Context: an optimization exercise on an open-source flow, tuned for small area and a short achievable clock period. The choices shown serve that exercise and are no tape-out recipe.
At most, simulation tests tie the RTL to the original design; equivalence was not proved.
Not every run is shown, and edits may drop behaviour that the tests do not exercise.
Function not checked in runs 2, 3, 5 and 6: the RTL went through the layout flow alone.

`flow/design.v`:
```
module height_to_id (
    input  wire [4:0] strip_height_i,  
    output reg  [3:0] strip_id_o  
);
    always @(*) begin
        if ((9 <= strip_height_i) && (strip_height_i <= 12)) begin  
            strip_id_o = (strip_height_i << 1) - 15;  
        end else if ((4 <= strip_height_i) && (strip_height_i <= 7)) begin  
            strip_id_o = -(strip_height_i << 1) + 18;  
        end else begin  
            strip_id_o = 4'd0;  
        end
    end
endmodule
module program_height_to_id (
    input  wire [4:0] program_height_i,  
    output reg  [3:0] strip_id_0_o,  
    output reg  [3:0] strip_id_1_o,  
    output reg  [3:0] strip_id_2_o  
);
    wire [3:0] strip_id_h0;
    wire [3:0] strip_id_h1;
    height_to_id hti_0 (
        .strip_height_i(program_height_i),
        .strip_id_o(strip_id_h0)
    );
    height_to_id hti_1 (
        .strip_height_i(program_height_i + 5'b1),
        .strip_id_o(strip_id_h1)
    );
    always @(*) begin
        if (program_height_i == 8) begin  
            strip_id_0_o = 4'd1;  
            strip_id_1_o = 4'd2;
            strip_id_2_o = strip_id_h1;
        end else if (program_height_i == 7) begin  
            strip_id_0_o = strip_id_h0;  
            strip_id_1_o = 4'd1;  
            strip_id_2_o = 4'd2;
        end else if (program_height_i >= 13) begin  
            strip_id_0_o = 4'd13;  
            strip_id_1_o = 4'd12;
            strip_id_2_o = 4'd11;
        end else begin
            strip_id_0_o = strip_id_h0;  
            strip_id_1_o = (program_height_i == 12) ? 4'd0 : strip_id_h1;  
            strip_id_2_o = 4'd0;  
        end
    end
endmodule
module latency #(
    parameter LENGTH = 5,  
    parameter WIDTH = 8  
) (
    input  wire clk,
    input  wire rst,
    input  wire [WIDTH-1:0] in,
    output wire [WIDTH-1:0] out
);
    reg [WIDTH-1:0] ff_chain [LENGTH-1:0];    
    integer i;
    always @(posedge clk) begin
        if(rst) begin
            for (i = 0; i < LENGTH; i=i+1) begin
                ff_chain[i] <= 8'b0;
            end
        end else begin
            ff_chain[0] <= in;
            for (i = 1; i < LENGTH; i=i+1) begin
                ff_chain[i] <= ff_chain[i-1];
            end
        end
    end
    assign out = ff_chain[LENGTH-1];
endmodule
module least_strip #(
    parameter MAX_WIDTH = 128
) (
    input  wire       clk_i,
    input  wire       rst_i,
    input  wire [3:0] strip_id_0_i,
    input  wire [7:0] strip_width_0_i,
    input  wire [3:0] strip_id_1_i,
    input  wire [7:0] strip_width_1_i,
    input  wire [3:0] strip_id_2_i,
    input  wire [7:0] strip_width_2_i,
    output reg [3:0] strip_id_o,
    output reg [7:0] strip_width_o
);
    reg id_0_smallest_reg, id_1_smallest_reg, id_2_smallest_reg;
    always @(posedge clk_i) begin
        if(rst_i) begin
            id_0_smallest_reg <= 1'b0;
            id_1_smallest_reg <= 1'b0;
            id_2_smallest_reg <= 1'b0;
            strip_id_o <= 4'b0;
            strip_width_o <= MAX_WIDTH;
        end else begin
            id_0_smallest_reg <= (strip_width_0_i <= strip_width_1_i) && (strip_width_0_i <= strip_width_2_i);
            id_1_smallest_reg <= (strip_width_1_i <= strip_width_0_i) && (strip_width_1_i <= strip_width_2_i);
            id_2_smallest_reg <= (strip_width_2_i <= strip_width_0_i) && (strip_width_2_i <= strip_width_1_i);
            if (id_0_smallest_reg) begin
                strip_id_o <= strip_id_0_i;
                strip_width_o <= strip_width_0_i;
            end else if (id_1_smallest_reg) begin
                strip_id_o <= strip_id_1_i;
                strip_width_o <= strip_width_1_i;
            end else if (id_2_smallest_reg) begin
                strip_id_o <= strip_id_2_i;
                strip_width_o <= strip_width_2_i;
            end else begin
                strip_id_o <= 4'b0;  
                strip_width_o <= MAX_WIDTH;  
            end
        end
    end
endmodule
module id_to_y (
    input  wire [3:0] strip_id_i,  
    output reg  [7:0] y_o  
);
    always @(*) begin
        if ((1 <= strip_id_i) && (strip_id_i <= 11)) begin
            if (strip_id_i[0] == 1'b1) begin  
                y_o = (strip_id_i - 1) << 3;
            end else begin  
                y_o = (strip_id_i << 3) - (9 - (strip_id_i >> 1));
            end
        end else if ((12 <= strip_id_i) && (strip_id_i <= 13)) begin  
            y_o = (strip_id_i << 4) - 96;
        end else begin
            y_o = 0;  
        end
    end
endmodule
module M216A_TopModule(
    input  wire       clk_i,
    input  wire       rst_i,
    input  wire [4:0] width_i,
    input  wire [4:0] height_i,
    output wire [7:0] index_x_o,
    output wire [7:0] index_y_o,
    output wire [3:0] strike_o
);
    localparam MAX_WIDTH = 128;
    localparam MAX_HEIGHT = 128;
    localparam CYCLES_PER_PROGRAM = 4;
    localparam OUTPUT_LATENCY = 8;
    wire valid_program = (width_i > 0) && (height_i > 0);
    reg started;
    always @(posedge clk_i) begin
        if(rst_i) begin
            started <= 1'b0;
        end else if (valid_program) begin
            started <= 1'b1;
        end
    end
    wire active = valid_program | started;
    reg [2:0] counter;
    wire [2:0] program_cycle = counter + active;
    always @(posedge clk_i) begin
        if(rst_i) begin
            counter <= 0;
        end else if (active) begin
            counter <= (counter >= CYCLES_PER_PROGRAM - 1) ? 0 : counter + 1;
        end
    end
    reg [4:0] width_i_reg, height_i_reg;
    always @(posedge clk_i) begin
        if(rst_i) begin
            width_i_reg <= 5'b0;
            height_i_reg <= 5'b0;
        end else if (program_cycle == 1) begin
            width_i_reg <= width_i;
            height_i_reg <= height_i;
        end
    end
    wire [4:0] delayed_width_i_reg, delayed_height_i_reg;
    latency #(
        .LENGTH(2),
        .WIDTH(10)
    ) latency_width_i (
        .clk(clk_i),
        .rst(rst_i),
        .in({width_i_reg, height_i_reg}),
        .out({delayed_width_i_reg, delayed_height_i_reg})
    );
    wire [4:0] extra_delayed_width_i_reg;
    latency #(
        .LENGTH(1),
        .WIDTH(5)
    ) latency_delayed_width_i_reg (
        .clk(clk_i),
        .rst(rst_i),
        .in(delayed_width_i_reg),
        .out(extra_delayed_width_i_reg)
    );
    reg [7:0] strip_widths [13:0];
    wire [3:0] strip_id_0, strip_id_1, strip_id_2;
    reg  [3:0] strip_id_0_reg, strip_id_1_reg, strip_id_2_reg;  
    program_height_to_id program_height_to_id_0 (
        .program_height_i(delayed_height_i_reg),
        .strip_id_0_o(strip_id_0),
        .strip_id_1_o(strip_id_1),
        .strip_id_2_o(strip_id_2)
    );
    always @(posedge clk_i) begin
        if(rst_i) begin
            strip_id_0_reg <= 4'b0;
            strip_id_1_reg <= 4'b0;
            strip_id_2_reg <= 4'b0;
        end else if (program_cycle == 4) begin
            strip_id_0_reg <= strip_id_0;
            strip_id_1_reg <= strip_id_1;
            strip_id_2_reg <= strip_id_2;
        end
    end
    wire [3:0] chosen_strip_id_reg;
    wire [7:0] chosen_strip_width_reg;
    least_strip #(
        .MAX_WIDTH(MAX_WIDTH)
    ) least_strip_0 (
        .clk_i(clk_i),
        .rst_i(rst_i),
        .strip_id_0_i(strip_id_0_reg),
        .strip_width_0_i(strip_widths[strip_id_0_reg]),
        .strip_id_1_i(strip_id_1_reg),
        .strip_width_1_i(strip_widths[strip_id_1_reg]),
        .strip_id_2_i(strip_id_2_reg),
        .strip_width_2_i(strip_widths[strip_id_2_reg]),
        .strip_id_o(chosen_strip_id_reg),
        .strip_width_o(chosen_strip_width_reg)
    );
    wire [7:0] new_width = chosen_strip_width_reg + extra_delayed_width_i_reg;
    reg  [7:0] new_width_reg;
    always @(posedge clk_i) begin
        if(rst_i) begin
            new_width_reg <= MAX_WIDTH;
        end else if (program_cycle == 3) begin
            new_width_reg <= new_width;
        end
    end
    wire place_program = (chosen_strip_id_reg != 0) & (new_width_reg <= MAX_WIDTH);
    integer i;
    always @(posedge clk_i) begin
        if(rst_i) begin
            for (i = 1; i <= 13; i=i+1) begin
                strip_widths[i] <= 8'b0;
            end
            strip_widths[0] <= MAX_WIDTH[7:0];
        end else if (program_cycle == 4) begin
            if (place_program) begin
                strip_widths[chosen_strip_id_reg] <= new_width_reg;
            end
        end
    end
    wire [7:0] strip_y_position;
    id_to_y ity_0 (
        .strip_id_i(chosen_strip_id_reg),
        .y_o(strip_y_position)
    );
    reg [7:0] index_x_o_reg;
    reg [7:0] index_y_o_reg;
    reg [3:0] strike_o_reg;
    always @(posedge clk_i) begin
        if(rst_i) begin
            index_x_o_reg <= 8'b0;
            index_y_o_reg <= 8'b0;
            strike_o_reg <= 4'b0;
        end else if (program_cycle == 4) begin
            if (place_program) begin
                index_x_o_reg <= chosen_strip_width_reg;
                index_y_o_reg <= strip_y_position;
            end else if (chosen_strip_id_reg != 0) begin
                index_x_o_reg <= MAX_WIDTH;
                index_y_o_reg <= MAX_HEIGHT;
                strike_o_reg <= strike_o_reg + 1;
            end
        end
    end
    assign index_x_o = index_x_o_reg;
    assign index_y_o = index_y_o_reg;
    assign strike_o = strike_o_reg;
endmodule
```
`flow/run.sh`:
```
#!/bin/bash
# synth_recipe.tcl (not shown) runs the flow's synth.tcl, then flattens the netlist and writes it again
# the make line also repeats each setting of config.mk as NAME=value (left out here)
make -C /OpenROAD-flow-scripts/flow DESIGN_CONFIG=/design/flow/config.mk WORK_HOME=/design/flow/orfs CLKGATE_MAP_FILE= SYNTH_SCRIPT=/design/flow/synth_recipe.tcl finish
```
`flow/config.mk`:
```
export PLATFORM = sky130hd
export DESIGN_NAME = M216A_TopModule
export DESIGN_NICKNAME = M216A_TopModule
export VERILOG_FILES = /design/flow/design.v
export SDC_FILE = /design/flow/constraint.sdc
export NUM_CORES = 4
export LEC_CHECK = 0
export CAP_MARGIN = 20
export CORE_MARGIN = 2
export CORE_UTILIZATION = 40
export SLEW_MARGIN = 20
```
`flow/constraint.sdc`:
```
create_clock -name core_clock -period 4.0 [get_ports {clk_i}]
set_input_delay 0.8000 -clock core_clock [delete_from_list [all_inputs] [get_ports {clk_i}]]
set_output_delay 0.8000 -clock core_clock [all_outputs]
set_load 0.01 [all_outputs]
```
Fig. 1: run 1, wires after detailed routing
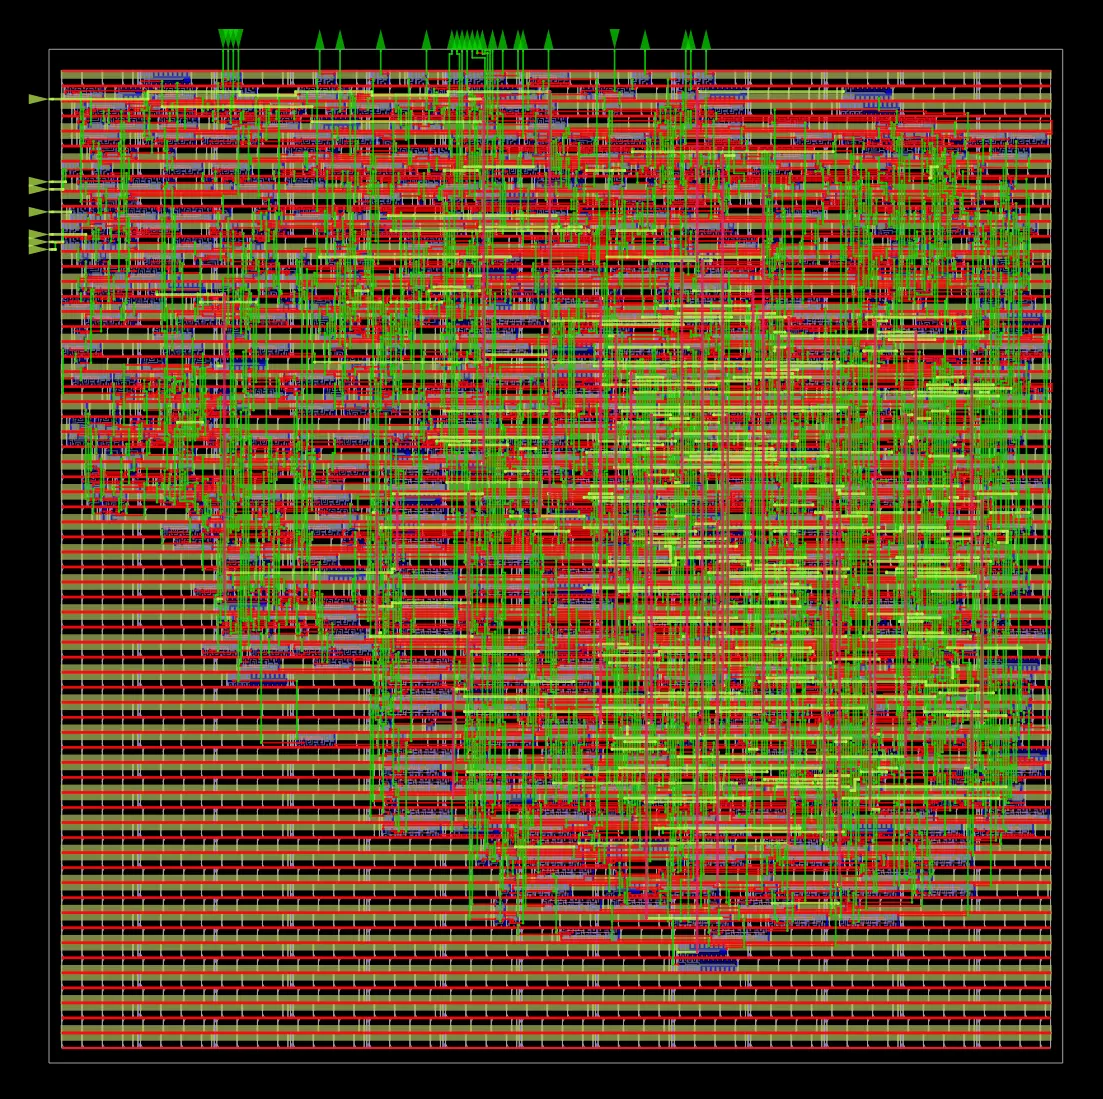
total track usage: 23.2%
wire per inst: 24.5 um

Fig. 2: run 1, routed metal, one color a layer
The bar under the picture is 50 um long.
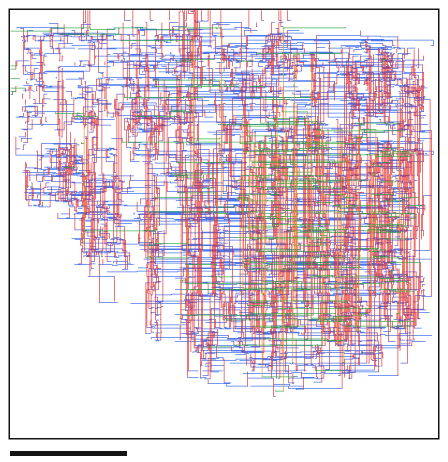
color	layer	wire length
blue	metal 1	15900 um
red	metal 2	17300 um
orange	metal 4	1820 um
green	metal 3	3250 um

==> impl_metrics.csv, run 1 <==
group,metric,value,unit
outcome,status,"finished clean",
clock_network,cts_tree,"yes",
yosys,synth_compound_gate_area_share,8.54,%
yosys,synth_top_area_share,29.8,%
clock_network,clock_sinks,234,
worst_setup_path,r2r-end,"least_strip_0.id_0_smallest_reg",
detailed_routing,dr_wl_met2,17300,um
timing,min_period,3.71,ns
yosys,yosys-top-cells-area,"edfxtp_1 (30%), dfxtp_1 (16%), mux4_2 (16%), ha_1 (5.1%), and2_1 (3.7%)",
worst_setup_path,worstPathArrival,3.97,ns
yosys,ys_async_sr_fraction,0,%
floorplan,pin_count,32,
floorplan,coreArea,31600,um^2
timing,clock-skew-final,0.00818,ns
worst_setup_path,endpoint_kind,"register",
worst_setup_path,ff2ff_setup_slack,0.59,ns
detailed_routing,wl_met3,3250,um
yosys,ys.flop_type,"edfxtp_1",
clock_network,cts_max_level,1,
worst_setup_path,r2r_cells,10,
yosys,synth_xor_area_share,1.02,%
cells_and_area,drive_above_1_share,20.8,%
global_routing,antenna_found_initial,0,
cells_and_area,nets,1208,
placement,dp_cells,1516,
cells_and_area,top_register,"strip_widths",
clock_network,cts_buffers,26,
clock_network,cts.reportedPaths.clkPinSlew,0.06,ns
timing,worst_pin_slew,1.06,ns
placement,gp_congestion,0.950,
timing,hold_ws,0.435,ns
cells_and_area,largest_reg_flops,128,
yosys,synth-simple-area-share,14.8,%
yosys,yosys_warnings,9,
global_routing,grt_max_degree,39,
clock_network,ctsHoldBuffers,0,
worst_setup_path,cp-start-kind,"input pin",
yosys,synth-seq-cells,234,
detailed_routing,drt-initial-drc-count,876,
hold_path,whs_endpoint,"latency_width_i.ff_chain[1][4]",
worst_setup_path,cp_cell_sequence,"clkdlybuf4s50_1 -> or4_1 -> o22ai_1 -> nand2b_1 -> ha_1 -> ha_1 -> nor2_1 -> and3_1 -> nand2_2 -> buf_4 -> nor3_1 -> and3_1 -> or2_1 -> buf_4",
global_routing,grt-ovfl-total,0,
yosys,synth_cells,1071,
yosys,synth.most_common_cell,"edfxtp_1",
detailed_routing,routed.top_layer,"met4",
yosys,ys_seq_area_share,46.3,%
floorplan,die_y,183,um
hold_path,hp-class,"register to register",
yosys,synth_top_area_cell,"edfxtp_1",
timing,setup_viol,0,
yosys,synth_fa_ha_area_share,5.30,%
yosys,syn-cell-area,12900,um^2
global_routing,grt_pass1_vias,9016,
placement,postPlaceCellArea,14100,um^2
detailed_routing,drc,0,
floorplan,die_area,33700,um^2
timing,worst_slack,0.290,ns
placement,dp_hpwl,27700,um
timing,rsz0062_at_grt,"false",
cells_and_area,final_cell_mix,"edfxtp_1 (128), dfxtp_1 (103), mux4_2 (94), and2_1 (76), buf_4 (75)",
hold_path,holdPathStages,1,
yosys,synth_top_family_by_area,"multiplexers",
yosys,synthDistinctLibCells,64,
worst_setup_path,crit_type,"input pin to register",
clock_network,post_cts_buffers,0,
clock_network,ctsRootBufferMaster,"clkbuf_16",
Fig. 3: run 1, congestion heat map
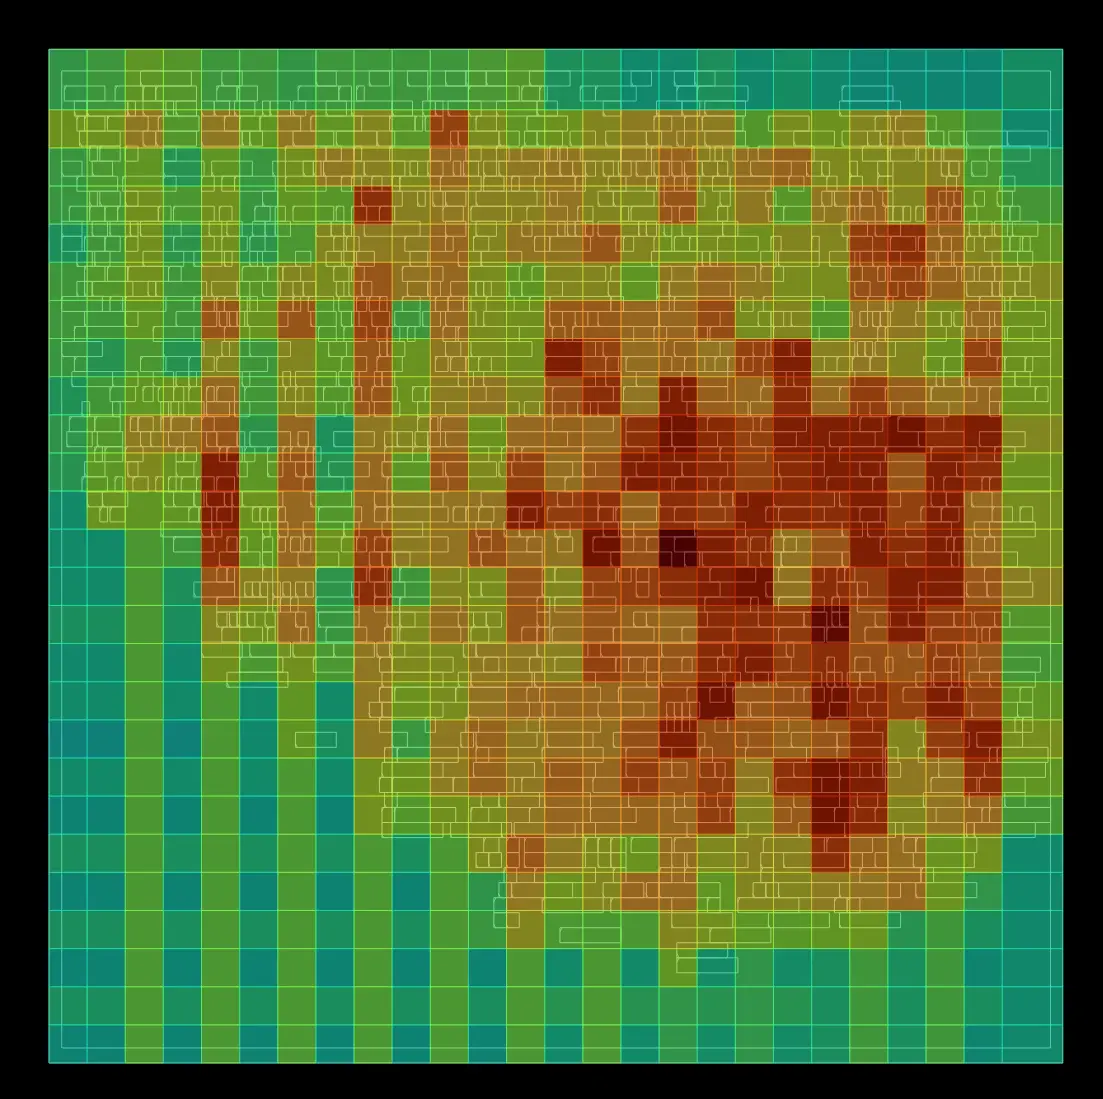
GRT met2 Usage: 35.9%
post-layout util: 47.7%
met1 Track Usage GR: 32.0%
Global Route met3 Usage: 4.12%
grt peak-use layer: met2

Fig. 4: run 1, M3 wires
The bar under the picture is 50 um long.
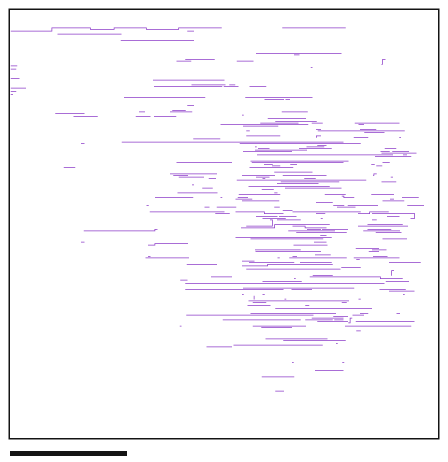
main direction	horizontal
wire length on this layer	3250 um
DR vias: 9251
Routed WL: 38300 um

run 1: cells by family after synthesis:
kind of cell | Yosys count
other | 2
AO/OA/AOI/OAI | 160
XOR/XNOR | 15
buffers and inverters | 116
adder cells (fa/ha/maj) | 54
multiplexers | 142
AND/OR/NAND/NOR | 348
flip-flops | 234
run 1: how the worst max path moves through the flow:
| stage | startpoint | to | slack [ns] | depth (start not counted) |
|---|---|---|---|---|
| 6_report | width_i[1] | strip_widths[10][5] | 0.29 | 14 |
| 5_1_grt | width_i[1] | strip_widths[11][3] | 0.13 | 13 |
| 4_1_cts | width_i[1] | strip_widths[10][5] | 0.30 | 14 |
| 3_5_place_dp | width_i[1] | strip_widths[10][5] | -0.27 | 14 |
| 3_3_place_gp | width_i[1] | strip_widths[10][3] | -0.17 | 14 |
| 2_1_floorplan | width_i[1] | strip_widths[1][0] | 0.02 | 15 |
run 1: cell type report:
type	count	area [um^2]
diodes	1	2.50
clock buffers	34	753
clock inverters	14	215
fillers	2824	16500
inverters	39	146
multi-input cells	727	6460
flip-flops and latches	234	5970
well taps	402	503
repair buffers	114	1040
--- run 2 (changed files replaced; the others as in run 1) ---
==> flow/design.v <==
module M216A_TopModule(
    input  wire       clk_i,
    input  wire       rst_i,
    input  wire [4:0] width_i,
    input  wire [4:0] height_i,
    output wire [7:0] index_x_o,
    output wire [7:0] index_y_o,
    output wire [3:0] strike_o
);
    wire [4:0] h = height_i;
    wire [4:0] w = width_i;
    wire valid = |h[4:2];
    reg       started;
    reg [1:0] q;
    always @(posedge clk_i) begin
        if (rst_i) begin
            started <= 1'b0;
            q <= 2'd0;
        end else begin
            if (valid) started <= 1'b1;
            if (valid | started) q <= q + 2'd1;
        end
    end
    wire clr = rst_i | ~started;
    reg  [52:1] RH, RT;
    wire [3:0] T1  = RT[4:1],   T2  = RT[8:5],   T3  = RT[12:9],  T4  = RT[16:13];
    wire [3:0] T5  = RT[20:17], T6  = RT[24:21], T7  = RT[28:25], T8  = RT[32:29];
    wire [3:0] T9  = RT[36:33], T10 = RT[40:37], T11 = RT[44:41], T12 = RT[48:45];
    wire [3:0] T13 = RT[52:49];
    reg [3:0] A0, A1, A2;
    always @(*) begin
        A1 = 4'hF;
        A2 = 4'hF;
        case (h)
            5'd4:  begin A0 = T10; A1 = T8;  end
            5'd5:  begin A0 = T8;  A1 = T6;  end
            5'd6:  begin A0 = T6;  A1 = T4;  end
            5'd7:  begin A0 = T4;  A1 = T1;  A2 = T2; end
            5'd8:  begin A0 = T1;  A1 = T2;  A2 = T3; end
            5'd9:  begin A0 = T3;  A1 = T5;  end
            5'd10: begin A0 = T5;  A1 = T7;  end
            5'd11: begin A0 = T7;  A1 = T9;  end
            5'd12: begin A0 = T9;  end
            default: begin A0 = T13; A1 = T12; A2 = T11; end
        endcase
    end
    function cmp4;
        input [3:0] a, b;
        input c;
        integer i;
        reg r;
        begin
            r = c;
            for (i = 0; i < 4; i = i + 1)
                r = (~a[i] & b[i]) | (~a[i] & r) | (b[i] & r);
            cmp4 = r;
        end
    endfunction
    wire [3:0] klo = 4'd0 - w[3:0];           
    reg le01_l, le02_l, le12_l, f0_l, f1_l, f2_l;
    always @(posedge clk_i) begin
        le01_l <= ~started | cmp4(A0, A1, 1'b1);
        le02_l <= ~started | cmp4(A0, A2, 1'b1);
        le12_l <= ~started | cmp4(A1, A2, 1'b1);
        f0_l   <= ~started | cmp4(A0, klo, 1'b1);
        f1_l   <= ~started | cmp4(A1, klo, 1'b1);
        f2_l   <= ~started | cmp4(A2, klo, 1'b1);
    end
    wire le01 = cmp4(A0, A1, le01_l);
    wire le02 = cmp4(A0, A2, le02_l);
    wire le12 = cmp4(A1, A2, le12_l);
    wire f0 = cmp4(A0, 4'd7, f0_l);
    wire f1 = cmp4(A1, 4'd7, f1_l);
    wire f2 = cmp4(A2, 4'd7, f2_l);
    wire win0 = le01 & le02;
    wire win1 = ~le01 & le12;
    wire fit = win0 ? f0 : (win1 ? f1 : f2);
    reg [1:0] dec;
    always @(posedge clk_i) begin
        if (q == 2'd1)
            dec <= ~fit ? 2'd3 : (win0 ? 2'd0 : (win1 ? 2'd1 : 2'd2));
    end
    wire place = valid & ~dec[1] | valid & ~dec[0];
    wire [3:0] Tsel = dec[1] ? A2 : (dec[0] ? A1 : A0);
    reg [3:0] cid;    
    always @(*) begin
        cid = 4'd13;
        case (h)
            5'd4:  cid = dec[0] ? 4'd8 : 4'd10;
            5'd5:  cid = dec[0] ? 4'd6 : 4'd8;
            5'd6:  cid = dec[0] ? 4'd4 : 4'd6;
            5'd7:  cid = dec[1] ? 4'd2 : (dec[0] ? 4'd1 : 4'd4);
            5'd8:  cid = dec[1] ? 4'd3 : (dec[0] ? 4'd2 : 4'd1);
            5'd9:  cid = dec[0] ? 4'd5 : 4'd3;
            5'd10: cid = dec[0] ? 4'd7 : 4'd5;
            5'd11: cid = dec[0] ? 4'd9 : 4'd7;
            5'd12: cid = 4'd9;
            default: cid = dec[1] ? 4'd11 : (dec[0] ? 4'd12 : 4'd13);
        endcase
    end
    reg inc;
    wire [3:0] addend = q[0] ? {3'b0, inc} : w[3:0];
    wire [4:0] sum = Tsel + addend;
    reg [3:0] xlo1;
    always @(posedge clk_i) begin
        inc  <= sum[4] | w[4];
        xlo1 <= Tsel;
    end
    wire upd = q[1] & place;
    wire [3:0] wdat = clr ? 4'd0 : sum[3:0];
    reg  [13:1] wen;
    integer s;
    always @(*) begin
        for (s = 1; s <= 13; s = s + 1)
            wen[s] = clr | (upd & (cid == s));
    end
    always @(posedge clk_i) begin
        for (s = 1; s <= 13; s = s + 1) begin
            RT[4*s -: 4] <= RH[4*s -: 4];
            RH[4*s -: 4] <= wen[s] ? wdat : RT[4*s -: 4];
        end
    end
    reg [7:0] xq;
    reg [3:0] code;    
    always @(posedge clk_i) begin
        if (q == 2'd3) begin
            xq <= place ? {Tsel, xlo1} : 8'd128;
        end
    end
    always @(posedge clk_i) begin
        if (rst_i)
            code <= 4'd0;
        else if (q == 2'd3)
            code <= ~valid ? 4'd0 : (place ? cid : 4'd15);
    end
    reg [7:0] ytab;
    always @(*) begin
        case (code)
            4'd1:  ytab = 8'd0;
            4'd2:  ytab = 8'd8;
            4'd3:  ytab = 8'd16;
            4'd4:  ytab = 8'd25;
            4'd5:  ytab = 8'd32;
            4'd6:  ytab = 8'd42;
            4'd7:  ytab = 8'd48;
            4'd8:  ytab = 8'd59;
            4'd9:  ytab = 8'd64;
            4'd10: ytab = 8'd76;
            4'd11: ytab = 8'd80;
            4'd12: ytab = 8'd96;
            4'd13: ytab = 8'd112;
            default: ytab = 8'd128;
        endcase
    end
    reg [7:0] xo, yo;
    reg [3:0] so;
    always @(posedge clk_i) begin
        if (rst_i) begin
            xo <= 8'd0;
            yo <= 8'd0;
            so <= 4'd0;
        end else if (q == 2'd3 && code != 4'd0) begin
            xo <= xq;
            yo <= ytab;
            if (code == 4'd15) so <= so + 4'd1;
        end
    end
    assign index_x_o = xo;
    assign index_y_o = yo;
    assign strike_o  = so;
endmodule
==> flow/config.mk <==
export PLATFORM = sky130hd
export DESIGN_NAME = M216A_TopModule
export DESIGN_NICKNAME = M216A_TopModule
export VERILOG_FILES = /design/flow/design.v
export SDC_FILE = /design/flow/constraint.sdc
export NUM_CORES = 4
export LEC_CHECK = 0
export CAP_MARGIN = 20
export CORE_MARGIN = 2
export CORE_UTILIZATION = 40
export GPL_TIMING_DRIVEN = 0
export SLEW_MARGIN = 20
==> run 2 against run 1 <==
Compared with the run above: still clean on timing, DRC and antenna; first-iteration DRC count decreased by 45%; worst setup slack worse by 0.20 ns; cell count is 35% lower; routed wire length decreased by 48%; fmax decreased by 5.1%; critical endpoint is now RH[12]; highest routed layer unchanged.
==> impl_metrics.csv, run 2 <==
group,metric,value,unit
clock_network,cts_buffers,17,
yosys,synth.most_common_cell,"dfxtp_1",
cells_and_area,n_antenna_cell,0,
cells_and_area,multi_input_area_share,42.2,%
cells_and_area,clock_cell_area_share,7.18,%
global_routing,antenna_found_initial,0,
placement,gp_congestion,0.954,
yosys,syn-cell-area,6730,um^2
cells_and_area,multi_input_gates,507,
yosys,synth_fa_ha_area_share,3.79,%
floorplan,coreArea,16500,um^2
yosys,synth_cells,726,
floorplan,die_y,134,um
worst_setup_path,worstPathArrival,4.21,ns
clock_network,cts_max_path_buffers,2,
cells_and_area,num-nonclk-buffers,94,
yosys,synth_common_cells,"dfxtp_1 (142), nor2_1 (99), nand2_1 (59)",
worst_setup_path,crit_type,"input pin to register",
cells_and_area,instances_no_fill,1025,
timing,fin_crit_sh,97.8,%
yosys,yosys_warnings,1,
floorplan,die_area,17900,um^2
detailed_routing,vias,5817,
cells_and_area,largest_class,"multi-input gates",
cells_and_area,fillers,1535,
floorplan,die_w,134,um
timing,hold_ws,0.324,ns
worst_setup_path,endpoint_kind,"register",
placement,port_buffers,30,
cells_and_area,clkbuf_count,19,
global_routing,grt_pass1_wl,31200,um
cells_and_area,design.seq.count,152,
flow_run,maxCapViolations,0,
cells_and_area,multiInputGateArea,3520,um^2
detailed_routing,drt-initial-drc-count,485,
hold_path,worstHoldStart,"RH[25]",
cells_and_area,drive_above_1_share,16.3,%
floorplan,pin_count,32,
outcome,status,"finished clean",
worst_setup_path,critPathLaunch,"height_i[4]",
cells_and_area,nets,817,
yosys,synth-simple-area-share,18.9,%
hold_path,hp-class,"register to register",
global_routing,met3_usage,5.02,%
global_routing,use_met2,35.5,%
yosys,synth_top_family_by_area,"simple AND/OR/NAND/NOR gates",
detailed_routing,drtPass1Iterations,6,
detailed_routing,wl_met1,9100,um
cells_and_area,seqCellArea,3140,um^2
detailed_routing,drtAntennaViolNets,0,
cells_and_area,area_share_nonclk_buffers,8.76,%
clock_network,cts_max_level,4,
yosys,synth_compound_gate_area_share,18.1,%
floorplan,row_count,47,
floorplan,tap_cells,220,
yosys,synth.area.mux_share,6.91,%
global_routing,gr-usage-met1,31.5,%
cells_and_area,layout_commonest_cell,"dfxtp_1",
timing,min_period,3.91,ns
cells_and_area,seq_share,37.7,%
detailed_routing,vias_per_cell,5.68,
floorplan,initial_core_util,40.7,%
timing,slew_headroom,45.1,%
clock_network,clkLatencyLatePin,0.44,ns
global_routing,grt_max_degree,17,
timing,tns,0,ns
clock_network,cts_tree,"yes",
clock_network,ctsHoldBuffers,0,
timing,drv_slew,0,
global_routing,grt-ovfl-total,0,
worst_setup_path,cp.required,4.30,ns
global_routing,grt.total_usage,22.9,%
cells_and_area,final_cell_mix,"dfxtp_1 (142), nor2_1 (97), nand2_1 (56), a21oi_1 (39), mux2i_1 (32)",
cells_and_area,finish.utilization,50.5,%
timing,setup_viol,0,
timing,worst_pin_slew,0.820,ns
yosys,synth_xor_area_share,0.911,%
placement,dp_cells,976,
yosys,ys_async_sr_fraction,0,%
placement,dp_hpwl,14300,um
yosys,synth_top_area_share,42.2,%
worst_setup_path,cp-start-kind,"input pin",
yosys,synth_edf_count,10,
yosys,synthDistinctLibCells,87,
yosys,synth-seq-cells,152,
timing,clock-skew-final,0.0121,ns
clock_network,cts.reportedPaths.clkPinSlew,0.07,ns
yosys,yosys-top-cells-area,"dfxtp_1 (42%), nor2_1 (5.5%), mux2i_1 (4.9%), edfxtp_1 (4.5%), nand2_1 (3.3%)",
cells_and_area,inv_count,20,
detailed_routing,drt-wirelength-per-cell,19.5,um
clock_network,clock_sinks,152,
global_routing,grt_pass1_vias,5578,
timing,fmax,256,MHz
worst_setup_path,r2r_start,"RT[26]",
worst_setup_path,cp_max_fo,10,
timing,hold_violations,0,
detailed_routing,drc,0,
global_routing,busiest_layer,"met2",
clock_network,ctsRootBufferMaster,"clkbuf_16",
cells_and_area,top_regs,"RH: 52 flops, RT: 52 flops",
yosys,ys.flop_type,"dfxtp_1",
yosys,ys_seq_area_share,46.7,%
yosys,avgSynthCellArea,9.27,um^2
yosys,synth_top_area_cell,"dfxtp_1",
[run 2: critical path, stage by stage]
cell,delay (ns)
clkdlybuf4s50_1,0.53
or2_4,0.17
nor3_2,0.09
a221o_1,0.36
o32a_1,0.37
buf_6,0.16
and2_1,0.18
o31ai_4,0.19
inv_1,0.09
ha_1,0.30
a21o_1,0.22
a21oi_4,0.22
xnor2_4,0.15
buf_8,0.16
mux2i_2,0.16
nor2_1,0.06
[run 2: worst paths after layout]
check             endpoint  depth (start not counted)  slack, ns
setup / recovery    RH[12]                         16       0.09
hold / removal      RT[25]                          0       0.32
setup reg to reg    RH[12]                         15       0.72
hold reg to reg     RT[25]                          0       0.32
[run 2: per-stage QoR]
step / worst slack (ns) / instance area (um^2)
final: 0.0886 / 8340
after global routing: -0.0267 / 8340
after CTS: 0.00586 / 8120
after detailed placement: -1.24 / 7310
after global placement: -1.13 / 7310
after floorplan: 0.0868 / 6730
[run 2: timing repair]
item,CTS,global route
pin swaps,5,11
setup buffers,4,10
gates resized for setup,38,36
cloned,1,2
endpoints found under the setup margin,50,49
hold endpoints to repair,0,0
Fig. 5: run 2, drive-strength map
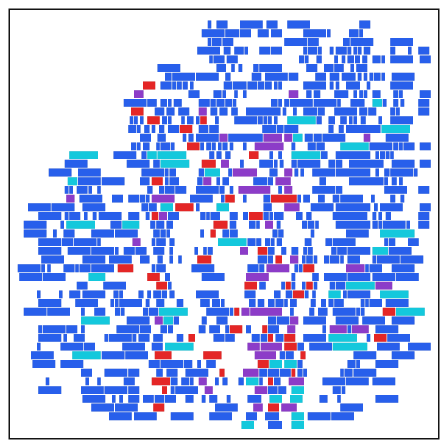
color	size	cells	most used
cyan	_6 and larger	40	clkbuf_16
purple	_3 and _4 cells	44	buf_4
red	_2 cells	47	buf_2
blue	_0 and _1 cells	674	dfxtp_1
Synth-to-Final Area Change: 23.9%
Final Worst Setup Slack: 0.0886 ns
post-route design area: 8340 um^2

Fig. 6: run 2, wires after detailed routing
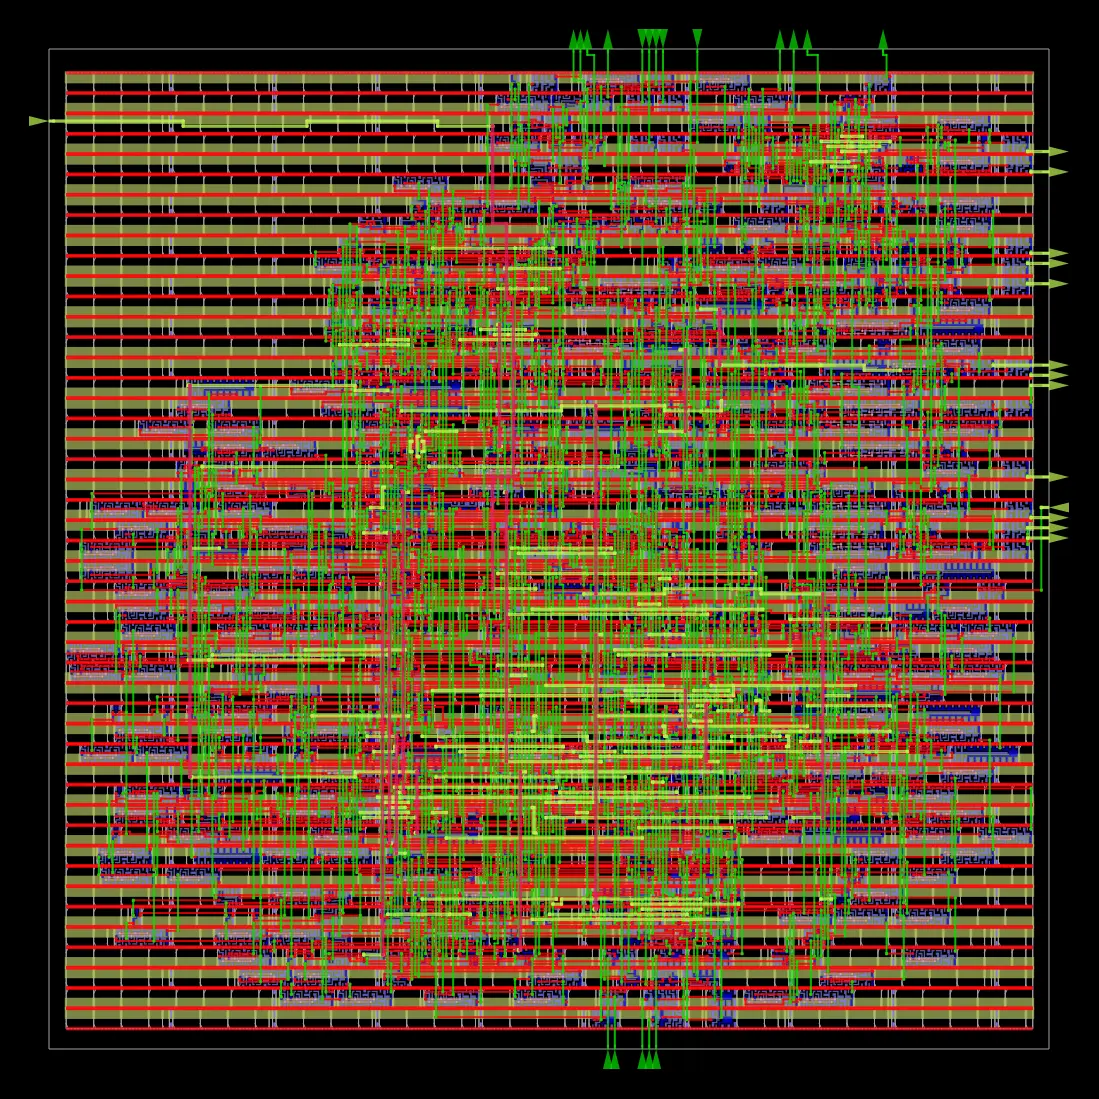
met2 wirelength from detailed routing: 9030 um
WL met3: 1410 um
top sig layer: met4
Routed WL: 20000 um

Fig. 7: run 2, M3 wires
The bar under the picture is 50 um long.
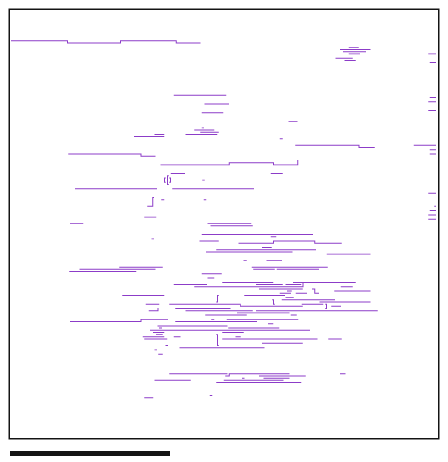
share of all routed wire	7.0%
wire length on this layer	1410 um
longest straight run	49.7 um

## Run 3: what changed since run 2
--- a/flow/config.mk
+++ b/flow/config.mk
@@ -9,4 +9,5 @@
 export CORE_MARGIN = 2
 export CORE_UTILIZATION = 40
 export GPL_TIMING_DRIVEN = 0
+export SETUP_SLACK_MARGIN = 1.5
 export SLEW_MARGIN = 20
Fig. 8: run 3, I/O nets highlighted
The bar under the picture is 50 um long.
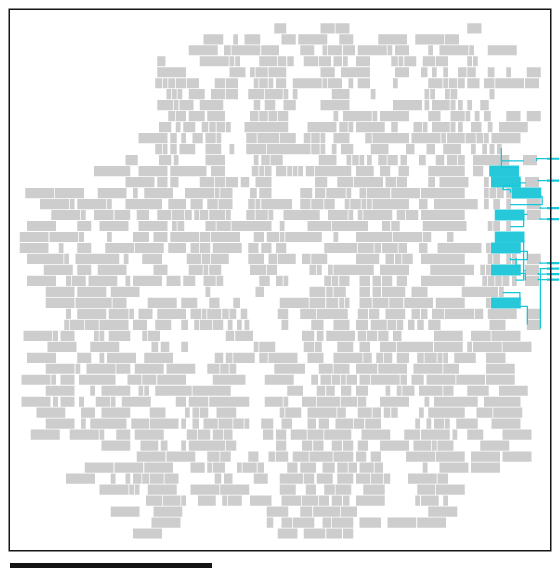
color	port	bits	direction	edge	end cells	wire
cyan	index_x_o	8	output	east	8	112 um

Fig. 9: run 3, M3 wires
The bar under the picture is 50 um long.
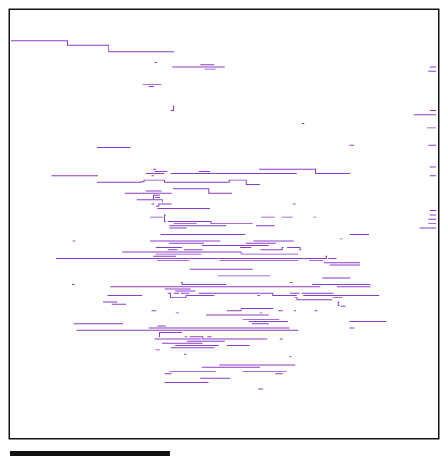
wire length on this layer	1490 um
longest straight run	84.4 um
DR vias: 6160
Global Route met3 Usage: 6.47%
Routed WL: 21700 um

Fig. 10: run 3, wires after detailed routing
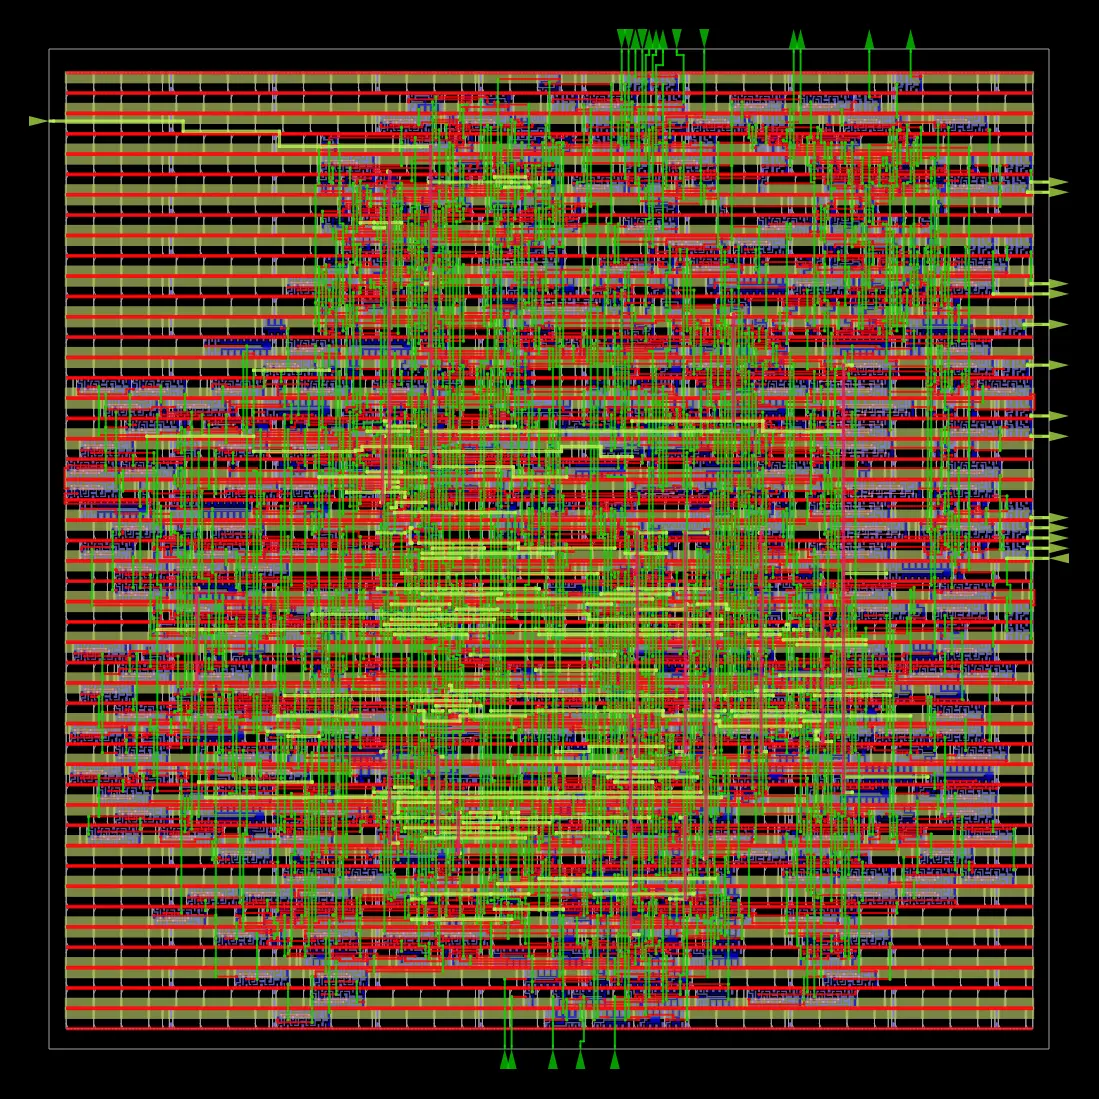
wire per inst: 20.0 um
total track usage: 24.7%
Met1 Routed Length: 9510 um
WL met3: 1490 um
met2 wirelength from detailed routing: 10300 um

==> run 3 against run 2 <==
Compared with the run above: sequential cell count unchanged; fmax up 13%; cell count grew 5.9%; highest routed layer unchanged; count of clock-buffer cells in the layout is 2 higher; critical path depth increased by 2; die area did not move; via count rose by 5.9%; area after synthesis unchanged; hold slack got worse by 0.0091 ns; register-to-register slack improved by 0.06 ns.
==> impl_metrics.csv, run 3 <==
group,metric,value,unit
outcome,status,"finished clean",
yosys,syn-cell-area,6730,um^2
cells_and_area,layout_commonest_cell,"dfxtp_1",
floorplan,die_w,134,um
timing,worst_pin_slew,0.756,ns
yosys,synth-seq-cells,152,
timing,hold_violations,0,
cells_and_area,syn_to_final_growth,40.4,%
worst_setup_path,critical_path.top_delay_family,"compound AO/OA/AOI/OAI gates",
detailed_routing,drc,0,
cells_and_area,nets,877,
timing,rsz0062_at_grt,"true",
cells_and_area,finish.utilization,57.2,%
yosys,synthDistinctLibCells,87,
clock_network,cts_tree,"yes",
yosys,ys_seq_area_share,46.7,%
worst_setup_path,ff2ff_setup_slack,0.78,ns
clock_network,cts.reportedPaths.clkPinSlew,0.07,ns
timing,setup_viol,0,
yosys,synth_top_area_cell,"dfxtp_1",
cells_and_area,drive_above_1_share,31.9,%
timing,min_period,3.46,ns
clock_network,ctsRootBufferMaster,"clkbuf_16",
worst_setup_path,critPathBufInv,6,
hold_path,worstHoldStart,"RH[28]",
worst_setup_path,crit_type,"input pin to register",
flow_run,maxCapViolations,0,
worst_setup_path,cp_cell_sequence,"buf_8 -> buf_6 -> buf_8 -> nand2_2 -> o21ai_2 -> a221o_1 -> o32a_1 -> buf_6 -> and2_4 -> o31ai_4 -> inv_2 -> ha_4 -> a21o_1 -> a21oi_2 -> xnor2_2 -> clkbuf_8 -> mux2i_1 -> nor2_1",
yosys,synth_common_cells,"dfxtp_1 (142), nor2_1 (99), nand2_1 (59)",
floorplan,coreArea,16500,um^2
floorplan,initial_core_util,40.7,%
detailed_routing,routed.top_layer,"met4",
cells_and_area,fin_area,9450,um^2
clock_network,post_cts_buffers,56,
yosys,avgSynthCellArea,9.27,um^2
floorplan,die_y,134,um
yosys,ys_async_sr_fraction,0,%
yosys,synth_cells,726,
floorplan,row_count,47,
global_routing,grt-ovfl-total,0,
hold_path,holdPathStages,0,
global_routing,busiest_layer,"met2",
clock_network,clkLatencyLatePin,0.44,ns
worst_setup_path,cp_max_fo,8,
global_routing,antenna_found_initial,0,
worst_setup_path,cp-start-kind,"input pin",
worst_setup_path,critPathLaunch,"height_i[2]",
yosys,yosys_warnings,1,
timing,fmax,289,MHz
floorplan,die_area,17900,um^2
placement,dp_hpwl,14900,um
worst_setup_path,r2r_cells,15,
worst_setup_path,critical_path.slowest_cell,"o32a_1",
cells_and_area,n_antenna_cell,0,
placement,gp_congestion,0.936,
global_routing,gr-usage-met1,31.8,%
timing,hold_ws,0.315,ns
timing,slew_headroom,49.6,%
yosys,ys.flop_type,"dfxtp_1",
detailed_routing,drt-initial-drc-count,648,
placement,port_buffers,30,
## run 3: cell counts after synthesis
Identical to the previous run, type by type.
## run 3: metrics by stage
stage	std cells	setup WS [ns]
2_1_floorplan	726	0.421
3_3_place_gp	976	-0.732
3_5_place_dp	976	-0.736
4_1_cts	1068	0.598
5_1_grt	1085	0.461
6_report	1085	0.538
## run 3: logic make-up after synthesis
| family | count (synthesis) | share of synthesized area, % |
|---|---|---|
| AOI/OAI and AO/OA | 174 | 18.1 |
| xor gates and xnor gates | 7 | 0.911 |
| adders and majority gates | 21 | 3.79 |
| buffers and inverters | 67 | 4.68 |
| DFF | 152 | 46.7 |
| muxes | 45 | 6.91 |
| and+or+nand+nor | 260 | 18.9 |
## run 3: area by class of cell
class / instances / area, um^2 / share of cell area (%)
Multi-Input combinational cell: 507 / 3960 / 41.9
Clock inverter: 11 / 121 / 1.28
Timing Repair Buffer: 107 / 1000 / 10.6
Inverter: 20 / 82.6 / 0.874
Buffer: 47 / 407 / 4.30
Clock buffer: 21 / 460 / 4.87
Sequential cell: 152 / 3140 / 33.3
Tap cell: 220 / 275 / 2.91
## run 3: path summary, 6_finish.rpt
check / end
min: RT[28]
max reg2reg: RH[8]
max: RH[8]
min reg2reg: RT[28]
Fig. 11: run 3, drive-strength map
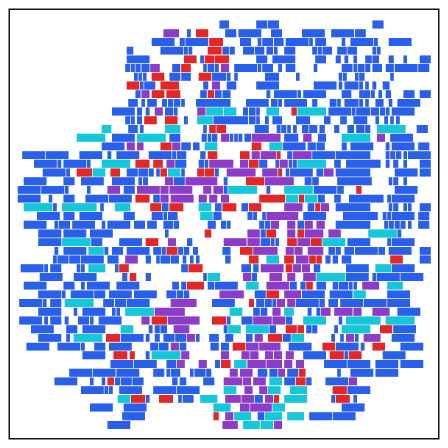

## Run 4: what changed since run 3
--- a/flow/design.v
+++ b/flow/design.v
@@ -44,34 +44,22 @@
             default: begin A0 = T13; A1 = T12; A2 = T11; end
         endcase
     end
-    function cmp4;
-        input [3:0] a, b;
-        input c;
-        integer i;
-        reg r;
-        begin
-            r = c;
-            for (i = 0; i < 4; i = i + 1)
-                r = (~a[i] & b[i]) | (~a[i] & r) | (b[i] & r);
-            cmp4 = r;
-        end
-    endfunction
     wire [3:0] klo = 4'd0 - w[3:0];           
     reg le01_l, le02_l, le12_l, f0_l, f1_l, f2_l;
     always @(posedge clk_i) begin
-        le01_l <= ~started | cmp4(A0, A1, 1'b1);
-        le02_l <= ~started | cmp4(A0, A2, 1'b1);
-        le12_l <= ~started | cmp4(A1, A2, 1'b1);
-        f0_l   <= ~started | cmp4(A0, klo, 1'b1);
-        f1_l   <= ~started | cmp4(A1, klo, 1'b1);
-        f2_l   <= ~started | cmp4(A2, klo, 1'b1);
+        le01_l <= ~started | (A0 <= A1);
+        le02_l <= ~started | (A0 <= A2);
+        le12_l <= ~started | (A1 <= A2);
+        f0_l   <= ~started | (A0 <= klo);
+        f1_l   <= ~started | (A1 <= klo);
+        f2_l   <= ~started | (A2 <= klo);
     end
-    wire le01 = cmp4(A0, A1, le01_l);
-    wire le02 = cmp4(A0, A2, le02_l);
-    wire le12 = cmp4(A1, A2, le12_l);
-    wire f0 = cmp4(A0, 4'd7, f0_l);
-    wire f1 = cmp4(A1, 4'd7, f1_l);
-    wire f2 = cmp4(A2, 4'd7, f2_l);
+    wire le01 = (A0 < A1) | ((A0 == A1) & le01_l);
+    wire le02 = (A0 < A2) | ((A0 == A2) & le02_l);
+    wire le12 = (A1 < A2) | ((A1 == A2) & le12_l);
+    wire f0 = (A0 < 4'd7) | ((A0 == 4'd7) & f0_l);
+    wire f1 = (A1 < 4'd7) | ((A1 == 4'd7) & f1_l);
+    wire f2 = (A2 < 4'd7) | ((A2 == 4'd7) & f2_l);
     wire win0 = le01 & le02;
     wire win1 = ~le01 & le12;
     wire fit = win0 ? f0 : (win1 ? f1 : f2);
@@ -107,17 +95,16 @@
         xlo1 <= Tsel;
     end
     wire upd = q[1] & place;
-    wire [3:0] wdat = clr ? 4'd0 : sum[3:0];
-    reg  [13:1] wen;
     integer s;
-    always @(*) begin
-        for (s = 1; s <= 13; s = s + 1)
-            wen[s] = clr | (upd & (cid == s));
-    end
     always @(posedge clk_i) begin
         for (s = 1; s <= 13; s = s + 1) begin
             RT[4*s -: 4] <= RH[4*s -: 4];
-            RH[4*s -: 4] <= wen[s] ? wdat : RT[4*s -: 4];
+            if (clr)
+                RH[4*s -: 4] <= 4'd0;
+            else if (upd && cid == s)
+                RH[4*s -: 4] <= sum[3:0];
+            else
+                RH[4*s -: 4] <= RT[4*s -: 4];
         end
     end
     reg [7:0] xq;
--- a/flow/config.mk
+++ b/flow/config.mk
@@ -8,6 +8,4 @@
 export CAP_MARGIN = 20
 export CORE_MARGIN = 2
 export CORE_UTILIZATION = 40
-export GPL_TIMING_DRIVEN = 0
-export SETUP_SLACK_MARGIN = 1.5
 export SLEW_MARGIN = 20
Fig. 12: run 4, drive-strength map
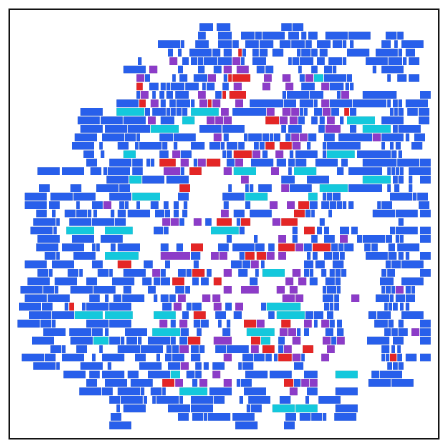
color	size	cells	most used
blue	_0 and _1 cells	680	dfxtp_1
red	_2 cells	44	mux2_2
purple	_3 and _4 cells	114	buf_4
cyan	_6 and larger	36	clkbuf_16

Fig. 13: run 4, routed metal, one color a layer
The bar under the picture is 50 um long.
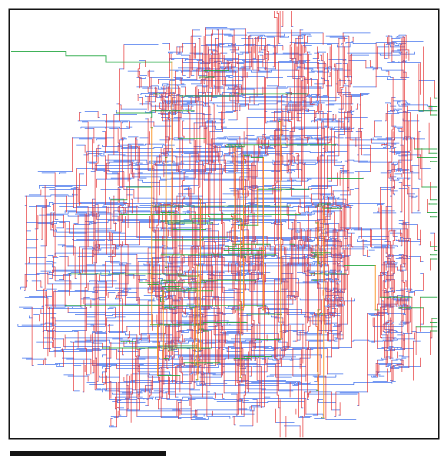
color	layer	wire length
orange	metal 4	679 um
red	metal 2	10100 um
blue	metal 1	9710 um
green	metal 3	974 um

Fig. 14: run 4, I/O nets highlighted
The bar under the picture is 50 um long.
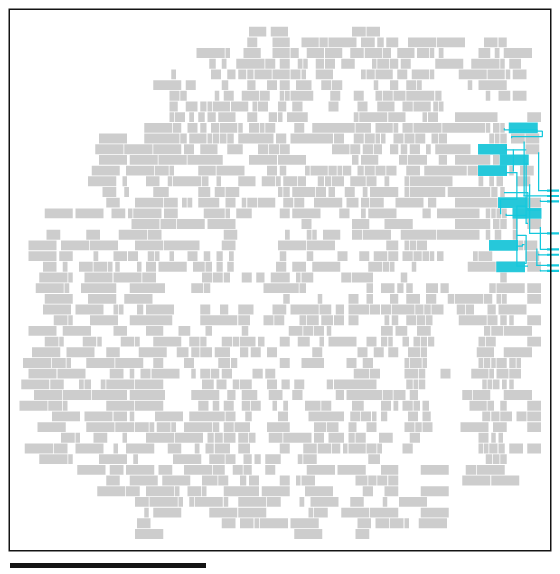
color	port	bits	direction	edge	end cells	wire
cyan	index_x_o	8	output	east	8	188 um

==> run 4 against run 3 <==
Compared with the run above: utilization down 4.6 points; area after synthesis up 5.8%; cell count up 1.3%; worst setup slack worse by 0.45 ns; critical endpoint is now dec[1]; largest cell class unchanged.
==> impl_metrics.csv, run 4 <==
group,metric,value,unit
cells_and_area,multi_input_area_share,40.6,%
floorplan,die_area,18900,um^2
floorplan,die_w,137,um
yosys,synth_top_family_by_area,"simple AND/OR/NAND/NOR gates",
yosys,synth_cells,745,
yosys,synth-simple-area-share,17.4,%
detailed_routing,wl,21400,um
yosys,synth_fa_ha_area_share,6.78,%
yosys,synth_top_area_share,39.9,%
cells_and_area,layout_commonest_cell,"dfxtp_1",
cells_and_area,syn_to_final_growth,28.1,%
timing,min_period,3.91,ns
yosys,synth-seq-cells,152,
yosys,synth.area.mux_share,9.91,%
placement,dp_hpwl,16000,um
yosys,ys_async_sr_fraction,0,%
timing,setup_viol,0,
worst_setup_path,cp_cell_sequence,"clkdlybuf4s50_1 -> buf_4 -> and2_1 -> a222oi_1 -> nor2b_2 -> nor4_2 -> buf_4 -> inv_1 -> ha_1 -> nand4_1 -> or2_2 -> a22o_1 -> a311oi_2 -> buf_4 -> a31oi_1",
timing,hold_ws,0.320,ns
cells_and_area,num-nonclk-buffers,144,
worst_setup_path,crit_type,"input pin to register",
clock_network,ctsHoldBuffers,0,
global_routing,grt-ovfl-total,0,
floorplan,row_count,48,
detailed_routing,drtPass1Iterations,5,
timing,fmax,256,MHz
detailed_routing,vias,5982,
floorplan,initial_core_util,41.0,%
outcome,status,"finished clean",
floorplan,pin_count,32,
cells_and_area,final_cell_mix,"dfxtp_1 (142), buf_4 (105), nand2_1 (100), mux2i_1 (56), a21oi_1 (39)",
worst_setup_path,cp_common_cell,"buf_4",
placement,pre_cts_ws,-0.740,ns
cells_and_area,multiInputGateArea,3700,um^2
cells_and_area,clock_cell_area_share,6.79,%
cells_and_area,fin_area,9120,um^2
clock_network,clock_sinks,152,
cells_and_area,n_antenna_cell,0,
global_routing,antenna_found_initial,0,
hold_path,hp-class,"register to register",
floorplan,die_y,137,um
detailed_routing,drc,0,
placement,gp_congestion,0.990,
timing,slew_headroom,38.0,%
global_routing,grt_max_degree,34,
clock_network,clkLatencyLatePin,0.43,ns
yosys,synthDistinctLibCells,88,
timing,fin_crit_sh,97.8,%
worst_setup_path,cp-start-kind,"input pin",
timing,worst_slack,0.0887,ns
timing,worst_pin_slew,0.926,ns
yosys,synth_edf_count,10,
yosys,yosys_warnings,1,
yosys,synth.most_common_cell,"dfxtp_1",
detailed_routing,drt-wirelength-per-cell,19.5,um
detailed_routing,vias_per_cell,5.44,
cells_and_area,area_share_nonclk_buffers,13.8,%
cells_and_area,nets,911,
clock_network,ctsRootBufferMaster,"clkbuf_16",
timing,drv_slew,0,
yosys,synth_compound_gate_area_share,15.7,%
yosys,avgSynthCellArea,9.56,um^2
yosys,yosys-top-cells-area,"dfxtp_1 (40%), mux2i_1 (8.0%), ha_1 (6.5%), nand2_1 (5.3%), edfxtp_1 (4.2%)",
global_routing,grt_pass1_wl,33400,um
yosys,synth_top_area_cell,"dfxtp_1",
worst_setup_path,critPathBufInv,5,
clock_network,cts_max_path_buffers,2,
yosys,synth_common_cells,"dfxtp_1 (142), nand2_1 (100), mux2i_1 (57)",
yosys,ys_seq_area_share,44.1,%
yosys,ys.flop_type,"dfxtp_1",
cells_and_area,inv_count,32,
cells_and_area,top_regs,"RH: 52 flops, RT: 52 flops",
global_routing,met3_usage,4.23,%
placement,postPlaceCellArea,8420,um^2
global_routing,gr-usage-met1,30.4,%
cells_and_area,seqCellArea,3140,um^2
floorplan,coreArea,17400,um^2
floorplan,tap_cells,225,
timing,clock-skew-final,0.0154,ns
clock_network,cts_buffers,17,
cells_and_area,clkbuf_count,19,
global_routing,use_met2,39.1,%
worst_setup_path,worstPathArrival,4.08,ns
clock_network,cts_max_level,4,
worst_setup_path,max_stage_delay,0.46,ns
yosys,syn-cell-area,7120,um^2
clock_network,cts_tree,"yes",
worst_setup_path,critical_path.slowest_cell,"clkdlybuf4s50_1",
worst_setup_path,critical_path.top_delay_family,"buffers and inverters",
global_routing,grt.total_usage,23.7,%
worst_setup_path,endpoint_kind,"register",
worst_setup_path,cp.required,4.17,ns
detailed_routing,drtAntennaViolNets,0,
global_routing,busiest_layer,"met2",
global_routing,grt_pass1_vias,6057,
cells_and_area,largest_class,"multi-input gates",
detailed_routing,drt-initial-drc-count,521,
flow_run,maxCapViolations,0,
cells_and_area,seq_share,34.5,%
worst_setup_path,cp_max_fo,8,
timing,hold_violations,0,
[run 4: path summary, 6_finish.rpt]
kind                    start  endpoint  slack, ns  depth (start not counted)
hold reg to reg        RH[14]    RT[14]       0.32                          0
setup reg to reg       RT[31]    dec[1]       0.86                         13
setup / recovery  height_i[2]    dec[1]       0.09                         15
hold / removal         RH[14]    RT[14]       0.32                          0
[run 4: repair_timing]
item,4_1_cts,5_1_grt
resized for setup,3,13
buffers inserted,1,1
setup endpoints to repair,15,27
pin swaps,1,4
[run 4: per-stage QoR]
stage	setup TNS [ns]	utilization, %	cells
6_report	0	52.6	1099
5_1_grt	-0.0528	52.6	1099
4_1_cts	0	52.2	1098
3_5_place_dp	-14.52	48.5	1065
3_3_place_gp	-11.69	48.5	1065
2_1_floorplan	0	-	745
[run 4: metal layers]
layer  vias up  part of all wire (%)
li1       2906                     -
met5         -                     0
met1      2862                    45
met4         0                   3.2
met3        40                   4.5
met2       174                    47
Fig. 15: run 4, congestion heat map
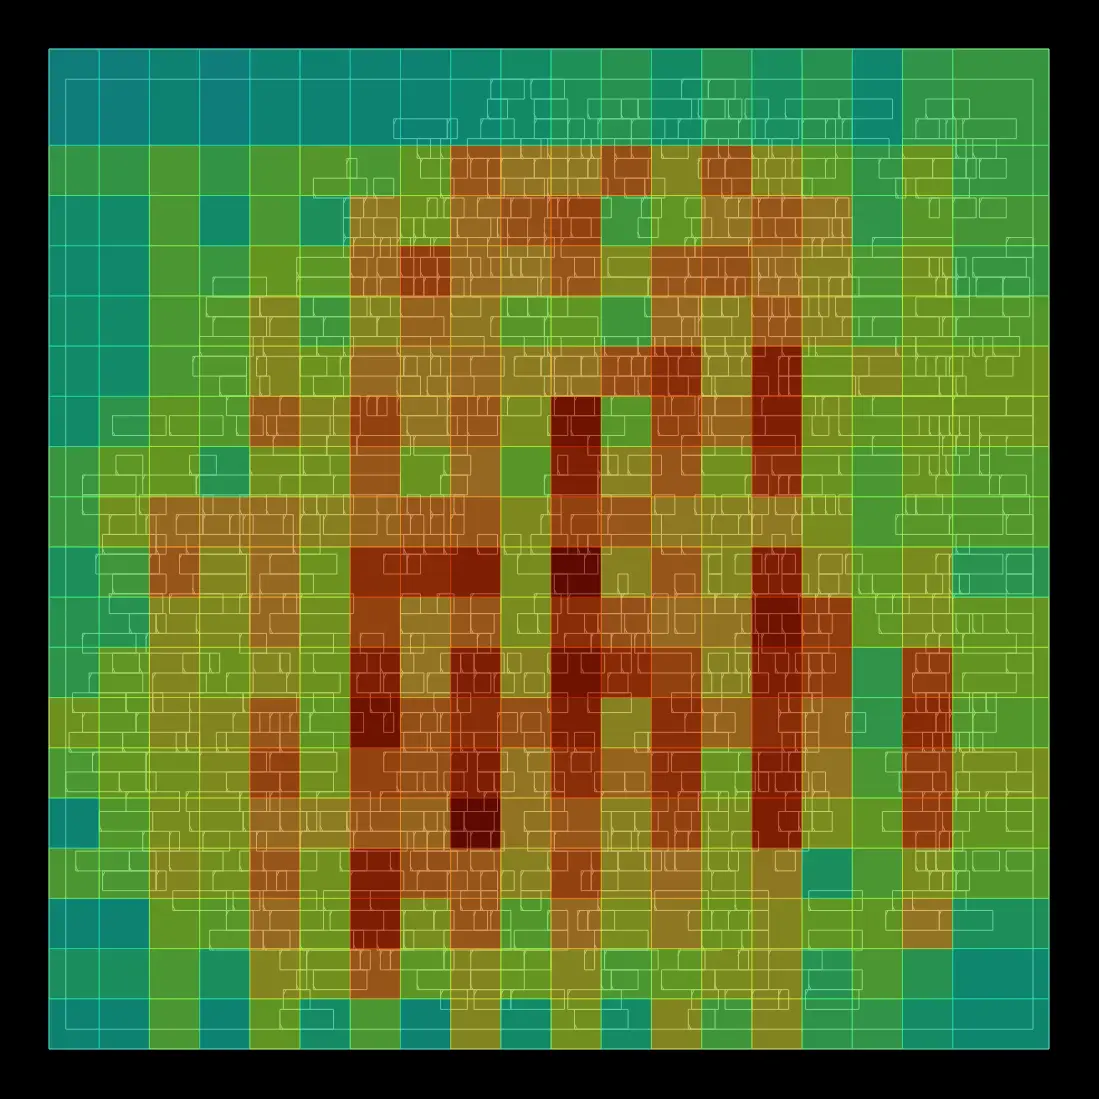

## Run 5: files that changed since run 4, shown whole
==> flow/design.v <==
module M216A_TopModule(
    input  wire       clk_i,
    input  wire       rst_i,
    input  wire [4:0] width_i,
    input  wire [4:0] height_i,
    output wire [7:0] index_x_o,
    output wire [7:0] index_y_o,
    output wire [3:0] strike_o
);
    reg [4:0] hr, wr;
    always @(posedge clk_i) begin
        hr <= height_i;
        wr <= width_i;
    end
    wire valid = |hr[4:2];
    reg       started;
    reg [1:0] p;
    always @(posedge clk_i) begin
        if (rst_i) begin
            started <= 1'b0;
            p <= 2'd0;
        end else begin
            if (valid) started <= 1'b1;
            if (valid | started) p <= p + 2'd1;
        end
    end
    wire clr = rst_i | ~started;
    reg  [52:1] RH, RT;
    wire [3:0] T1  = RT[4:1],   T2  = RT[8:5],   T3  = RT[12:9],  T4  = RT[16:13];
    wire [3:0] T5  = RT[20:17], T6  = RT[24:21], T7  = RT[28:25], T8  = RT[32:29];
    wire [3:0] T9  = RT[36:33], T10 = RT[40:37], T11 = RT[44:41], T12 = RT[48:45];
    wire [3:0] T13 = RT[52:49];
    reg [3:0] A0, A1, A2;
    always @(*) begin
        A1 = 4'hF;
        A2 = 4'hF;
        case (hr)
            5'd4:  begin A0 = T10; A1 = T8;  end
            5'd5:  begin A0 = T8;  A1 = T6;  end
            5'd6:  begin A0 = T6;  A1 = T4;  end
            5'd7:  begin A0 = T4;  A1 = T1;  A2 = T2; end
            5'd8:  begin A0 = T1;  A1 = T2;  A2 = T3; end
            5'd9:  begin A0 = T3;  A1 = T5;  end
            5'd10: begin A0 = T5;  A1 = T7;  end
            5'd11: begin A0 = T7;  A1 = T9;  end
            5'd12: begin A0 = T9;  end
            default: begin A0 = T13; A1 = T12; A2 = T11; end
        endcase
    end
    function cmp4;
        input [3:0] a, b;
        input c;
        integer i;
        reg r;
        begin
            r = c;
            for (i = 0; i < 4; i = i + 1)
                r = (~a[i] & b[i]) | (~a[i] & r) | (b[i] & r);
            cmp4 = r;
        end
    endfunction
    wire [3:0] klo = 4'd0 - wr[3:0];
    reg le01_l, le02_l, le12_l, f0_l, f1_l, f2_l;
    always @(posedge clk_i) begin
        le01_l <= cmp4(A0, A1, 1'b1);
        le02_l <= cmp4(A0, A2, 1'b1);
        le12_l <= cmp4(A1, A2, 1'b1);
        f0_l   <= cmp4(A0, klo, 1'b1);
        f1_l   <= cmp4(A1, klo, 1'b1);
        f2_l   <= cmp4(A2, klo, 1'b1);
    end
    reg le01, le02, le12, f0, f1, f2;
    always @(posedge clk_i) begin
        if (p == 2'd1) begin
            le01 <= cmp4(A0, A1, le01_l);
            le02 <= cmp4(A0, A2, le02_l);
            le12 <= cmp4(A1, A2, le12_l);
            f0   <= cmp4(A0, 4'd7, f0_l);
            f1   <= cmp4(A1, 4'd7, f1_l);
            f2   <= cmp4(A2, 4'd7, f2_l);
        end
    end
    wire win0 = le01 & le02;
    wire win1 = ~le01 & le12;
    wire win2 = ~win0 & ~win1;
    wire fit = win0 & f0 | win1 & f1 | win2 & f2;
    wire [3:0] Tsel = {4{win0}} & A0 | {4{win1}} & A1 | {4{win2}} & A2;
    reg [3:0] cid;    
    always @(*) begin
        case (hr)
            5'd4:  cid = win0 ? 4'd10 : 4'd8;
            5'd5:  cid = win0 ? 4'd8  : 4'd6;
            5'd6:  cid = win0 ? 4'd6  : 4'd4;
            5'd7:  cid = win0 ? 4'd4  : (win1 ? 4'd1 : 4'd2);
            5'd8:  cid = win0 ? 4'd1  : (win1 ? 4'd2 : 4'd3);
            5'd9:  cid = win0 ? 4'd3  : 4'd5;
            5'd10: cid = win0 ? 4'd5  : 4'd7;
            5'd11: cid = win0 ? 4'd7  : 4'd9;
            5'd12: cid = 4'd9;
            default: cid = win0 ? 4'd13 : (win1 ? 4'd12 : 4'd11);
        endcase
    end
    reg inc;
    wire [3:0] addend = p[0] ? {3'b0, inc} : wr[3:0];
    wire [4:0] sum = Tsel + addend;
    reg [3:0] sumr, xlo;
    always @(posedge clk_i) begin
        inc  <= sum[4] | wr[4];
        sumr <= sum[3:0];
        xlo  <= Tsel;
    end
    reg [3:0] code;
    reg [7:0] xq;
    always @(posedge clk_i) begin
        if (rst_i)
            code <= 4'd0;
        else if (p == 2'd2)
            code <= ~valid ? 4'd0 : (fit ? cid : 4'd15);
    end
    always @(posedge clk_i) begin
        if (p == 2'd3)
            xq <= (code == 4'd15) ? 8'd128 : {Tsel, xlo};
    end
    wire wph = p[0] ~^ p[1];    
    wire [3:0] wdat = clr ? 4'd0 : sumr;
    reg  [13:1] wen;
    integer s;
    always @(*) begin
        for (s = 1; s <= 13; s = s + 1)
            wen[s] = clr | (wph & (code == s));
    end
    always @(posedge clk_i) begin
        for (s = 1; s <= 13; s = s + 1) begin
            RH[4*s -: 4] <= RT[4*s -: 4];
            RT[4*s -: 4] <= wen[s] ? wdat : RH[4*s -: 4];
        end
    end
    reg [7:0] ytab;
    always @(*) begin
        case (code)
            4'd1:  ytab = 8'd0;
            4'd2:  ytab = 8'd8;
            4'd3:  ytab = 8'd16;
            4'd4:  ytab = 8'd25;
            4'd5:  ytab = 8'd32;
            4'd6:  ytab = 8'd42;
            4'd7:  ytab = 8'd48;
            4'd8:  ytab = 8'd59;
            4'd9:  ytab = 8'd64;
            4'd10: ytab = 8'd76;
            4'd11: ytab = 8'd80;
            4'd12: ytab = 8'd96;
            4'd13: ytab = 8'd112;
            default: ytab = 8'd128;
        endcase
    end
    reg [7:0] xo, yo;
    reg [3:0] so;
    always @(posedge clk_i) begin
        if (rst_i) begin
            xo <= 8'd0;
            yo <= 8'd0;
            so <= 4'd0;
        end else if (p == 2'd2 && code != 4'd0) begin
            xo <= xq;
            yo <= ytab;
            if (code == 4'd15) so <= so + 4'd1;
        end
    end
    assign index_x_o = xo;
    assign index_y_o = yo;
    assign strike_o  = so;
endmodule
==> flow/config.mk <==
export PLATFORM = sky130hd
export DESIGN_NAME = M216A_TopModule
export DESIGN_NICKNAME = M216A_TopModule
export VERILOG_FILES = /design/flow/design.v
export SDC_FILE = /design/flow/constraint.sdc
export NUM_CORES = 4
export LEC_CHECK = 0
export CAP_MARGIN = 20
export CORE_MARGIN = 2
export CORE_UTILIZATION = 40
export GPL_TIMING_DRIVEN = 0
export SLEW_MARGIN = 20
Fig. 16: run 5, congestion heat map
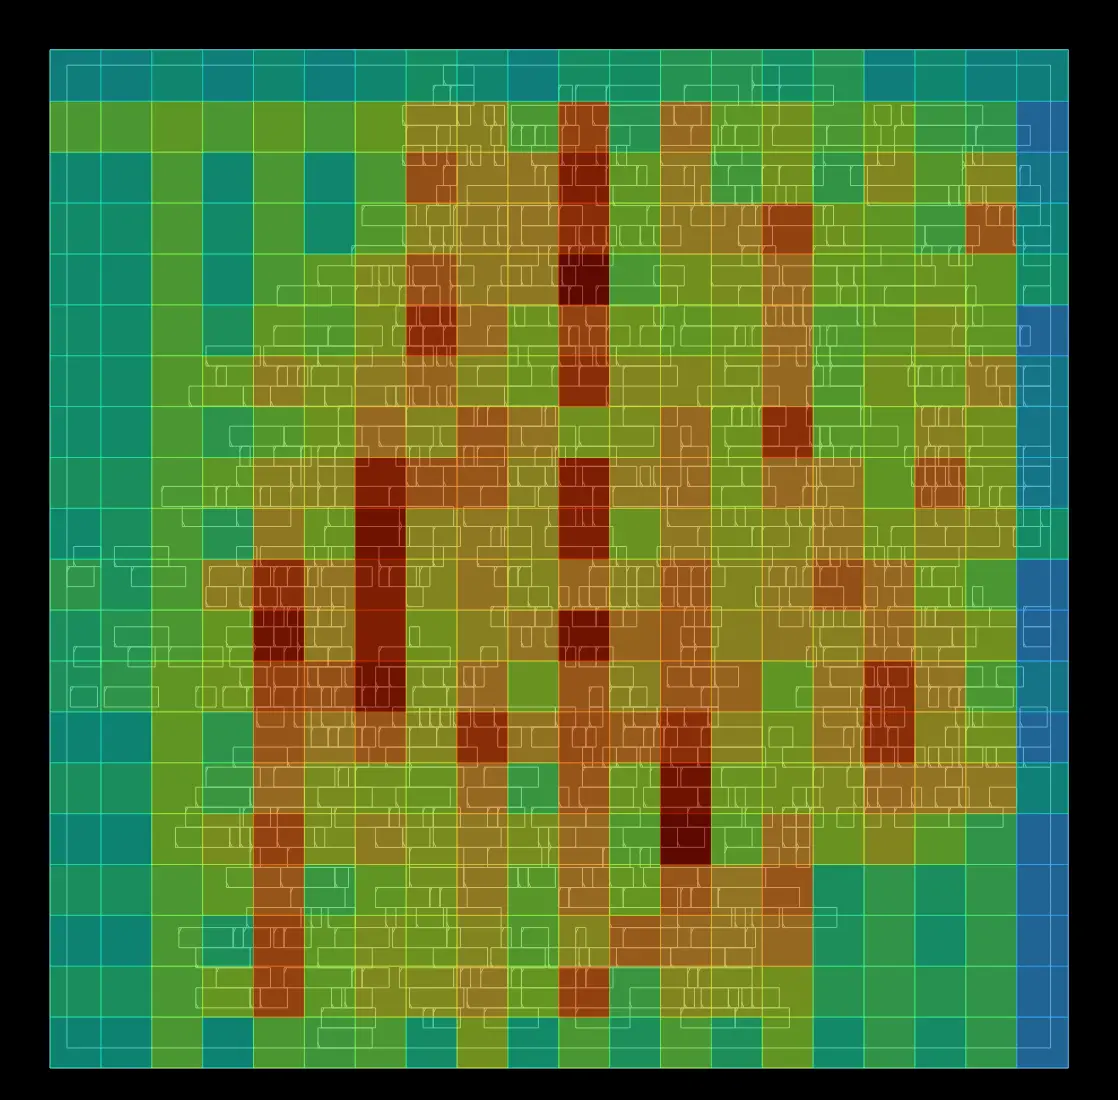
GRT met2 Usage: 32.4%
total track usage: 19.7%
met1 Track Usage GR: 25.8%

Fig. 17: run 5, drive-strength map
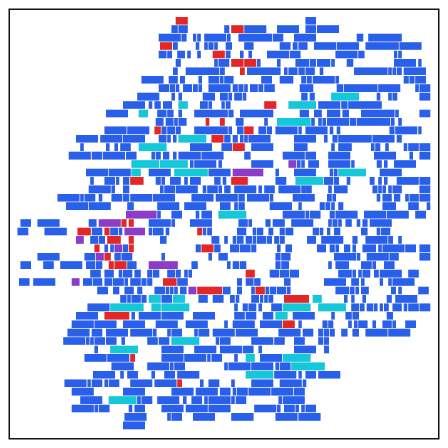
color	size	cells	most used
blue	_0 and _1 cells	712	dfxtp_1
red	_2 cells	38	buf_2
cyan	_6 and larger	30	clkbuf_16
purple	_3 and _4 cells	11	buf_4
post-route design area: 8410 um^2
count of plain and timing-repair buffers: 74

==> run 5 against run 4 <==
Compared with the run above: still clean; sequential cell count rose by 18; routed wire length fell by 15%; register-to-register slack got worse by 0.34 ns; worst setup slack improved by 0.43 ns; area after synthesis rose by 1.0%; cell area fell by 7.8%; via count fell by 7.8%; sequential share of layout area rose by 7.7 points; non-clock buffer count fell by 70.
==> impl_metrics.csv, run 5 <==
group,metric,value,unit
outcome,status,"finished clean",
cells_and_area,drive_above_1_share,9.99,%
cells_and_area,n_antenna_cell,0,
floorplan,pin_count,32,
yosys,ys.flop_type,"dfxtp_1",
clock_network,cts_max_path_buffers,2,
floorplan,coreArea,17800,um^2
yosys,avgSynthCellArea,9.87,um^2
cells_and_area,multiInputGateArea,3360,um^2
floorplan,initial_core_util,40.5,%
yosys,synthDistinctLibCells,81,
worst_setup_path,endpoint_kind,"register",
yosys,synth_common_cells,"dfxtp_1 (156), nor2_1 (99), mux2i_1 (69)",
detailed_routing,vias_per_cell,5.41,
cells_and_area,instances_no_fill,1020,
cells_and_area,largest_class,"sequential cells",
yosys,yosys-top-cells-area,"dfxtp_1 (43%), mux2i_1 (9.6%), edfxtp_1 (5.8%), nor2_1 (5.2%), nand2_1 (3.0%)",
hold_path,hp-class,"register to register",
cells_and_area,nets,804,
worst_setup_path,cp_common_cell,"a21oi_1",
cells_and_area,finish.utilization,47.3,%
floorplan,die_w,138,um
timing,hold_violations,0,
cells_and_area,final_cell_mix,"dfxtp_1 (156), nor2_1 (99), mux2i_1 (69), nand2_1 (57), a21oi_1 (40)",
worst_setup_path,cp_max_fo,10,
timing,fmax,287,MHz
yosys,synth-seq-cells,170,
timing,slew_headroom,24.4,%
placement,dp_hpwl,13400,um
global_routing,grt_pass1_wl,29700,um
clock_network,cts_max_level,4,
clock_network,post_cts_buffers,0,
timing,rsz0062_at_grt,"false",
detailed_routing,drtAntennaViolNets,0,
placement,pre_cts_ws,0.573,ns
detailed_routing,drc,0,
timing,worst_slack,0.520,ns
detailed_routing,drt-initial-drc-count,428,
timing,hold_ws,0.352,ns
timing,drv_slew,0,
cells_and_area,design.seq.count,170,
timing,fin_crit_sh,87.0,%
worst_setup_path,cp-start-kind,"register",
floorplan,row_count,49,
placement,port_buffers,30,
clock_network,cts-resized-gates,0,
cells_and_area,layout_commonest_cell,"dfxtp_1",
timing,clock-skew-final,0.00732,ns
global_routing,grt_max_degree,17,
worst_setup_path,crit_type,"register to register",
clock_network,cts_buffers,17,
flow_run,maxCapViolations,0,
clock_network,ctsHoldBuffers,0,
yosys,synth.most_common_cell,"dfxtp_1",
floorplan,tap_cells,229,
cells_and_area,seqCellArea,3540,um^2
floorplan,die_y,138,um
yosys,synth_cells,729,
cells_and_area,syn_to_final_growth,16.9,%
cells_and_area,top_regs,"RH: 52 flops, RT: 52 flops",
clock_network,clock_sinks,170,
cells_and_area,clkbuf_count,17,
placement,gp_congestion,0.921,
worst_setup_path,cp_cell_sequence,"buf_4 -> nor3b_2 -> buf_2 -> a22oi_1 -> a21oi_1 -> a21oi_1 -> a21oi_1 -> ha_1 -> nor2b_1 -> o21ai_0 -> nand2_1",
timing,worst_pin_slew,1.13,ns
detailed_routing,drt-wirelength-per-cell,18.0,um
detailed_routing,wl,18300,um
global_routing,antenna_found_initial,0,
timing,min_period,3.48,ns
timing,setup_viol,0,
yosys,synth_top_area_share,43.4,%
worst_setup_path,critical_path.slowest_cell,"nor3b_2",
clock_network,cts.reportedPaths.clkPinSlew,0.07,ns
detailed_routing,vias,5516,
placement,dp_cells,988,
placement,postPlaceCellArea,7780,um^2
yosys,syn-cell-area,7190,um^2
clock_network,ctsRootBufferMaster,"clkbuf_16",
cells_and_area,fillers,1656,
yosys,synth_edf_count,14,
yosys,synth_top_area_cell,"dfxtp_1",
cells_and_area,multi_input_gates,493,
global_routing,grt_pass1_vias,5392,
cells_and_area,area_share_nonclk_buffers,6.08,%
clock_network,cts_tree,"yes",
cells_and_area,seq_share,42.1,%
cells_and_area,clock_cell_area_share,7.50,%
yosys,ys_async_sr_fraction,0,%
yosys,ys_seq_area_share,49.3,%
worst_setup_path,max_stage_delay,0.62,ns
worst_setup_path,worstPathArrival,3.80,ns
detailed_routing,drtPass1Iterations,5,
timing,tns,0,ns
clock_network,clkLatencyLatePin,0.43,ns
cells_and_area,multi_input_area_share,39.9,%
global_routing,grt-ovfl-total,0,
yosys,yosys_warnings,1,
worst_setup_path,cp.required,4.32,ns
cells_and_area,inv_count,22,
floorplan,die_area,19100,um^2
Fig. 18: run 5, M3 wires
The bar under the picture is 50 um long.
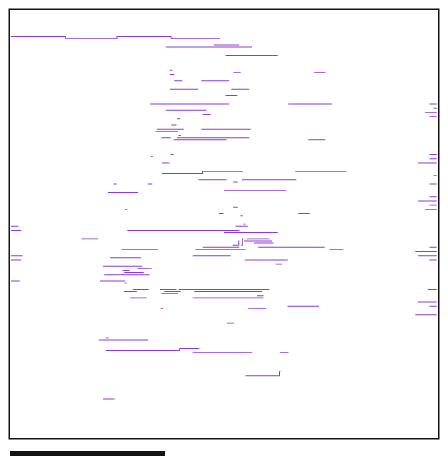
main direction	horizontal
nets with wire on the layer	86
longest straight run	35.9 um
share of all routed wire	5.1%
wire length on this layer	927 um

run 5: logic make-up (layout without fill, tap and decap cells):
logic type | count (synthesis) | after routing | synth area share [%]
DFF | 170 | 170 | 49.3
and+or+nand+nor | 240 | 240 | 15.5
adders and majority gates | 22 | 22 | 3.76
buffers and inverters | 66 | 128 | 4.09
AOI/OAI and AO/OA | 146 | 146 | 15.1
xor gates and xnor gates | 8 | 8 | 0.974
muxes | 77 | 77 | 11.3
run 5: worst max-delay path, delay by kind of cell (launching register included):
kind	cells	cell delay, ns
compound gates	5	1.37
fa+ha+maj	1	0.33
buf+inv	2	0.54
flops	1	0.30
simple gates	3	0.83
run 5: metal layers:
layer / up-vias / GRT usage [%] / wire [um]
met2: 182 / 32.4 / 8640
met5: - / 0 / 0
li1: 2683 / - / -
met1: 2609 / 25.8 / 8190
met3: 42 / 3.71 / 926
met4: 0 / 7.52 / 547
run 5: worst paths after layout:
path | startpoint | endpoint | slack [ns] | depth (start not counted)
setup / recovery | hr[4] | inc | 0.52 | 11
hold / removal | RT[50] | RH[50] | 0.35 | 0
setup reg to reg | hr[4] | inc | 0.52 | 11
hold reg to reg | RT[50] | RH[50] | 0.35 | 0
## Run 6: what changed since run 5
--- a/flow/config.mk
+++ b/flow/config.mk
@@ -8,5 +8,7 @@
 export CAP_MARGIN = 20
 export CORE_MARGIN = 2
 export CORE_UTILIZATION = 40
+export CTS_BUF_LIST = sky130_fd_sc_hd__clkbuf_4 sky130_fd_sc_hd__clkbuf_8
 export GPL_TIMING_DRIVEN = 0
+export SETUP_SLACK_MARGIN = 1.5
 export SLEW_MARGIN = 20
==> run 6 against run 5 <==
Compared with the run above: global-route usage grew 1.2 points; synthesized cell count is the same; register-to-register slack improved by 0.78 ns; critical path type unchanged; worst setup slack improved by 0.78 ns; clock skew grew 0.010 ns.
==> impl_metrics.csv, run 6 <==
group,metric,value,unit
timing,min_period,2.70,ns
global_routing,grt-ovfl-total,0,
global_routing,antenna_found_initial,0,
detailed_routing,drtAntennaViolNets,0,
cells_and_area,n_antenna_cell,0,
hold_path,hp-class,"register to register",
timing,worst_pin_slew,0.691,ns
cells_and_area,area_share_nonclk_buffers,12.6,%
yosys,synth_top_area_cell,"dfxtp_1",
yosys,syn-cell-area,7190,um^2
cells_and_area,fillers,1560,
worst_setup_path,endpoint_kind,"register",
yosys,yosys_warnings,1,
cells_and_area,multi_input_area_share,40.4,%
worst_setup_path,cp-start-kind,"register",
worst_setup_path,cp_cell_sequence,"buf_6 -> nor3b_4 -> buf_4 -> nor2_4 -> a311o_1 -> o22ai_4 -> a21oi_2 -> mux2_4 -> ha_4 -> inv_2 -> fa_2 -> inv_2",
cells_and_area,clkbuf_count,17,
timing,hold_violations,0,
cells_and_area,seq_share,38.5,%
yosys,synth_edf_count,14,
global_routing,use_met2,34.9,%
floorplan,initial_core_util,40.5,%
cells_and_area,fin_area,9240,um^2
timing,fmax,371,MHz
placement,dp_hpwl,13800,um
floorplan,tap_cells,229,
cells_and_area,seqCellArea,3560,um^2
cells_and_area,final_cell_mix,"dfxtp_1 (151), nor2_1 (95), mux2i_1 (66), nand2_1 (55), buf_4 (41)",
worst_setup_path,cp_common_cell,"inv_2",
clock_network,clock_sinks,170,
cells_and_area,finish.utilization,52.0,%
timing,slew_headroom,53.4,%
yosys,synth_fa_ha_area_share,3.76,%
cells_and_area,syn_to_final_growth,28.5,%
cells_and_area,layout_commonest_cell,"dfxtp_1",
global_routing,grt_max_degree,17,
detailed_routing,routed.top_layer,"met4",
timing,setup_viol,0,
yosys,ys.flop_type,"dfxtp_1",
global_routing,grt_pass1_wl,31700,um
detailed_routing,drc,0,
detailed_routing,vias_per_cell,5.51,
worst_setup_path,cp.required,4.40,ns
floorplan,coreArea,17800,um^2
worst_setup_path,critical_path.slowest_cell,"fa_2",
worst_setup_path,max_stage_delay,0.43,ns
clock_network,cts.reportedPaths.clkPinSlew,0.09,ns
cells_and_area,drive_above_1_share,24.3,%
placement,pre_cts_ws,0.519,ns
timing,clock-skew-final,0.0178,ns
yosys,ys_async_sr_fraction,0,%
yosys,synth.most_common_cell,"dfxtp_1",
placement,postPlaceCellArea,7840,um^2
detailed_routing,drt-wirelength-per-cell,18.6,um
detailed_routing,wl_met1,8710,um
hold_path,worstHoldStart,"RT[47]",
timing,worst_slack,1.30,ns
clock_network,ctsRootBufferMaster,"clkbuf_8",
yosys,synth.area.mux_share,11.3,%
yosys,ys_seq_area_share,49.3,%
yosys,synth-seq-cells,170,
worst_setup_path,critical_path.top_delay_family,"compound AO/OA/AOI/OAI gates",
worst_setup_path,worstPathArrival,3.10,ns
global_routing,busiest_layer,"met2",
floorplan,pin_count,32,
outcome,status,"finished clean",
yosys,synth_compound_gate_area_share,15.1,%
yosys,yosys-top-cells-area,"dfxtp_1 (43%), mux2i_1 (9.6%), edfxtp_1 (5.8%), nor2_1 (5.2%), nand2_1 (3.0%)",
yosys,synth_top_area_share,43.4,%
cells_and_area,multiInputGateArea,3730,um^2
floorplan,die_y,138,um
yosys,synth-simple-area-share,15.5,%
detailed_routing,drtPass1Iterations,8,
clock_network,cts_buffers,17,
detailed_routing,drt-initial-drc-count,462,
worst_setup_path,r2r_start,"hr[4]",
cells_and_area,top_regs,"RH: 52 flops, RT: 52 flops",
timing,fin_crit_sh,67.4,%
worst_setup_path,cp_max_fo,4,
cells_and_area,clock_cell_area_share,4.52,%
cells_and_area,num-nonclk-buffers,132,
worst_setup_path,critPathBufInv,4,
cells_and_area,instances_no_fill,1078,
cells_and_area,nets,862,
yosys,synth_common_cells,"dfxtp_1 (156), nor2_1 (99), mux2i_1 (69)",
floorplan,die_area,19100,um^2
global_routing,gr-usage-met1,27.0,%
global_routing,grt_pass1_vias,5742,
-- run 6: cell count changes in the layout (fill, tap and decap cells not counted), moves of 5 or more --
cell / previous run / this run
dfxtp_1: 156 / 151
buf_2: 10 / 3
a21oi_1: 40 / 32
a21oi_2: 1 / 6
buf_6: 2 / 22
buf_4: 5 / 41
a211oi_2: 0 / 5
clkbuf_16: 17 / 1
clkbuf_8: 0 / 17
a211oi_1: 11 / 6
-- run 6: cell families (layout without fill, tap and decap cells) --
family | after synthesis | count (layout)
and+or+nand+nor | 240 | 240
adders and majority gates | 22 | 22
DFF | 170 | 170
buffers and inverters | 66 | 186
muxes | 77 | 77
AOI/OAI and AO/OA | 146 | 146
xor gates and xnor gates | 8 | 8
-- run 6: path summary, 6_finish.rpt --
| kind | endpoint | cells past startpoint |
|---|---|---|
| max | sumr[1] | 12 |
| min | RH[47] | 0 |
| max reg2reg | sumr[1] | 12 |
| min reg2reg | RH[47] | 0 |
-- run 6: repair_timing --
item | 4_1_cts | 5_1_grt
hold buffers | 0 | 0
cloned | 1 | 2
setup endpoints to repair | 23 | 19
resized for setup | 79 | 52
setup buffers | 35 | 20
pin swaps | 31 | 35
Fig. 19: run 6, routed metal, one color a layer
The bar under the picture is 50 um long.
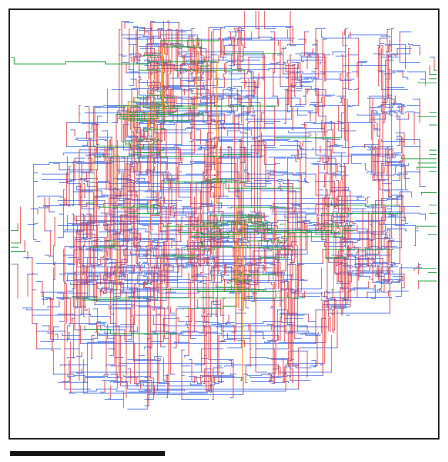
color	layer	wire length
green	metal 3	1340 um
orange	metal 4	380 um
red	metal 2	9650 um
blue	metal 1	8710 um

Fig. 20: run 6, M3 wires
The bar under the picture is 50 um long.
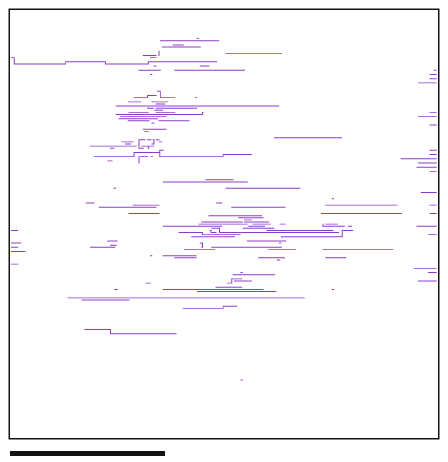
main direction	horizontal
nets with wire on the layer	101
share of all routed wire	6.7%
DR vias: 5937
Global Route met3 Usage: 5.06%
Routed WL: 20100 um

Fig. 21: run 6, I/O nets highlighted
The bar under the picture is 50 um long.
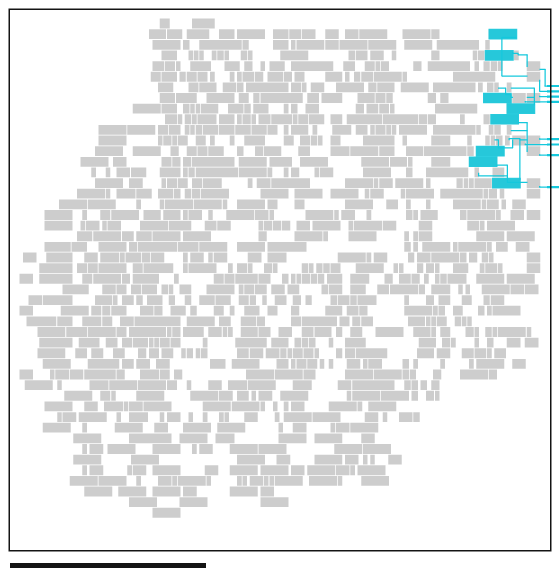
color	port	bits	direction	edge	end cells	wire
cyan	index_x_o	8	output	east	8	136 um

## Run 7: what changed since run 6
--- a/flow/design.v
+++ b/flow/design.v
@@ -7,12 +7,22 @@
     output wire [7:0] index_y_o,
     output wire [3:0] strike_o
 );
-    reg [4:0] hr, wr;
+    reg k4, k5, k6, k7, k8, k9, k10, k11, k12, k13;
+    reg [4:0] wr;
     always @(posedge clk_i) begin
-        hr <= height_i;
-        wr <= width_i;
+        k4  <= height_i == 5'd4;
+        k5  <= height_i == 5'd5;
+        k6  <= height_i == 5'd6;
+        k7  <= height_i == 5'd7;
+        k8  <= height_i == 5'd8;
+        k9  <= height_i == 5'd9;
+        k10 <= height_i == 5'd10;
+        k11 <= height_i == 5'd11;
+        k12 <= height_i == 5'd12;
+        k13 <= height_i >= 5'd13;
+        wr  <= width_i;
     end
-    wire valid = |hr[4:2];
+    wire valid = k4 | k5 | k6 | k7 | k8 | k9 | k10 | k11 | k12 | k13;
     reg       started;
     reg [1:0] p;
     always @(posedge clk_i) begin
@@ -30,23 +40,14 @@
     wire [3:0] T5  = RT[20:17], T6  = RT[24:21], T7  = RT[28:25], T8  = RT[32:29];
     wire [3:0] T9  = RT[36:33], T10 = RT[40:37], T11 = RT[44:41], T12 = RT[48:45];
     wire [3:0] T13 = RT[52:49];
-    reg [3:0] A0, A1, A2;
-    always @(*) begin
-        A1 = 4'hF;
-        A2 = 4'hF;
-        case (hr)
-            5'd4:  begin A0 = T10; A1 = T8;  end
-            5'd5:  begin A0 = T8;  A1 = T6;  end
-            5'd6:  begin A0 = T6;  A1 = T4;  end
-            5'd7:  begin A0 = T4;  A1 = T1;  A2 = T2; end
-            5'd8:  begin A0 = T1;  A1 = T2;  A2 = T3; end
-            5'd9:  begin A0 = T3;  A1 = T5;  end
-            5'd10: begin A0 = T5;  A1 = T7;  end
-            5'd11: begin A0 = T7;  A1 = T9;  end
-            5'd12: begin A0 = T9;  end
-            default: begin A0 = T13; A1 = T12; A2 = T11; end
-        endcase
-    end
+    wire [3:0] A0 = {4{k4}} & T10 | {4{k5}} & T8 | {4{k6}} & T6 | {4{k7}} & T4
+                  | {4{k8}} & T1  | {4{k9}} & T3 | {4{k10}} & T5 | {4{k11}} & T7
+                  | {4{k12}} & T9 | {4{k13}} & T13;
+    wire [3:0] A1 = {4{k4}} & T8  | {4{k5}} & T6 | {4{k6}} & T4 | {4{k7}} & T1
+                  | {4{k8}} & T2  | {4{k9}} & T5 | {4{k10}} & T7 | {4{k11}} & T9
+                  | {4{k12}} | {4{k13}} & T12;
+    wire [3:0] A2 = {4{k7}} & T2 | {4{k8}} & T3 | {4{k13}} & T11
+                  | {4{~(k7 | k8 | k13)}};
     function cmp4;
         input [3:0] a, b;
         input c;
@@ -85,21 +86,16 @@
     wire win2 = ~win0 & ~win1;
     wire fit = win0 & f0 | win1 & f1 | win2 & f2;
     wire [3:0] Tsel = {4{win0}} & A0 | {4{win1}} & A1 | {4{win2}} & A2;
-    reg [3:0] cid;    
-    always @(*) begin
-        case (hr)
-            5'd4:  cid = win0 ? 4'd10 : 4'd8;
-            5'd5:  cid = win0 ? 4'd8  : 4'd6;
-            5'd6:  cid = win0 ? 4'd6  : 4'd4;
-            5'd7:  cid = win0 ? 4'd4  : (win1 ? 4'd1 : 4'd2);
-            5'd8:  cid = win0 ? 4'd1  : (win1 ? 4'd2 : 4'd3);
-            5'd9:  cid = win0 ? 4'd3  : 4'd5;
-            5'd10: cid = win0 ? 4'd5  : 4'd7;
-            5'd11: cid = win0 ? 4'd7  : 4'd9;
-            5'd12: cid = 4'd9;
-            default: cid = win0 ? 4'd13 : (win1 ? 4'd12 : 4'd11);
-        endcase
-    end
+    wire [3:0] cid = {4{k4 & win0}} & 4'd10 | {4{k4 & ~win0}} & 4'd8
+                   | {4{k5 & win0}} & 4'd8  | {4{k5 & ~win0}} & 4'd6
+                   | {4{k6 & win0}} & 4'd6  | {4{k6 & ~win0}} & 4'd4
+                   | {4{k7 & win0}} & 4'd4  | {4{k7 & win1}} & 4'd1 | {4{k7 & win2}} & 4'd2
+                   | {4{k8 & win0}} & 4'd1  | {4{k8 & win1}} & 4'd2 | {4{k8 & win2}} & 4'd3
+                   | {4{k9 & win0}} & 4'd3  | {4{k9 & ~win0}} & 4'd5
+                   | {4{k10 & win0}} & 4'd5 | {4{k10 & ~win0}} & 4'd7
+                   | {4{k11 & win0}} & 4'd7 | {4{k11 & ~win0}} & 4'd9
+                   | {4{k12}} & 4'd9
+                   | {4{k13 & win0}} & 4'd13 | {4{k13 & win1}} & 4'd12 | {4{k13 & win2}} & 4'd11;
     reg inc;
     wire [3:0] addend = p[0] ? {3'b0, inc} : wr[3:0];
     wire [4:0] sum = Tsel + addend;
==> run 7 against run 6 <==
Compared with the run above: still clean on timing, DRC and antenna; clock skew down 0.0092 ns; via count down 15%; critical path depth down 3; worst setup slack better by 0.27 ns; routed wire length down 17%; sequential cell count up 5.
==> impl_metrics.csv, run 7 <==
group,metric,value,unit
clock_network,ctsRootBufferMaster,"clkbuf_8",
yosys,syn-cell-area,6700,um^2
detailed_routing,drc,0,
floorplan,pin_count,32,
detailed_routing,wl_met1,7560,um
worst_setup_path,cp-start-kind,"register",
cells_and_area,syn_to_final_growth,18.3,%
cells_and_area,finish.utilization,48.1,%
global_routing,antenna_found_initial,0,
yosys,ys_seq_area_share,54.4,%
cells_and_area,instances_no_fill,954,
timing,min_period,2.42,ns
worst_setup_path,r2r-end,"inc",
flow_run,maxCapViolations,0,
cells_and_area,fillers,1575,
cells_and_area,nets,747,
clock_network,cts_tree,"yes",
worst_setup_path,cp_max_fo,10,
outcome,status,"finished clean",
cells_and_area,n_antenna_cell,0,
clock_network,cts.reportedPaths.clkPinSlew,0.09,ns
yosys,yosys-top-cells-area,"dfxtp_1 (48%), mux2i_1 (7.9%), edfxtp_1 (6.3%), nor2_1 (4.7%), a22oi_1 (3.9%)",
placement,dp_hpwl,11800,um
yosys,synth_fa_ha_area_share,5.51,%
global_routing,grt_max_degree,17,
worst_setup_path,crit_end,"inc",
timing,hold_violations,0,
yosys,yosys_warnings,1,
yosys,synthDistinctLibCells,55,
clock_network,cts_max_level,4,
timing,slew_headroom,58.4,%
cells_and_area,seqCellArea,3650,um^2
global_routing,grt-ovfl-total,0,
cells_and_area,top_regs,"RH: 52 flops, RT: 52 flops",
floorplan,die_w,133,um
yosys,synth_edf_count,14,
yosys,avgSynthCellArea,10.1,um^2
hold_path,hp-class,"register to register",
timing,setup_viol,0,
cells_and_area,fin_area,7920,um^2
worst_setup_path,cp.required,4.37,ns
worst_setup_path,worstPathArrival,2.79,ns
yosys,synth-simple-area-share,15.7,%
global_routing,grt_pass1_vias,4980,
yosys,synth_top_area_share,48.1,%
worst_setup_path,r2r_start,"k13",
timing,worst_pin_slew,0.618,ns
placement,pre_cts_ws,0.717,ns
cells_and_area,multiInputGateArea,2920,um^2
yosys,synth_common_cells,"dfxtp_1 (161), nor2_1 (83), mux2i_1 (53)",
yosys,synth.most_common_cell,"dfxtp_1",
hold_path,worstHoldStart,"RT[41]",
yosys,ys.flop_type,"dfxtp_1",
detailed_routing,routed.top_layer,"met4",
yosys,ys_async_sr_fraction,0,%
hold_path,whs_endpoint,"RH[41]",
detailed_routing,dr_wl_met2,7970,um
detailed_routing,vias_per_cell,5.29,
global_routing,busiest_layer,"met2",
yosys,synth-seq-cells,175,
hold_path,holdPathStages,0,
yosys,synth_cells,662,
timing,tns,0,ns
cells_and_area,final_cell_mix,"dfxtp_1 (158), nor2_1 (80), mux2i_1 (53), nand2_1 (48), clkdlybuf4s50_1 (30)",
worst_setup_path,ff2ff_setup_slack,1.58,ns
detailed_routing,drt-initial-drc-count,261,
worst_setup_path,endpoint_kind,"register",
timing,rsz0062_at_grt,"true",
yosys,synth.area.mux_share,7.92,%
placement,postPlaceCellArea,7290,um^2
global_routing,met3_usage,4.11,%
clock_network,clkLatencyLatePin,0.47,ns
floorplan,coreArea,16500,um^2
clock_network,cts_buffers,17,
detailed_routing,wl_met3,666,um
-- run 7: cell count changes in the layout (fill, tap and decap cells not counted), moves of 7 or more --
cell and delta:
nand2_1 -7, mux2i_1 -13, maj3_1 +13, a31oi_1 -8, buf_6 -16, nand2b_1 +7, dfxtp_1 +7, a22oi_1 +29
nand4_1 +9, nor2_1 -15, buf_4 -26
-- run 7: what timing repair did --
item / in CTS / in global routing
gates cloned: 0 / 0
pin swaps: 7 / 12
endpoints found under the setup margin: 9 / 5
setup buffers: 7 / 3
endpoints found under the hold margin: 0 / 0
gates resized for setup: 13 / 36
-- run 7: final cells by class --
| cell class | count | share of cell area [%] |
|---|---|---|
| Sequential cell | 175 | 46.0 |
| Inverter | 16 | 0.758 |
| Clock inverter | 13 | 1.90 |
| Timing Repair Buffer | 40 | 4.74 |
| Buffer | 40 | 2.95 |
| Tap cell | 220 | 3.47 |
| Clock buffer | 19 | 3.30 |
| Multi-Input combinational cell | 431 | 36.8 |
-- run 7: critical path: stages, from the launching register on --
cell	delay, ns
dfxtp_1	0.30
buf_4	0.16
clkbuf_4	0.20
a22oi_1	0.18
nand4_1	0.17
a211oi_4	0.44
o221ai_1	0.31
ha_1	0.38
o21ai_0	0.09
nand2_1	0.07
Fig. 22: run 7, congestion heat map
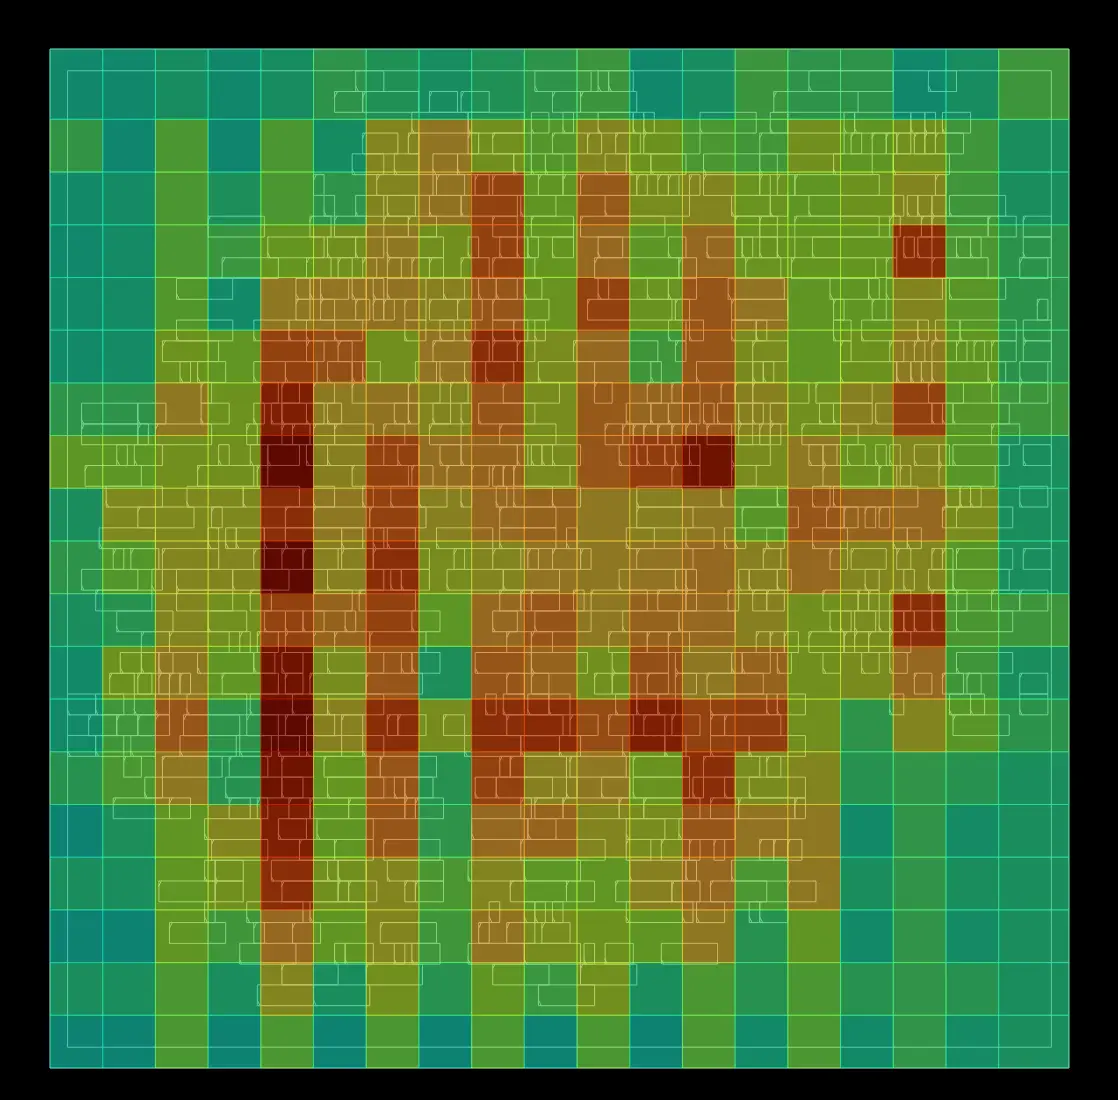
wire per inst: 17.4 um
met1 Track Usage GR: 24.6%
GRT met2 Usage: 32.2%
total track usage: 19.2%

Fig. 23: run 7, routed metal, one color a layer
The bar under the picture is 50 um long.
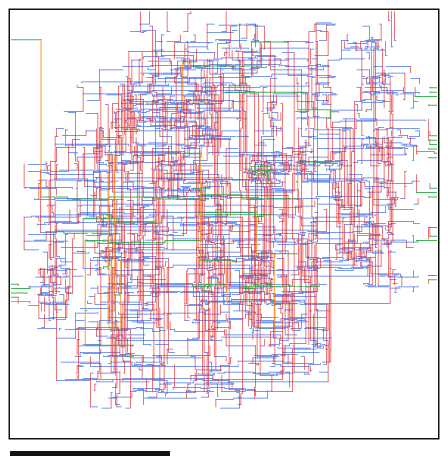
color	layer	wire length
blue	metal 1	7560 um
green	metal 3	666 um
red	metal 2	7970 um
orange	metal 4	371 um
Routed WL: 16600 um
DR vias: 5045

Fig. 24: run 7, drive-strength map
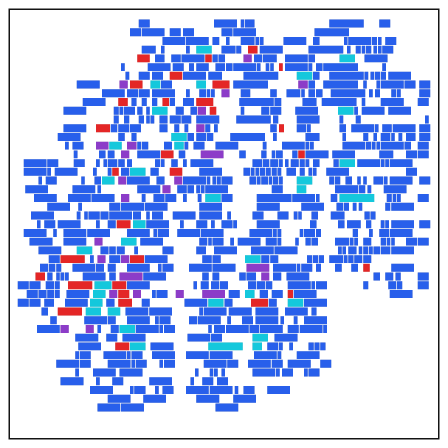
color	size	cells	most used
purple	_3 and _4 cells	26	buf_4
blue	_0 and _1 cells	644	dfxtp_1
red	_2 cells	30	a22oi_2
cyan	_6 and larger	34	clkbuf_8

## Run 8: what changed since run 7
--- a/flow/config.mk
+++ b/flow/config.mk
@@ -10,5 +10,5 @@
 export CORE_UTILIZATION = 40
 export CTS_BUF_LIST = sky130_fd_sc_hd__clkbuf_4 sky130_fd_sc_hd__clkbuf_8
 export GPL_TIMING_DRIVEN = 0
-export SETUP_SLACK_MARGIN = 1.5
+export SETUP_SLACK_MARGIN = 2.2
 export SLEW_MARGIN = 20
Fig. 25: run 8, I/O nets highlighted
The bar under the picture is 50 um long.
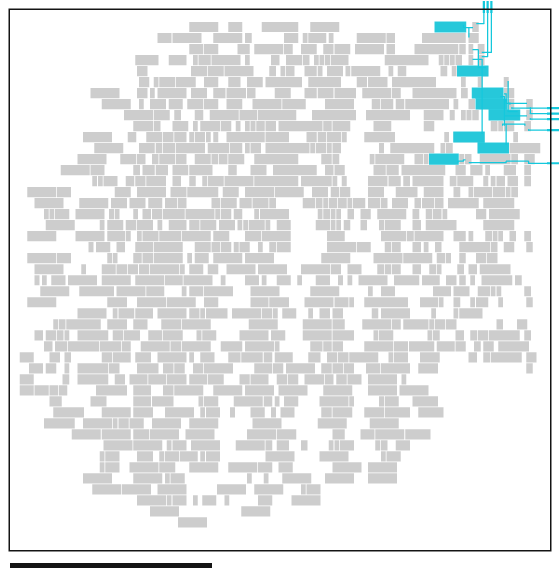
color	port	bits	direction	edge	end cells	wire
cyan	index_x_o	8	output	5 east, 3 north	8	154 um

Fig. 26: run 8, congestion heat map
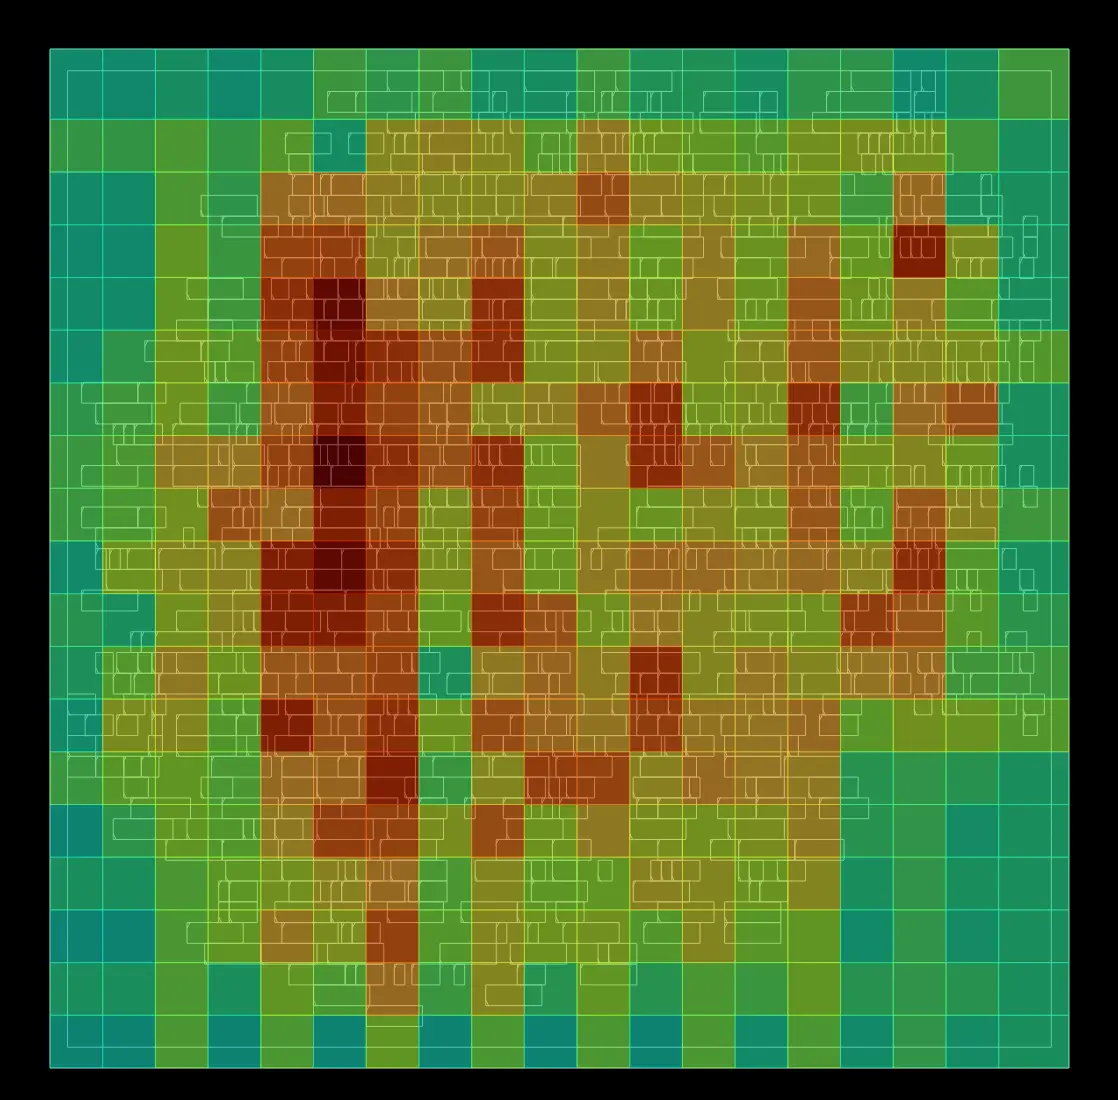
Global Route met3 Usage: 4.79%
GRT met2 Usage: 34.8%
post-layout util: 54.4%

==> run 8 against run 7 <==
Compared with the run above: area after synthesis unchanged; first-iteration DRC count is 37% higher; sequential share of layout area decreased by 4.9 points; hold slack better by 0.0017 ns; cell count increased by 6.0%; fmax grew 4.0%; synthesized cell count is the same; via count up 5.7%; worst setup slack improved by 0.093 ns.
==> impl_metrics.csv, run 8 <==
group,metric,value,unit
yosys,ys.flop_type,"dfxtp_1",
detailed_routing,drc,0,
cells_and_area,seq_share,41.2,%
floorplan,initial_core_util,40.7,%
cells_and_area,clock_cell_area_share,4.67,%
cells_and_area,layout_commonest_cell,"dfxtp_1",
cells_and_area,syn_to_final_growth,33.7,%
yosys,synth_common_cells,"dfxtp_1 (161), nor2_1 (83), mux2i_1 (53)",
clock_network,cts_buffers,17,
yosys,avgSynthCellArea,10.1,um^2
flow_run,maxCapViolations,0,
global_routing,antenna_found_initial,0,
worst_setup_path,endpoint_kind,"register",
detailed_routing,drt-wirelength-per-cell,17.6,um
worst_setup_path,worstPathArrival,2.70,ns
timing,drv_slew,0,
cells_and_area,seqCellArea,3690,um^2
global_routing,grt.total_usage,19.8,%
clock_network,clkLatencyLatePin,0.47,ns
detailed_routing,drtPass1Iterations,5,
timing,hold_violations,0,
cells_and_area,multi_input_gates,431,
timing,clock-skew-final,0.0119,ns
cells_and_area,multiInputGateArea,3360,um^2
yosys,synth_top_area_share,48.1,%
yosys,yosys-top-cells-area,"dfxtp_1 (48%), mux2i_1 (7.9%), edfxtp_1 (6.3%), nor2_1 (4.7%), a22oi_1 (3.9%)",
detailed_routing,wl,17800,um
placement,dp_hpwl,11800,um
worst_setup_path,critPathBufInv,6,
yosys,synth_top_area_cell,"dfxtp_1",
cells_and_area,clkbuf_count,20,
yosys,syn-cell-area,6700,um^2
yosys,synth_edf_count,14,
clock_network,cts_tree,"yes",
yosys,synth_xor_area_share,1.05,%
yosys,synth_top_family_by_area,"simple AND/OR/NAND/NOR gates",
worst_setup_path,cp_cell_sequence,"buf_6 -> or3_4 -> buf_6 -> and4_4 -> buf_6 -> nor2_4 -> a211oi_4 -> buf_4 -> buf_6 -> fa_2 -> inv_2",
worst_setup_path,critical_path.slowest_cell,"fa_2",
detailed_routing,vias_per_cell,5.28,
timing,fin_crit_sh,58.3,%
cells_and_area,design.seq.count,175,
worst_setup_path,critical_path.top_delay_family,"buffers and inverters",
worst_setup_path,cp-start-kind,"register",
worst_setup_path,cp_max_fo,6,
yosys,ys_seq_area_share,54.4,%
placement,port_buffers,30,
yosys,ys_async_sr_fraction,0,%
yosys,synth_fa_ha_area_share,5.51,%
timing,setup_viol,0,
timing,fmax,429,MHz
timing,tns,0,ns
hold_path,hp-class,"register to register",
cells_and_area,largest_class,"sequential cells",
cells_and_area,final_cell_mix,"dfxtp_1 (130), nor2_1 (78), mux2i_1 (53), nand2_1 (47), buf_4 (43)",
cells_and_area,multi_input_area_share,37.5,%
timing,min_period,2.33,ns
worst_setup_path,crit_type,"register to register",
worst_setup_path,max_stage_delay,0.56,ns
yosys,synth_cells,662,
global_routing,grt_pass1_wl,27200,um
floorplan,row_count,47,
clock_network,clock_sinks,175,
detailed_routing,drtAntennaViolNets,0,
detailed_routing,drt-initial-drc-count,357,
clock_network,cts.reportedPaths.clkPinSlew,0.09,ns
cells_and_area,top_regs,"RH: 52 flops, RT: 52 flops",
global_routing,grt_max_degree,17,
global_routing,grt-ovfl-total,0,
cells_and_area,nets,804,
outcome,status,"finished clean",
placement,gp_congestion,0.848,
clock_network,cts_max_path_buffers,2,
yosys,synthDistinctLibCells,55,
yosys,synth-seq-cells,175,
worst_setup_path,cp_common_cell,"buf_6",
yosys,yosys_warnings,1,
global_routing,grt_pass1_vias,5193,
floorplan,tap_cells,220,
cells_and_area,fillers,1463,
floorplan,coreArea,16500,um^2
cells_and_area,drive_above_1_share,35.0,%
timing,slew_headroom,63.6,%
timing,worst_pin_slew,0.546,ns
Fig. 27: run 8, drive-strength map
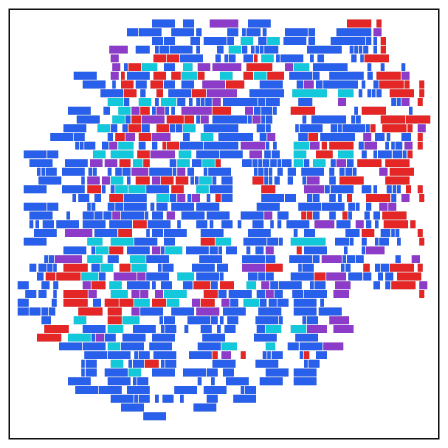
color	size	cells	most used
red	_2 cells	122	dfxtp_2
blue	_0 and _1 cells	514	dfxtp_1
cyan	_6 and larger	68	buf_6
purple	_3 and _4 cells	87	buf_4
count of plain and timing-repair buffers: 137
Final Worst Setup Slack: 1.67 ns
post-route design area: 8960 um^2

run 8: through the flow:
step	hold slack (ns)	std cells	instance area, um^2	worst slack (ns)
6_report	0.358	1011	8960	1.67
5_1_grt	0.366	1011	8960	1.59
4_1_cts	0.359	988	8460	1.75
3_5_place_dp	0.342	912	7420	1.46
3_3_place_gp	0.338	912	7420	1.52
2_1_floorplan	0.330	662	6850	1.84
run 8: timing repair:
| action | 4_1_cts | 5_1_grt |
|---|---|---|
| endpoints found under the setup margin | 114 | 90 |
| hold buffers | 0 | 0 |
| pin swaps | 41 | 36 |
| buffers inserted | 44 | 23 |
| resized for setup | 201 | 74 |
run 8: per-layer routing:
metal / vias to the layer above / GRT usage, % / wire (um) / share of wire (%)
li1: 2574 / - / - / -
met1: 2563 / 23.9 / 7700 / 43
met2: 162 / 34.8 / 8780 / 49
met3: 35 / 4.79 / 833 / 4.7
met4: 0 / 6.68 / 456 / 2.6
met5: - / 0 / 0 / 0
run 8: worst paths after layout:
kind,from,to,cells after the start
max,k13,sumr[1],11
min,RT[43],RH[43],0
max reg2reg,k13,sumr[1],11
min reg2reg,RT[43],RH[43],0

## Gallery

I/O nets highlighted.
The bar under the picture is 50 um long.
picture 1
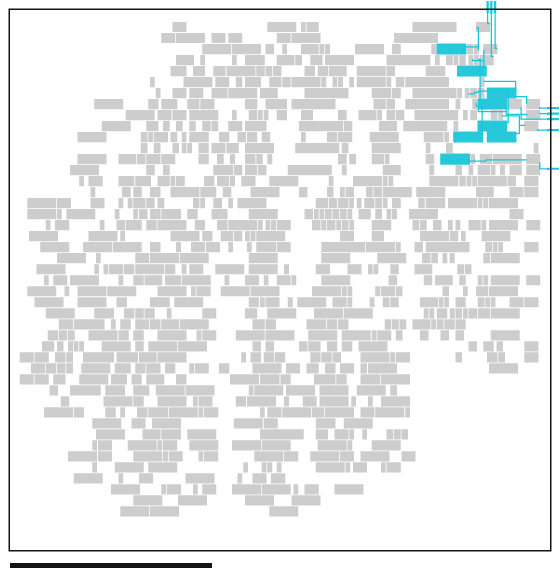
picture 2
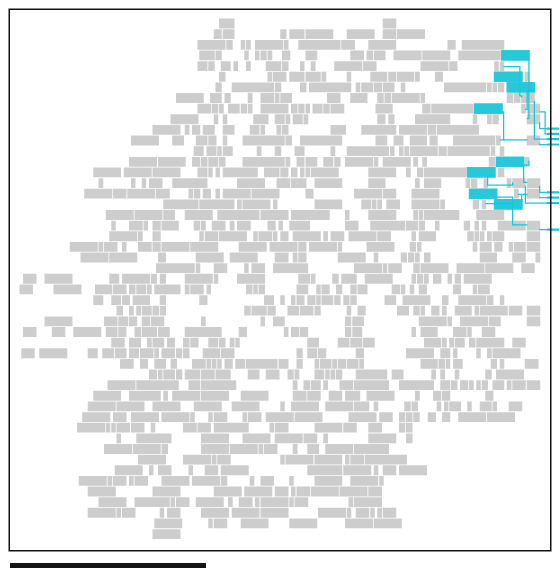
picture 3
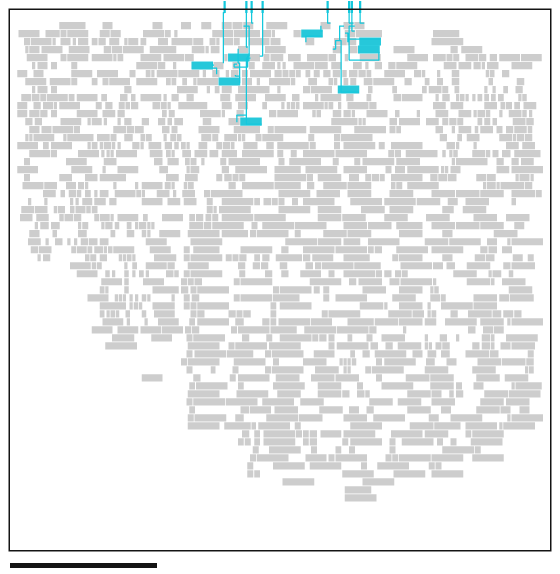
picture 4
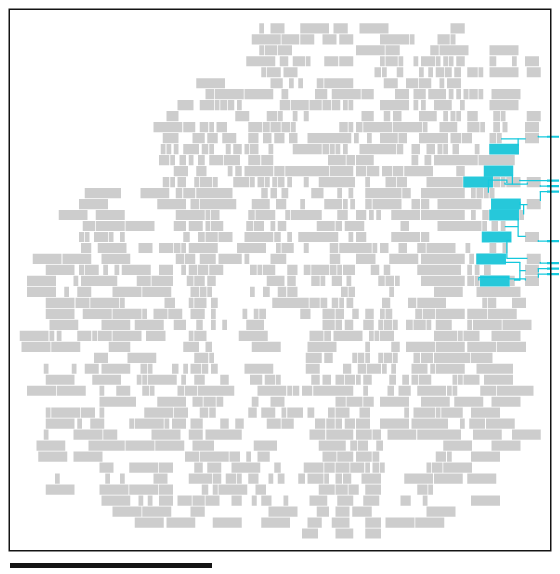
The one with the most cells is picture 3.
The one with the largest die is picture 3.
picture 2 -> run 5
picture 3 -> run 1
picture 1 -> run 7
picture 4 -> run 2

==> what the ideal ports hide <==
How much do the figures lean on ideal ports? The routed layouts below were timed once more, with nothing changed but the port constraints. Step 1: set_driving_cell puts a clkbuf_16 on clk_i and a buf_2 on each other input, an assumption about the parent block. Step 2 times the ports against the registers' clock, not the clock port: input delays grow and output delays shrink by t, the midpoint of the rising clock arrivals with the driver on. a / b / c = no drivers / after step 1 / after step 2; a / b = the first two.
run | shift t [ns] | setup slack, ns | worst setup path after step 2 | latest minus earliest clock arrival (ns)
run 1 | 0.585 | 0.290 / 0.315 / -0.270 | input to register | 0.008 / 0.009
run 2 | 0.474 | 0.089 / 0.108 / -0.366 | input to register | 0.013 / 0.013
run 3 | 0.472 | 0.538 / 0.542 / 0.070 | input to register | 0.017 / 0.016
run 4 | 0.467 | 0.089 / 0.106 / -0.361 | input to register | 0.017 / 0.016
run 5 | 0.469 | 0.520 / 0.520 / 0.520 | register to register | 0.008 / 0.008
run 6 | 0.497 | 1.302 / 1.302 / 1.302 | register to register | 0.019 / 0.019
run 7 | 0.506 | 1.575 / 1.575 / 1.575 | register to register | 0.009 / 0.009
run 8 | 0.506 | 1.668 / 1.668 / 1.668 | register to register | 0.012 / 0.012
Met with ideal ports but missed after step 2: setup timing in run 1, run 2 and run 4. For run 1, which loses most, drivers alone change the setup slack by +0.025 ns; drivers and shift together by -0.560 ns.
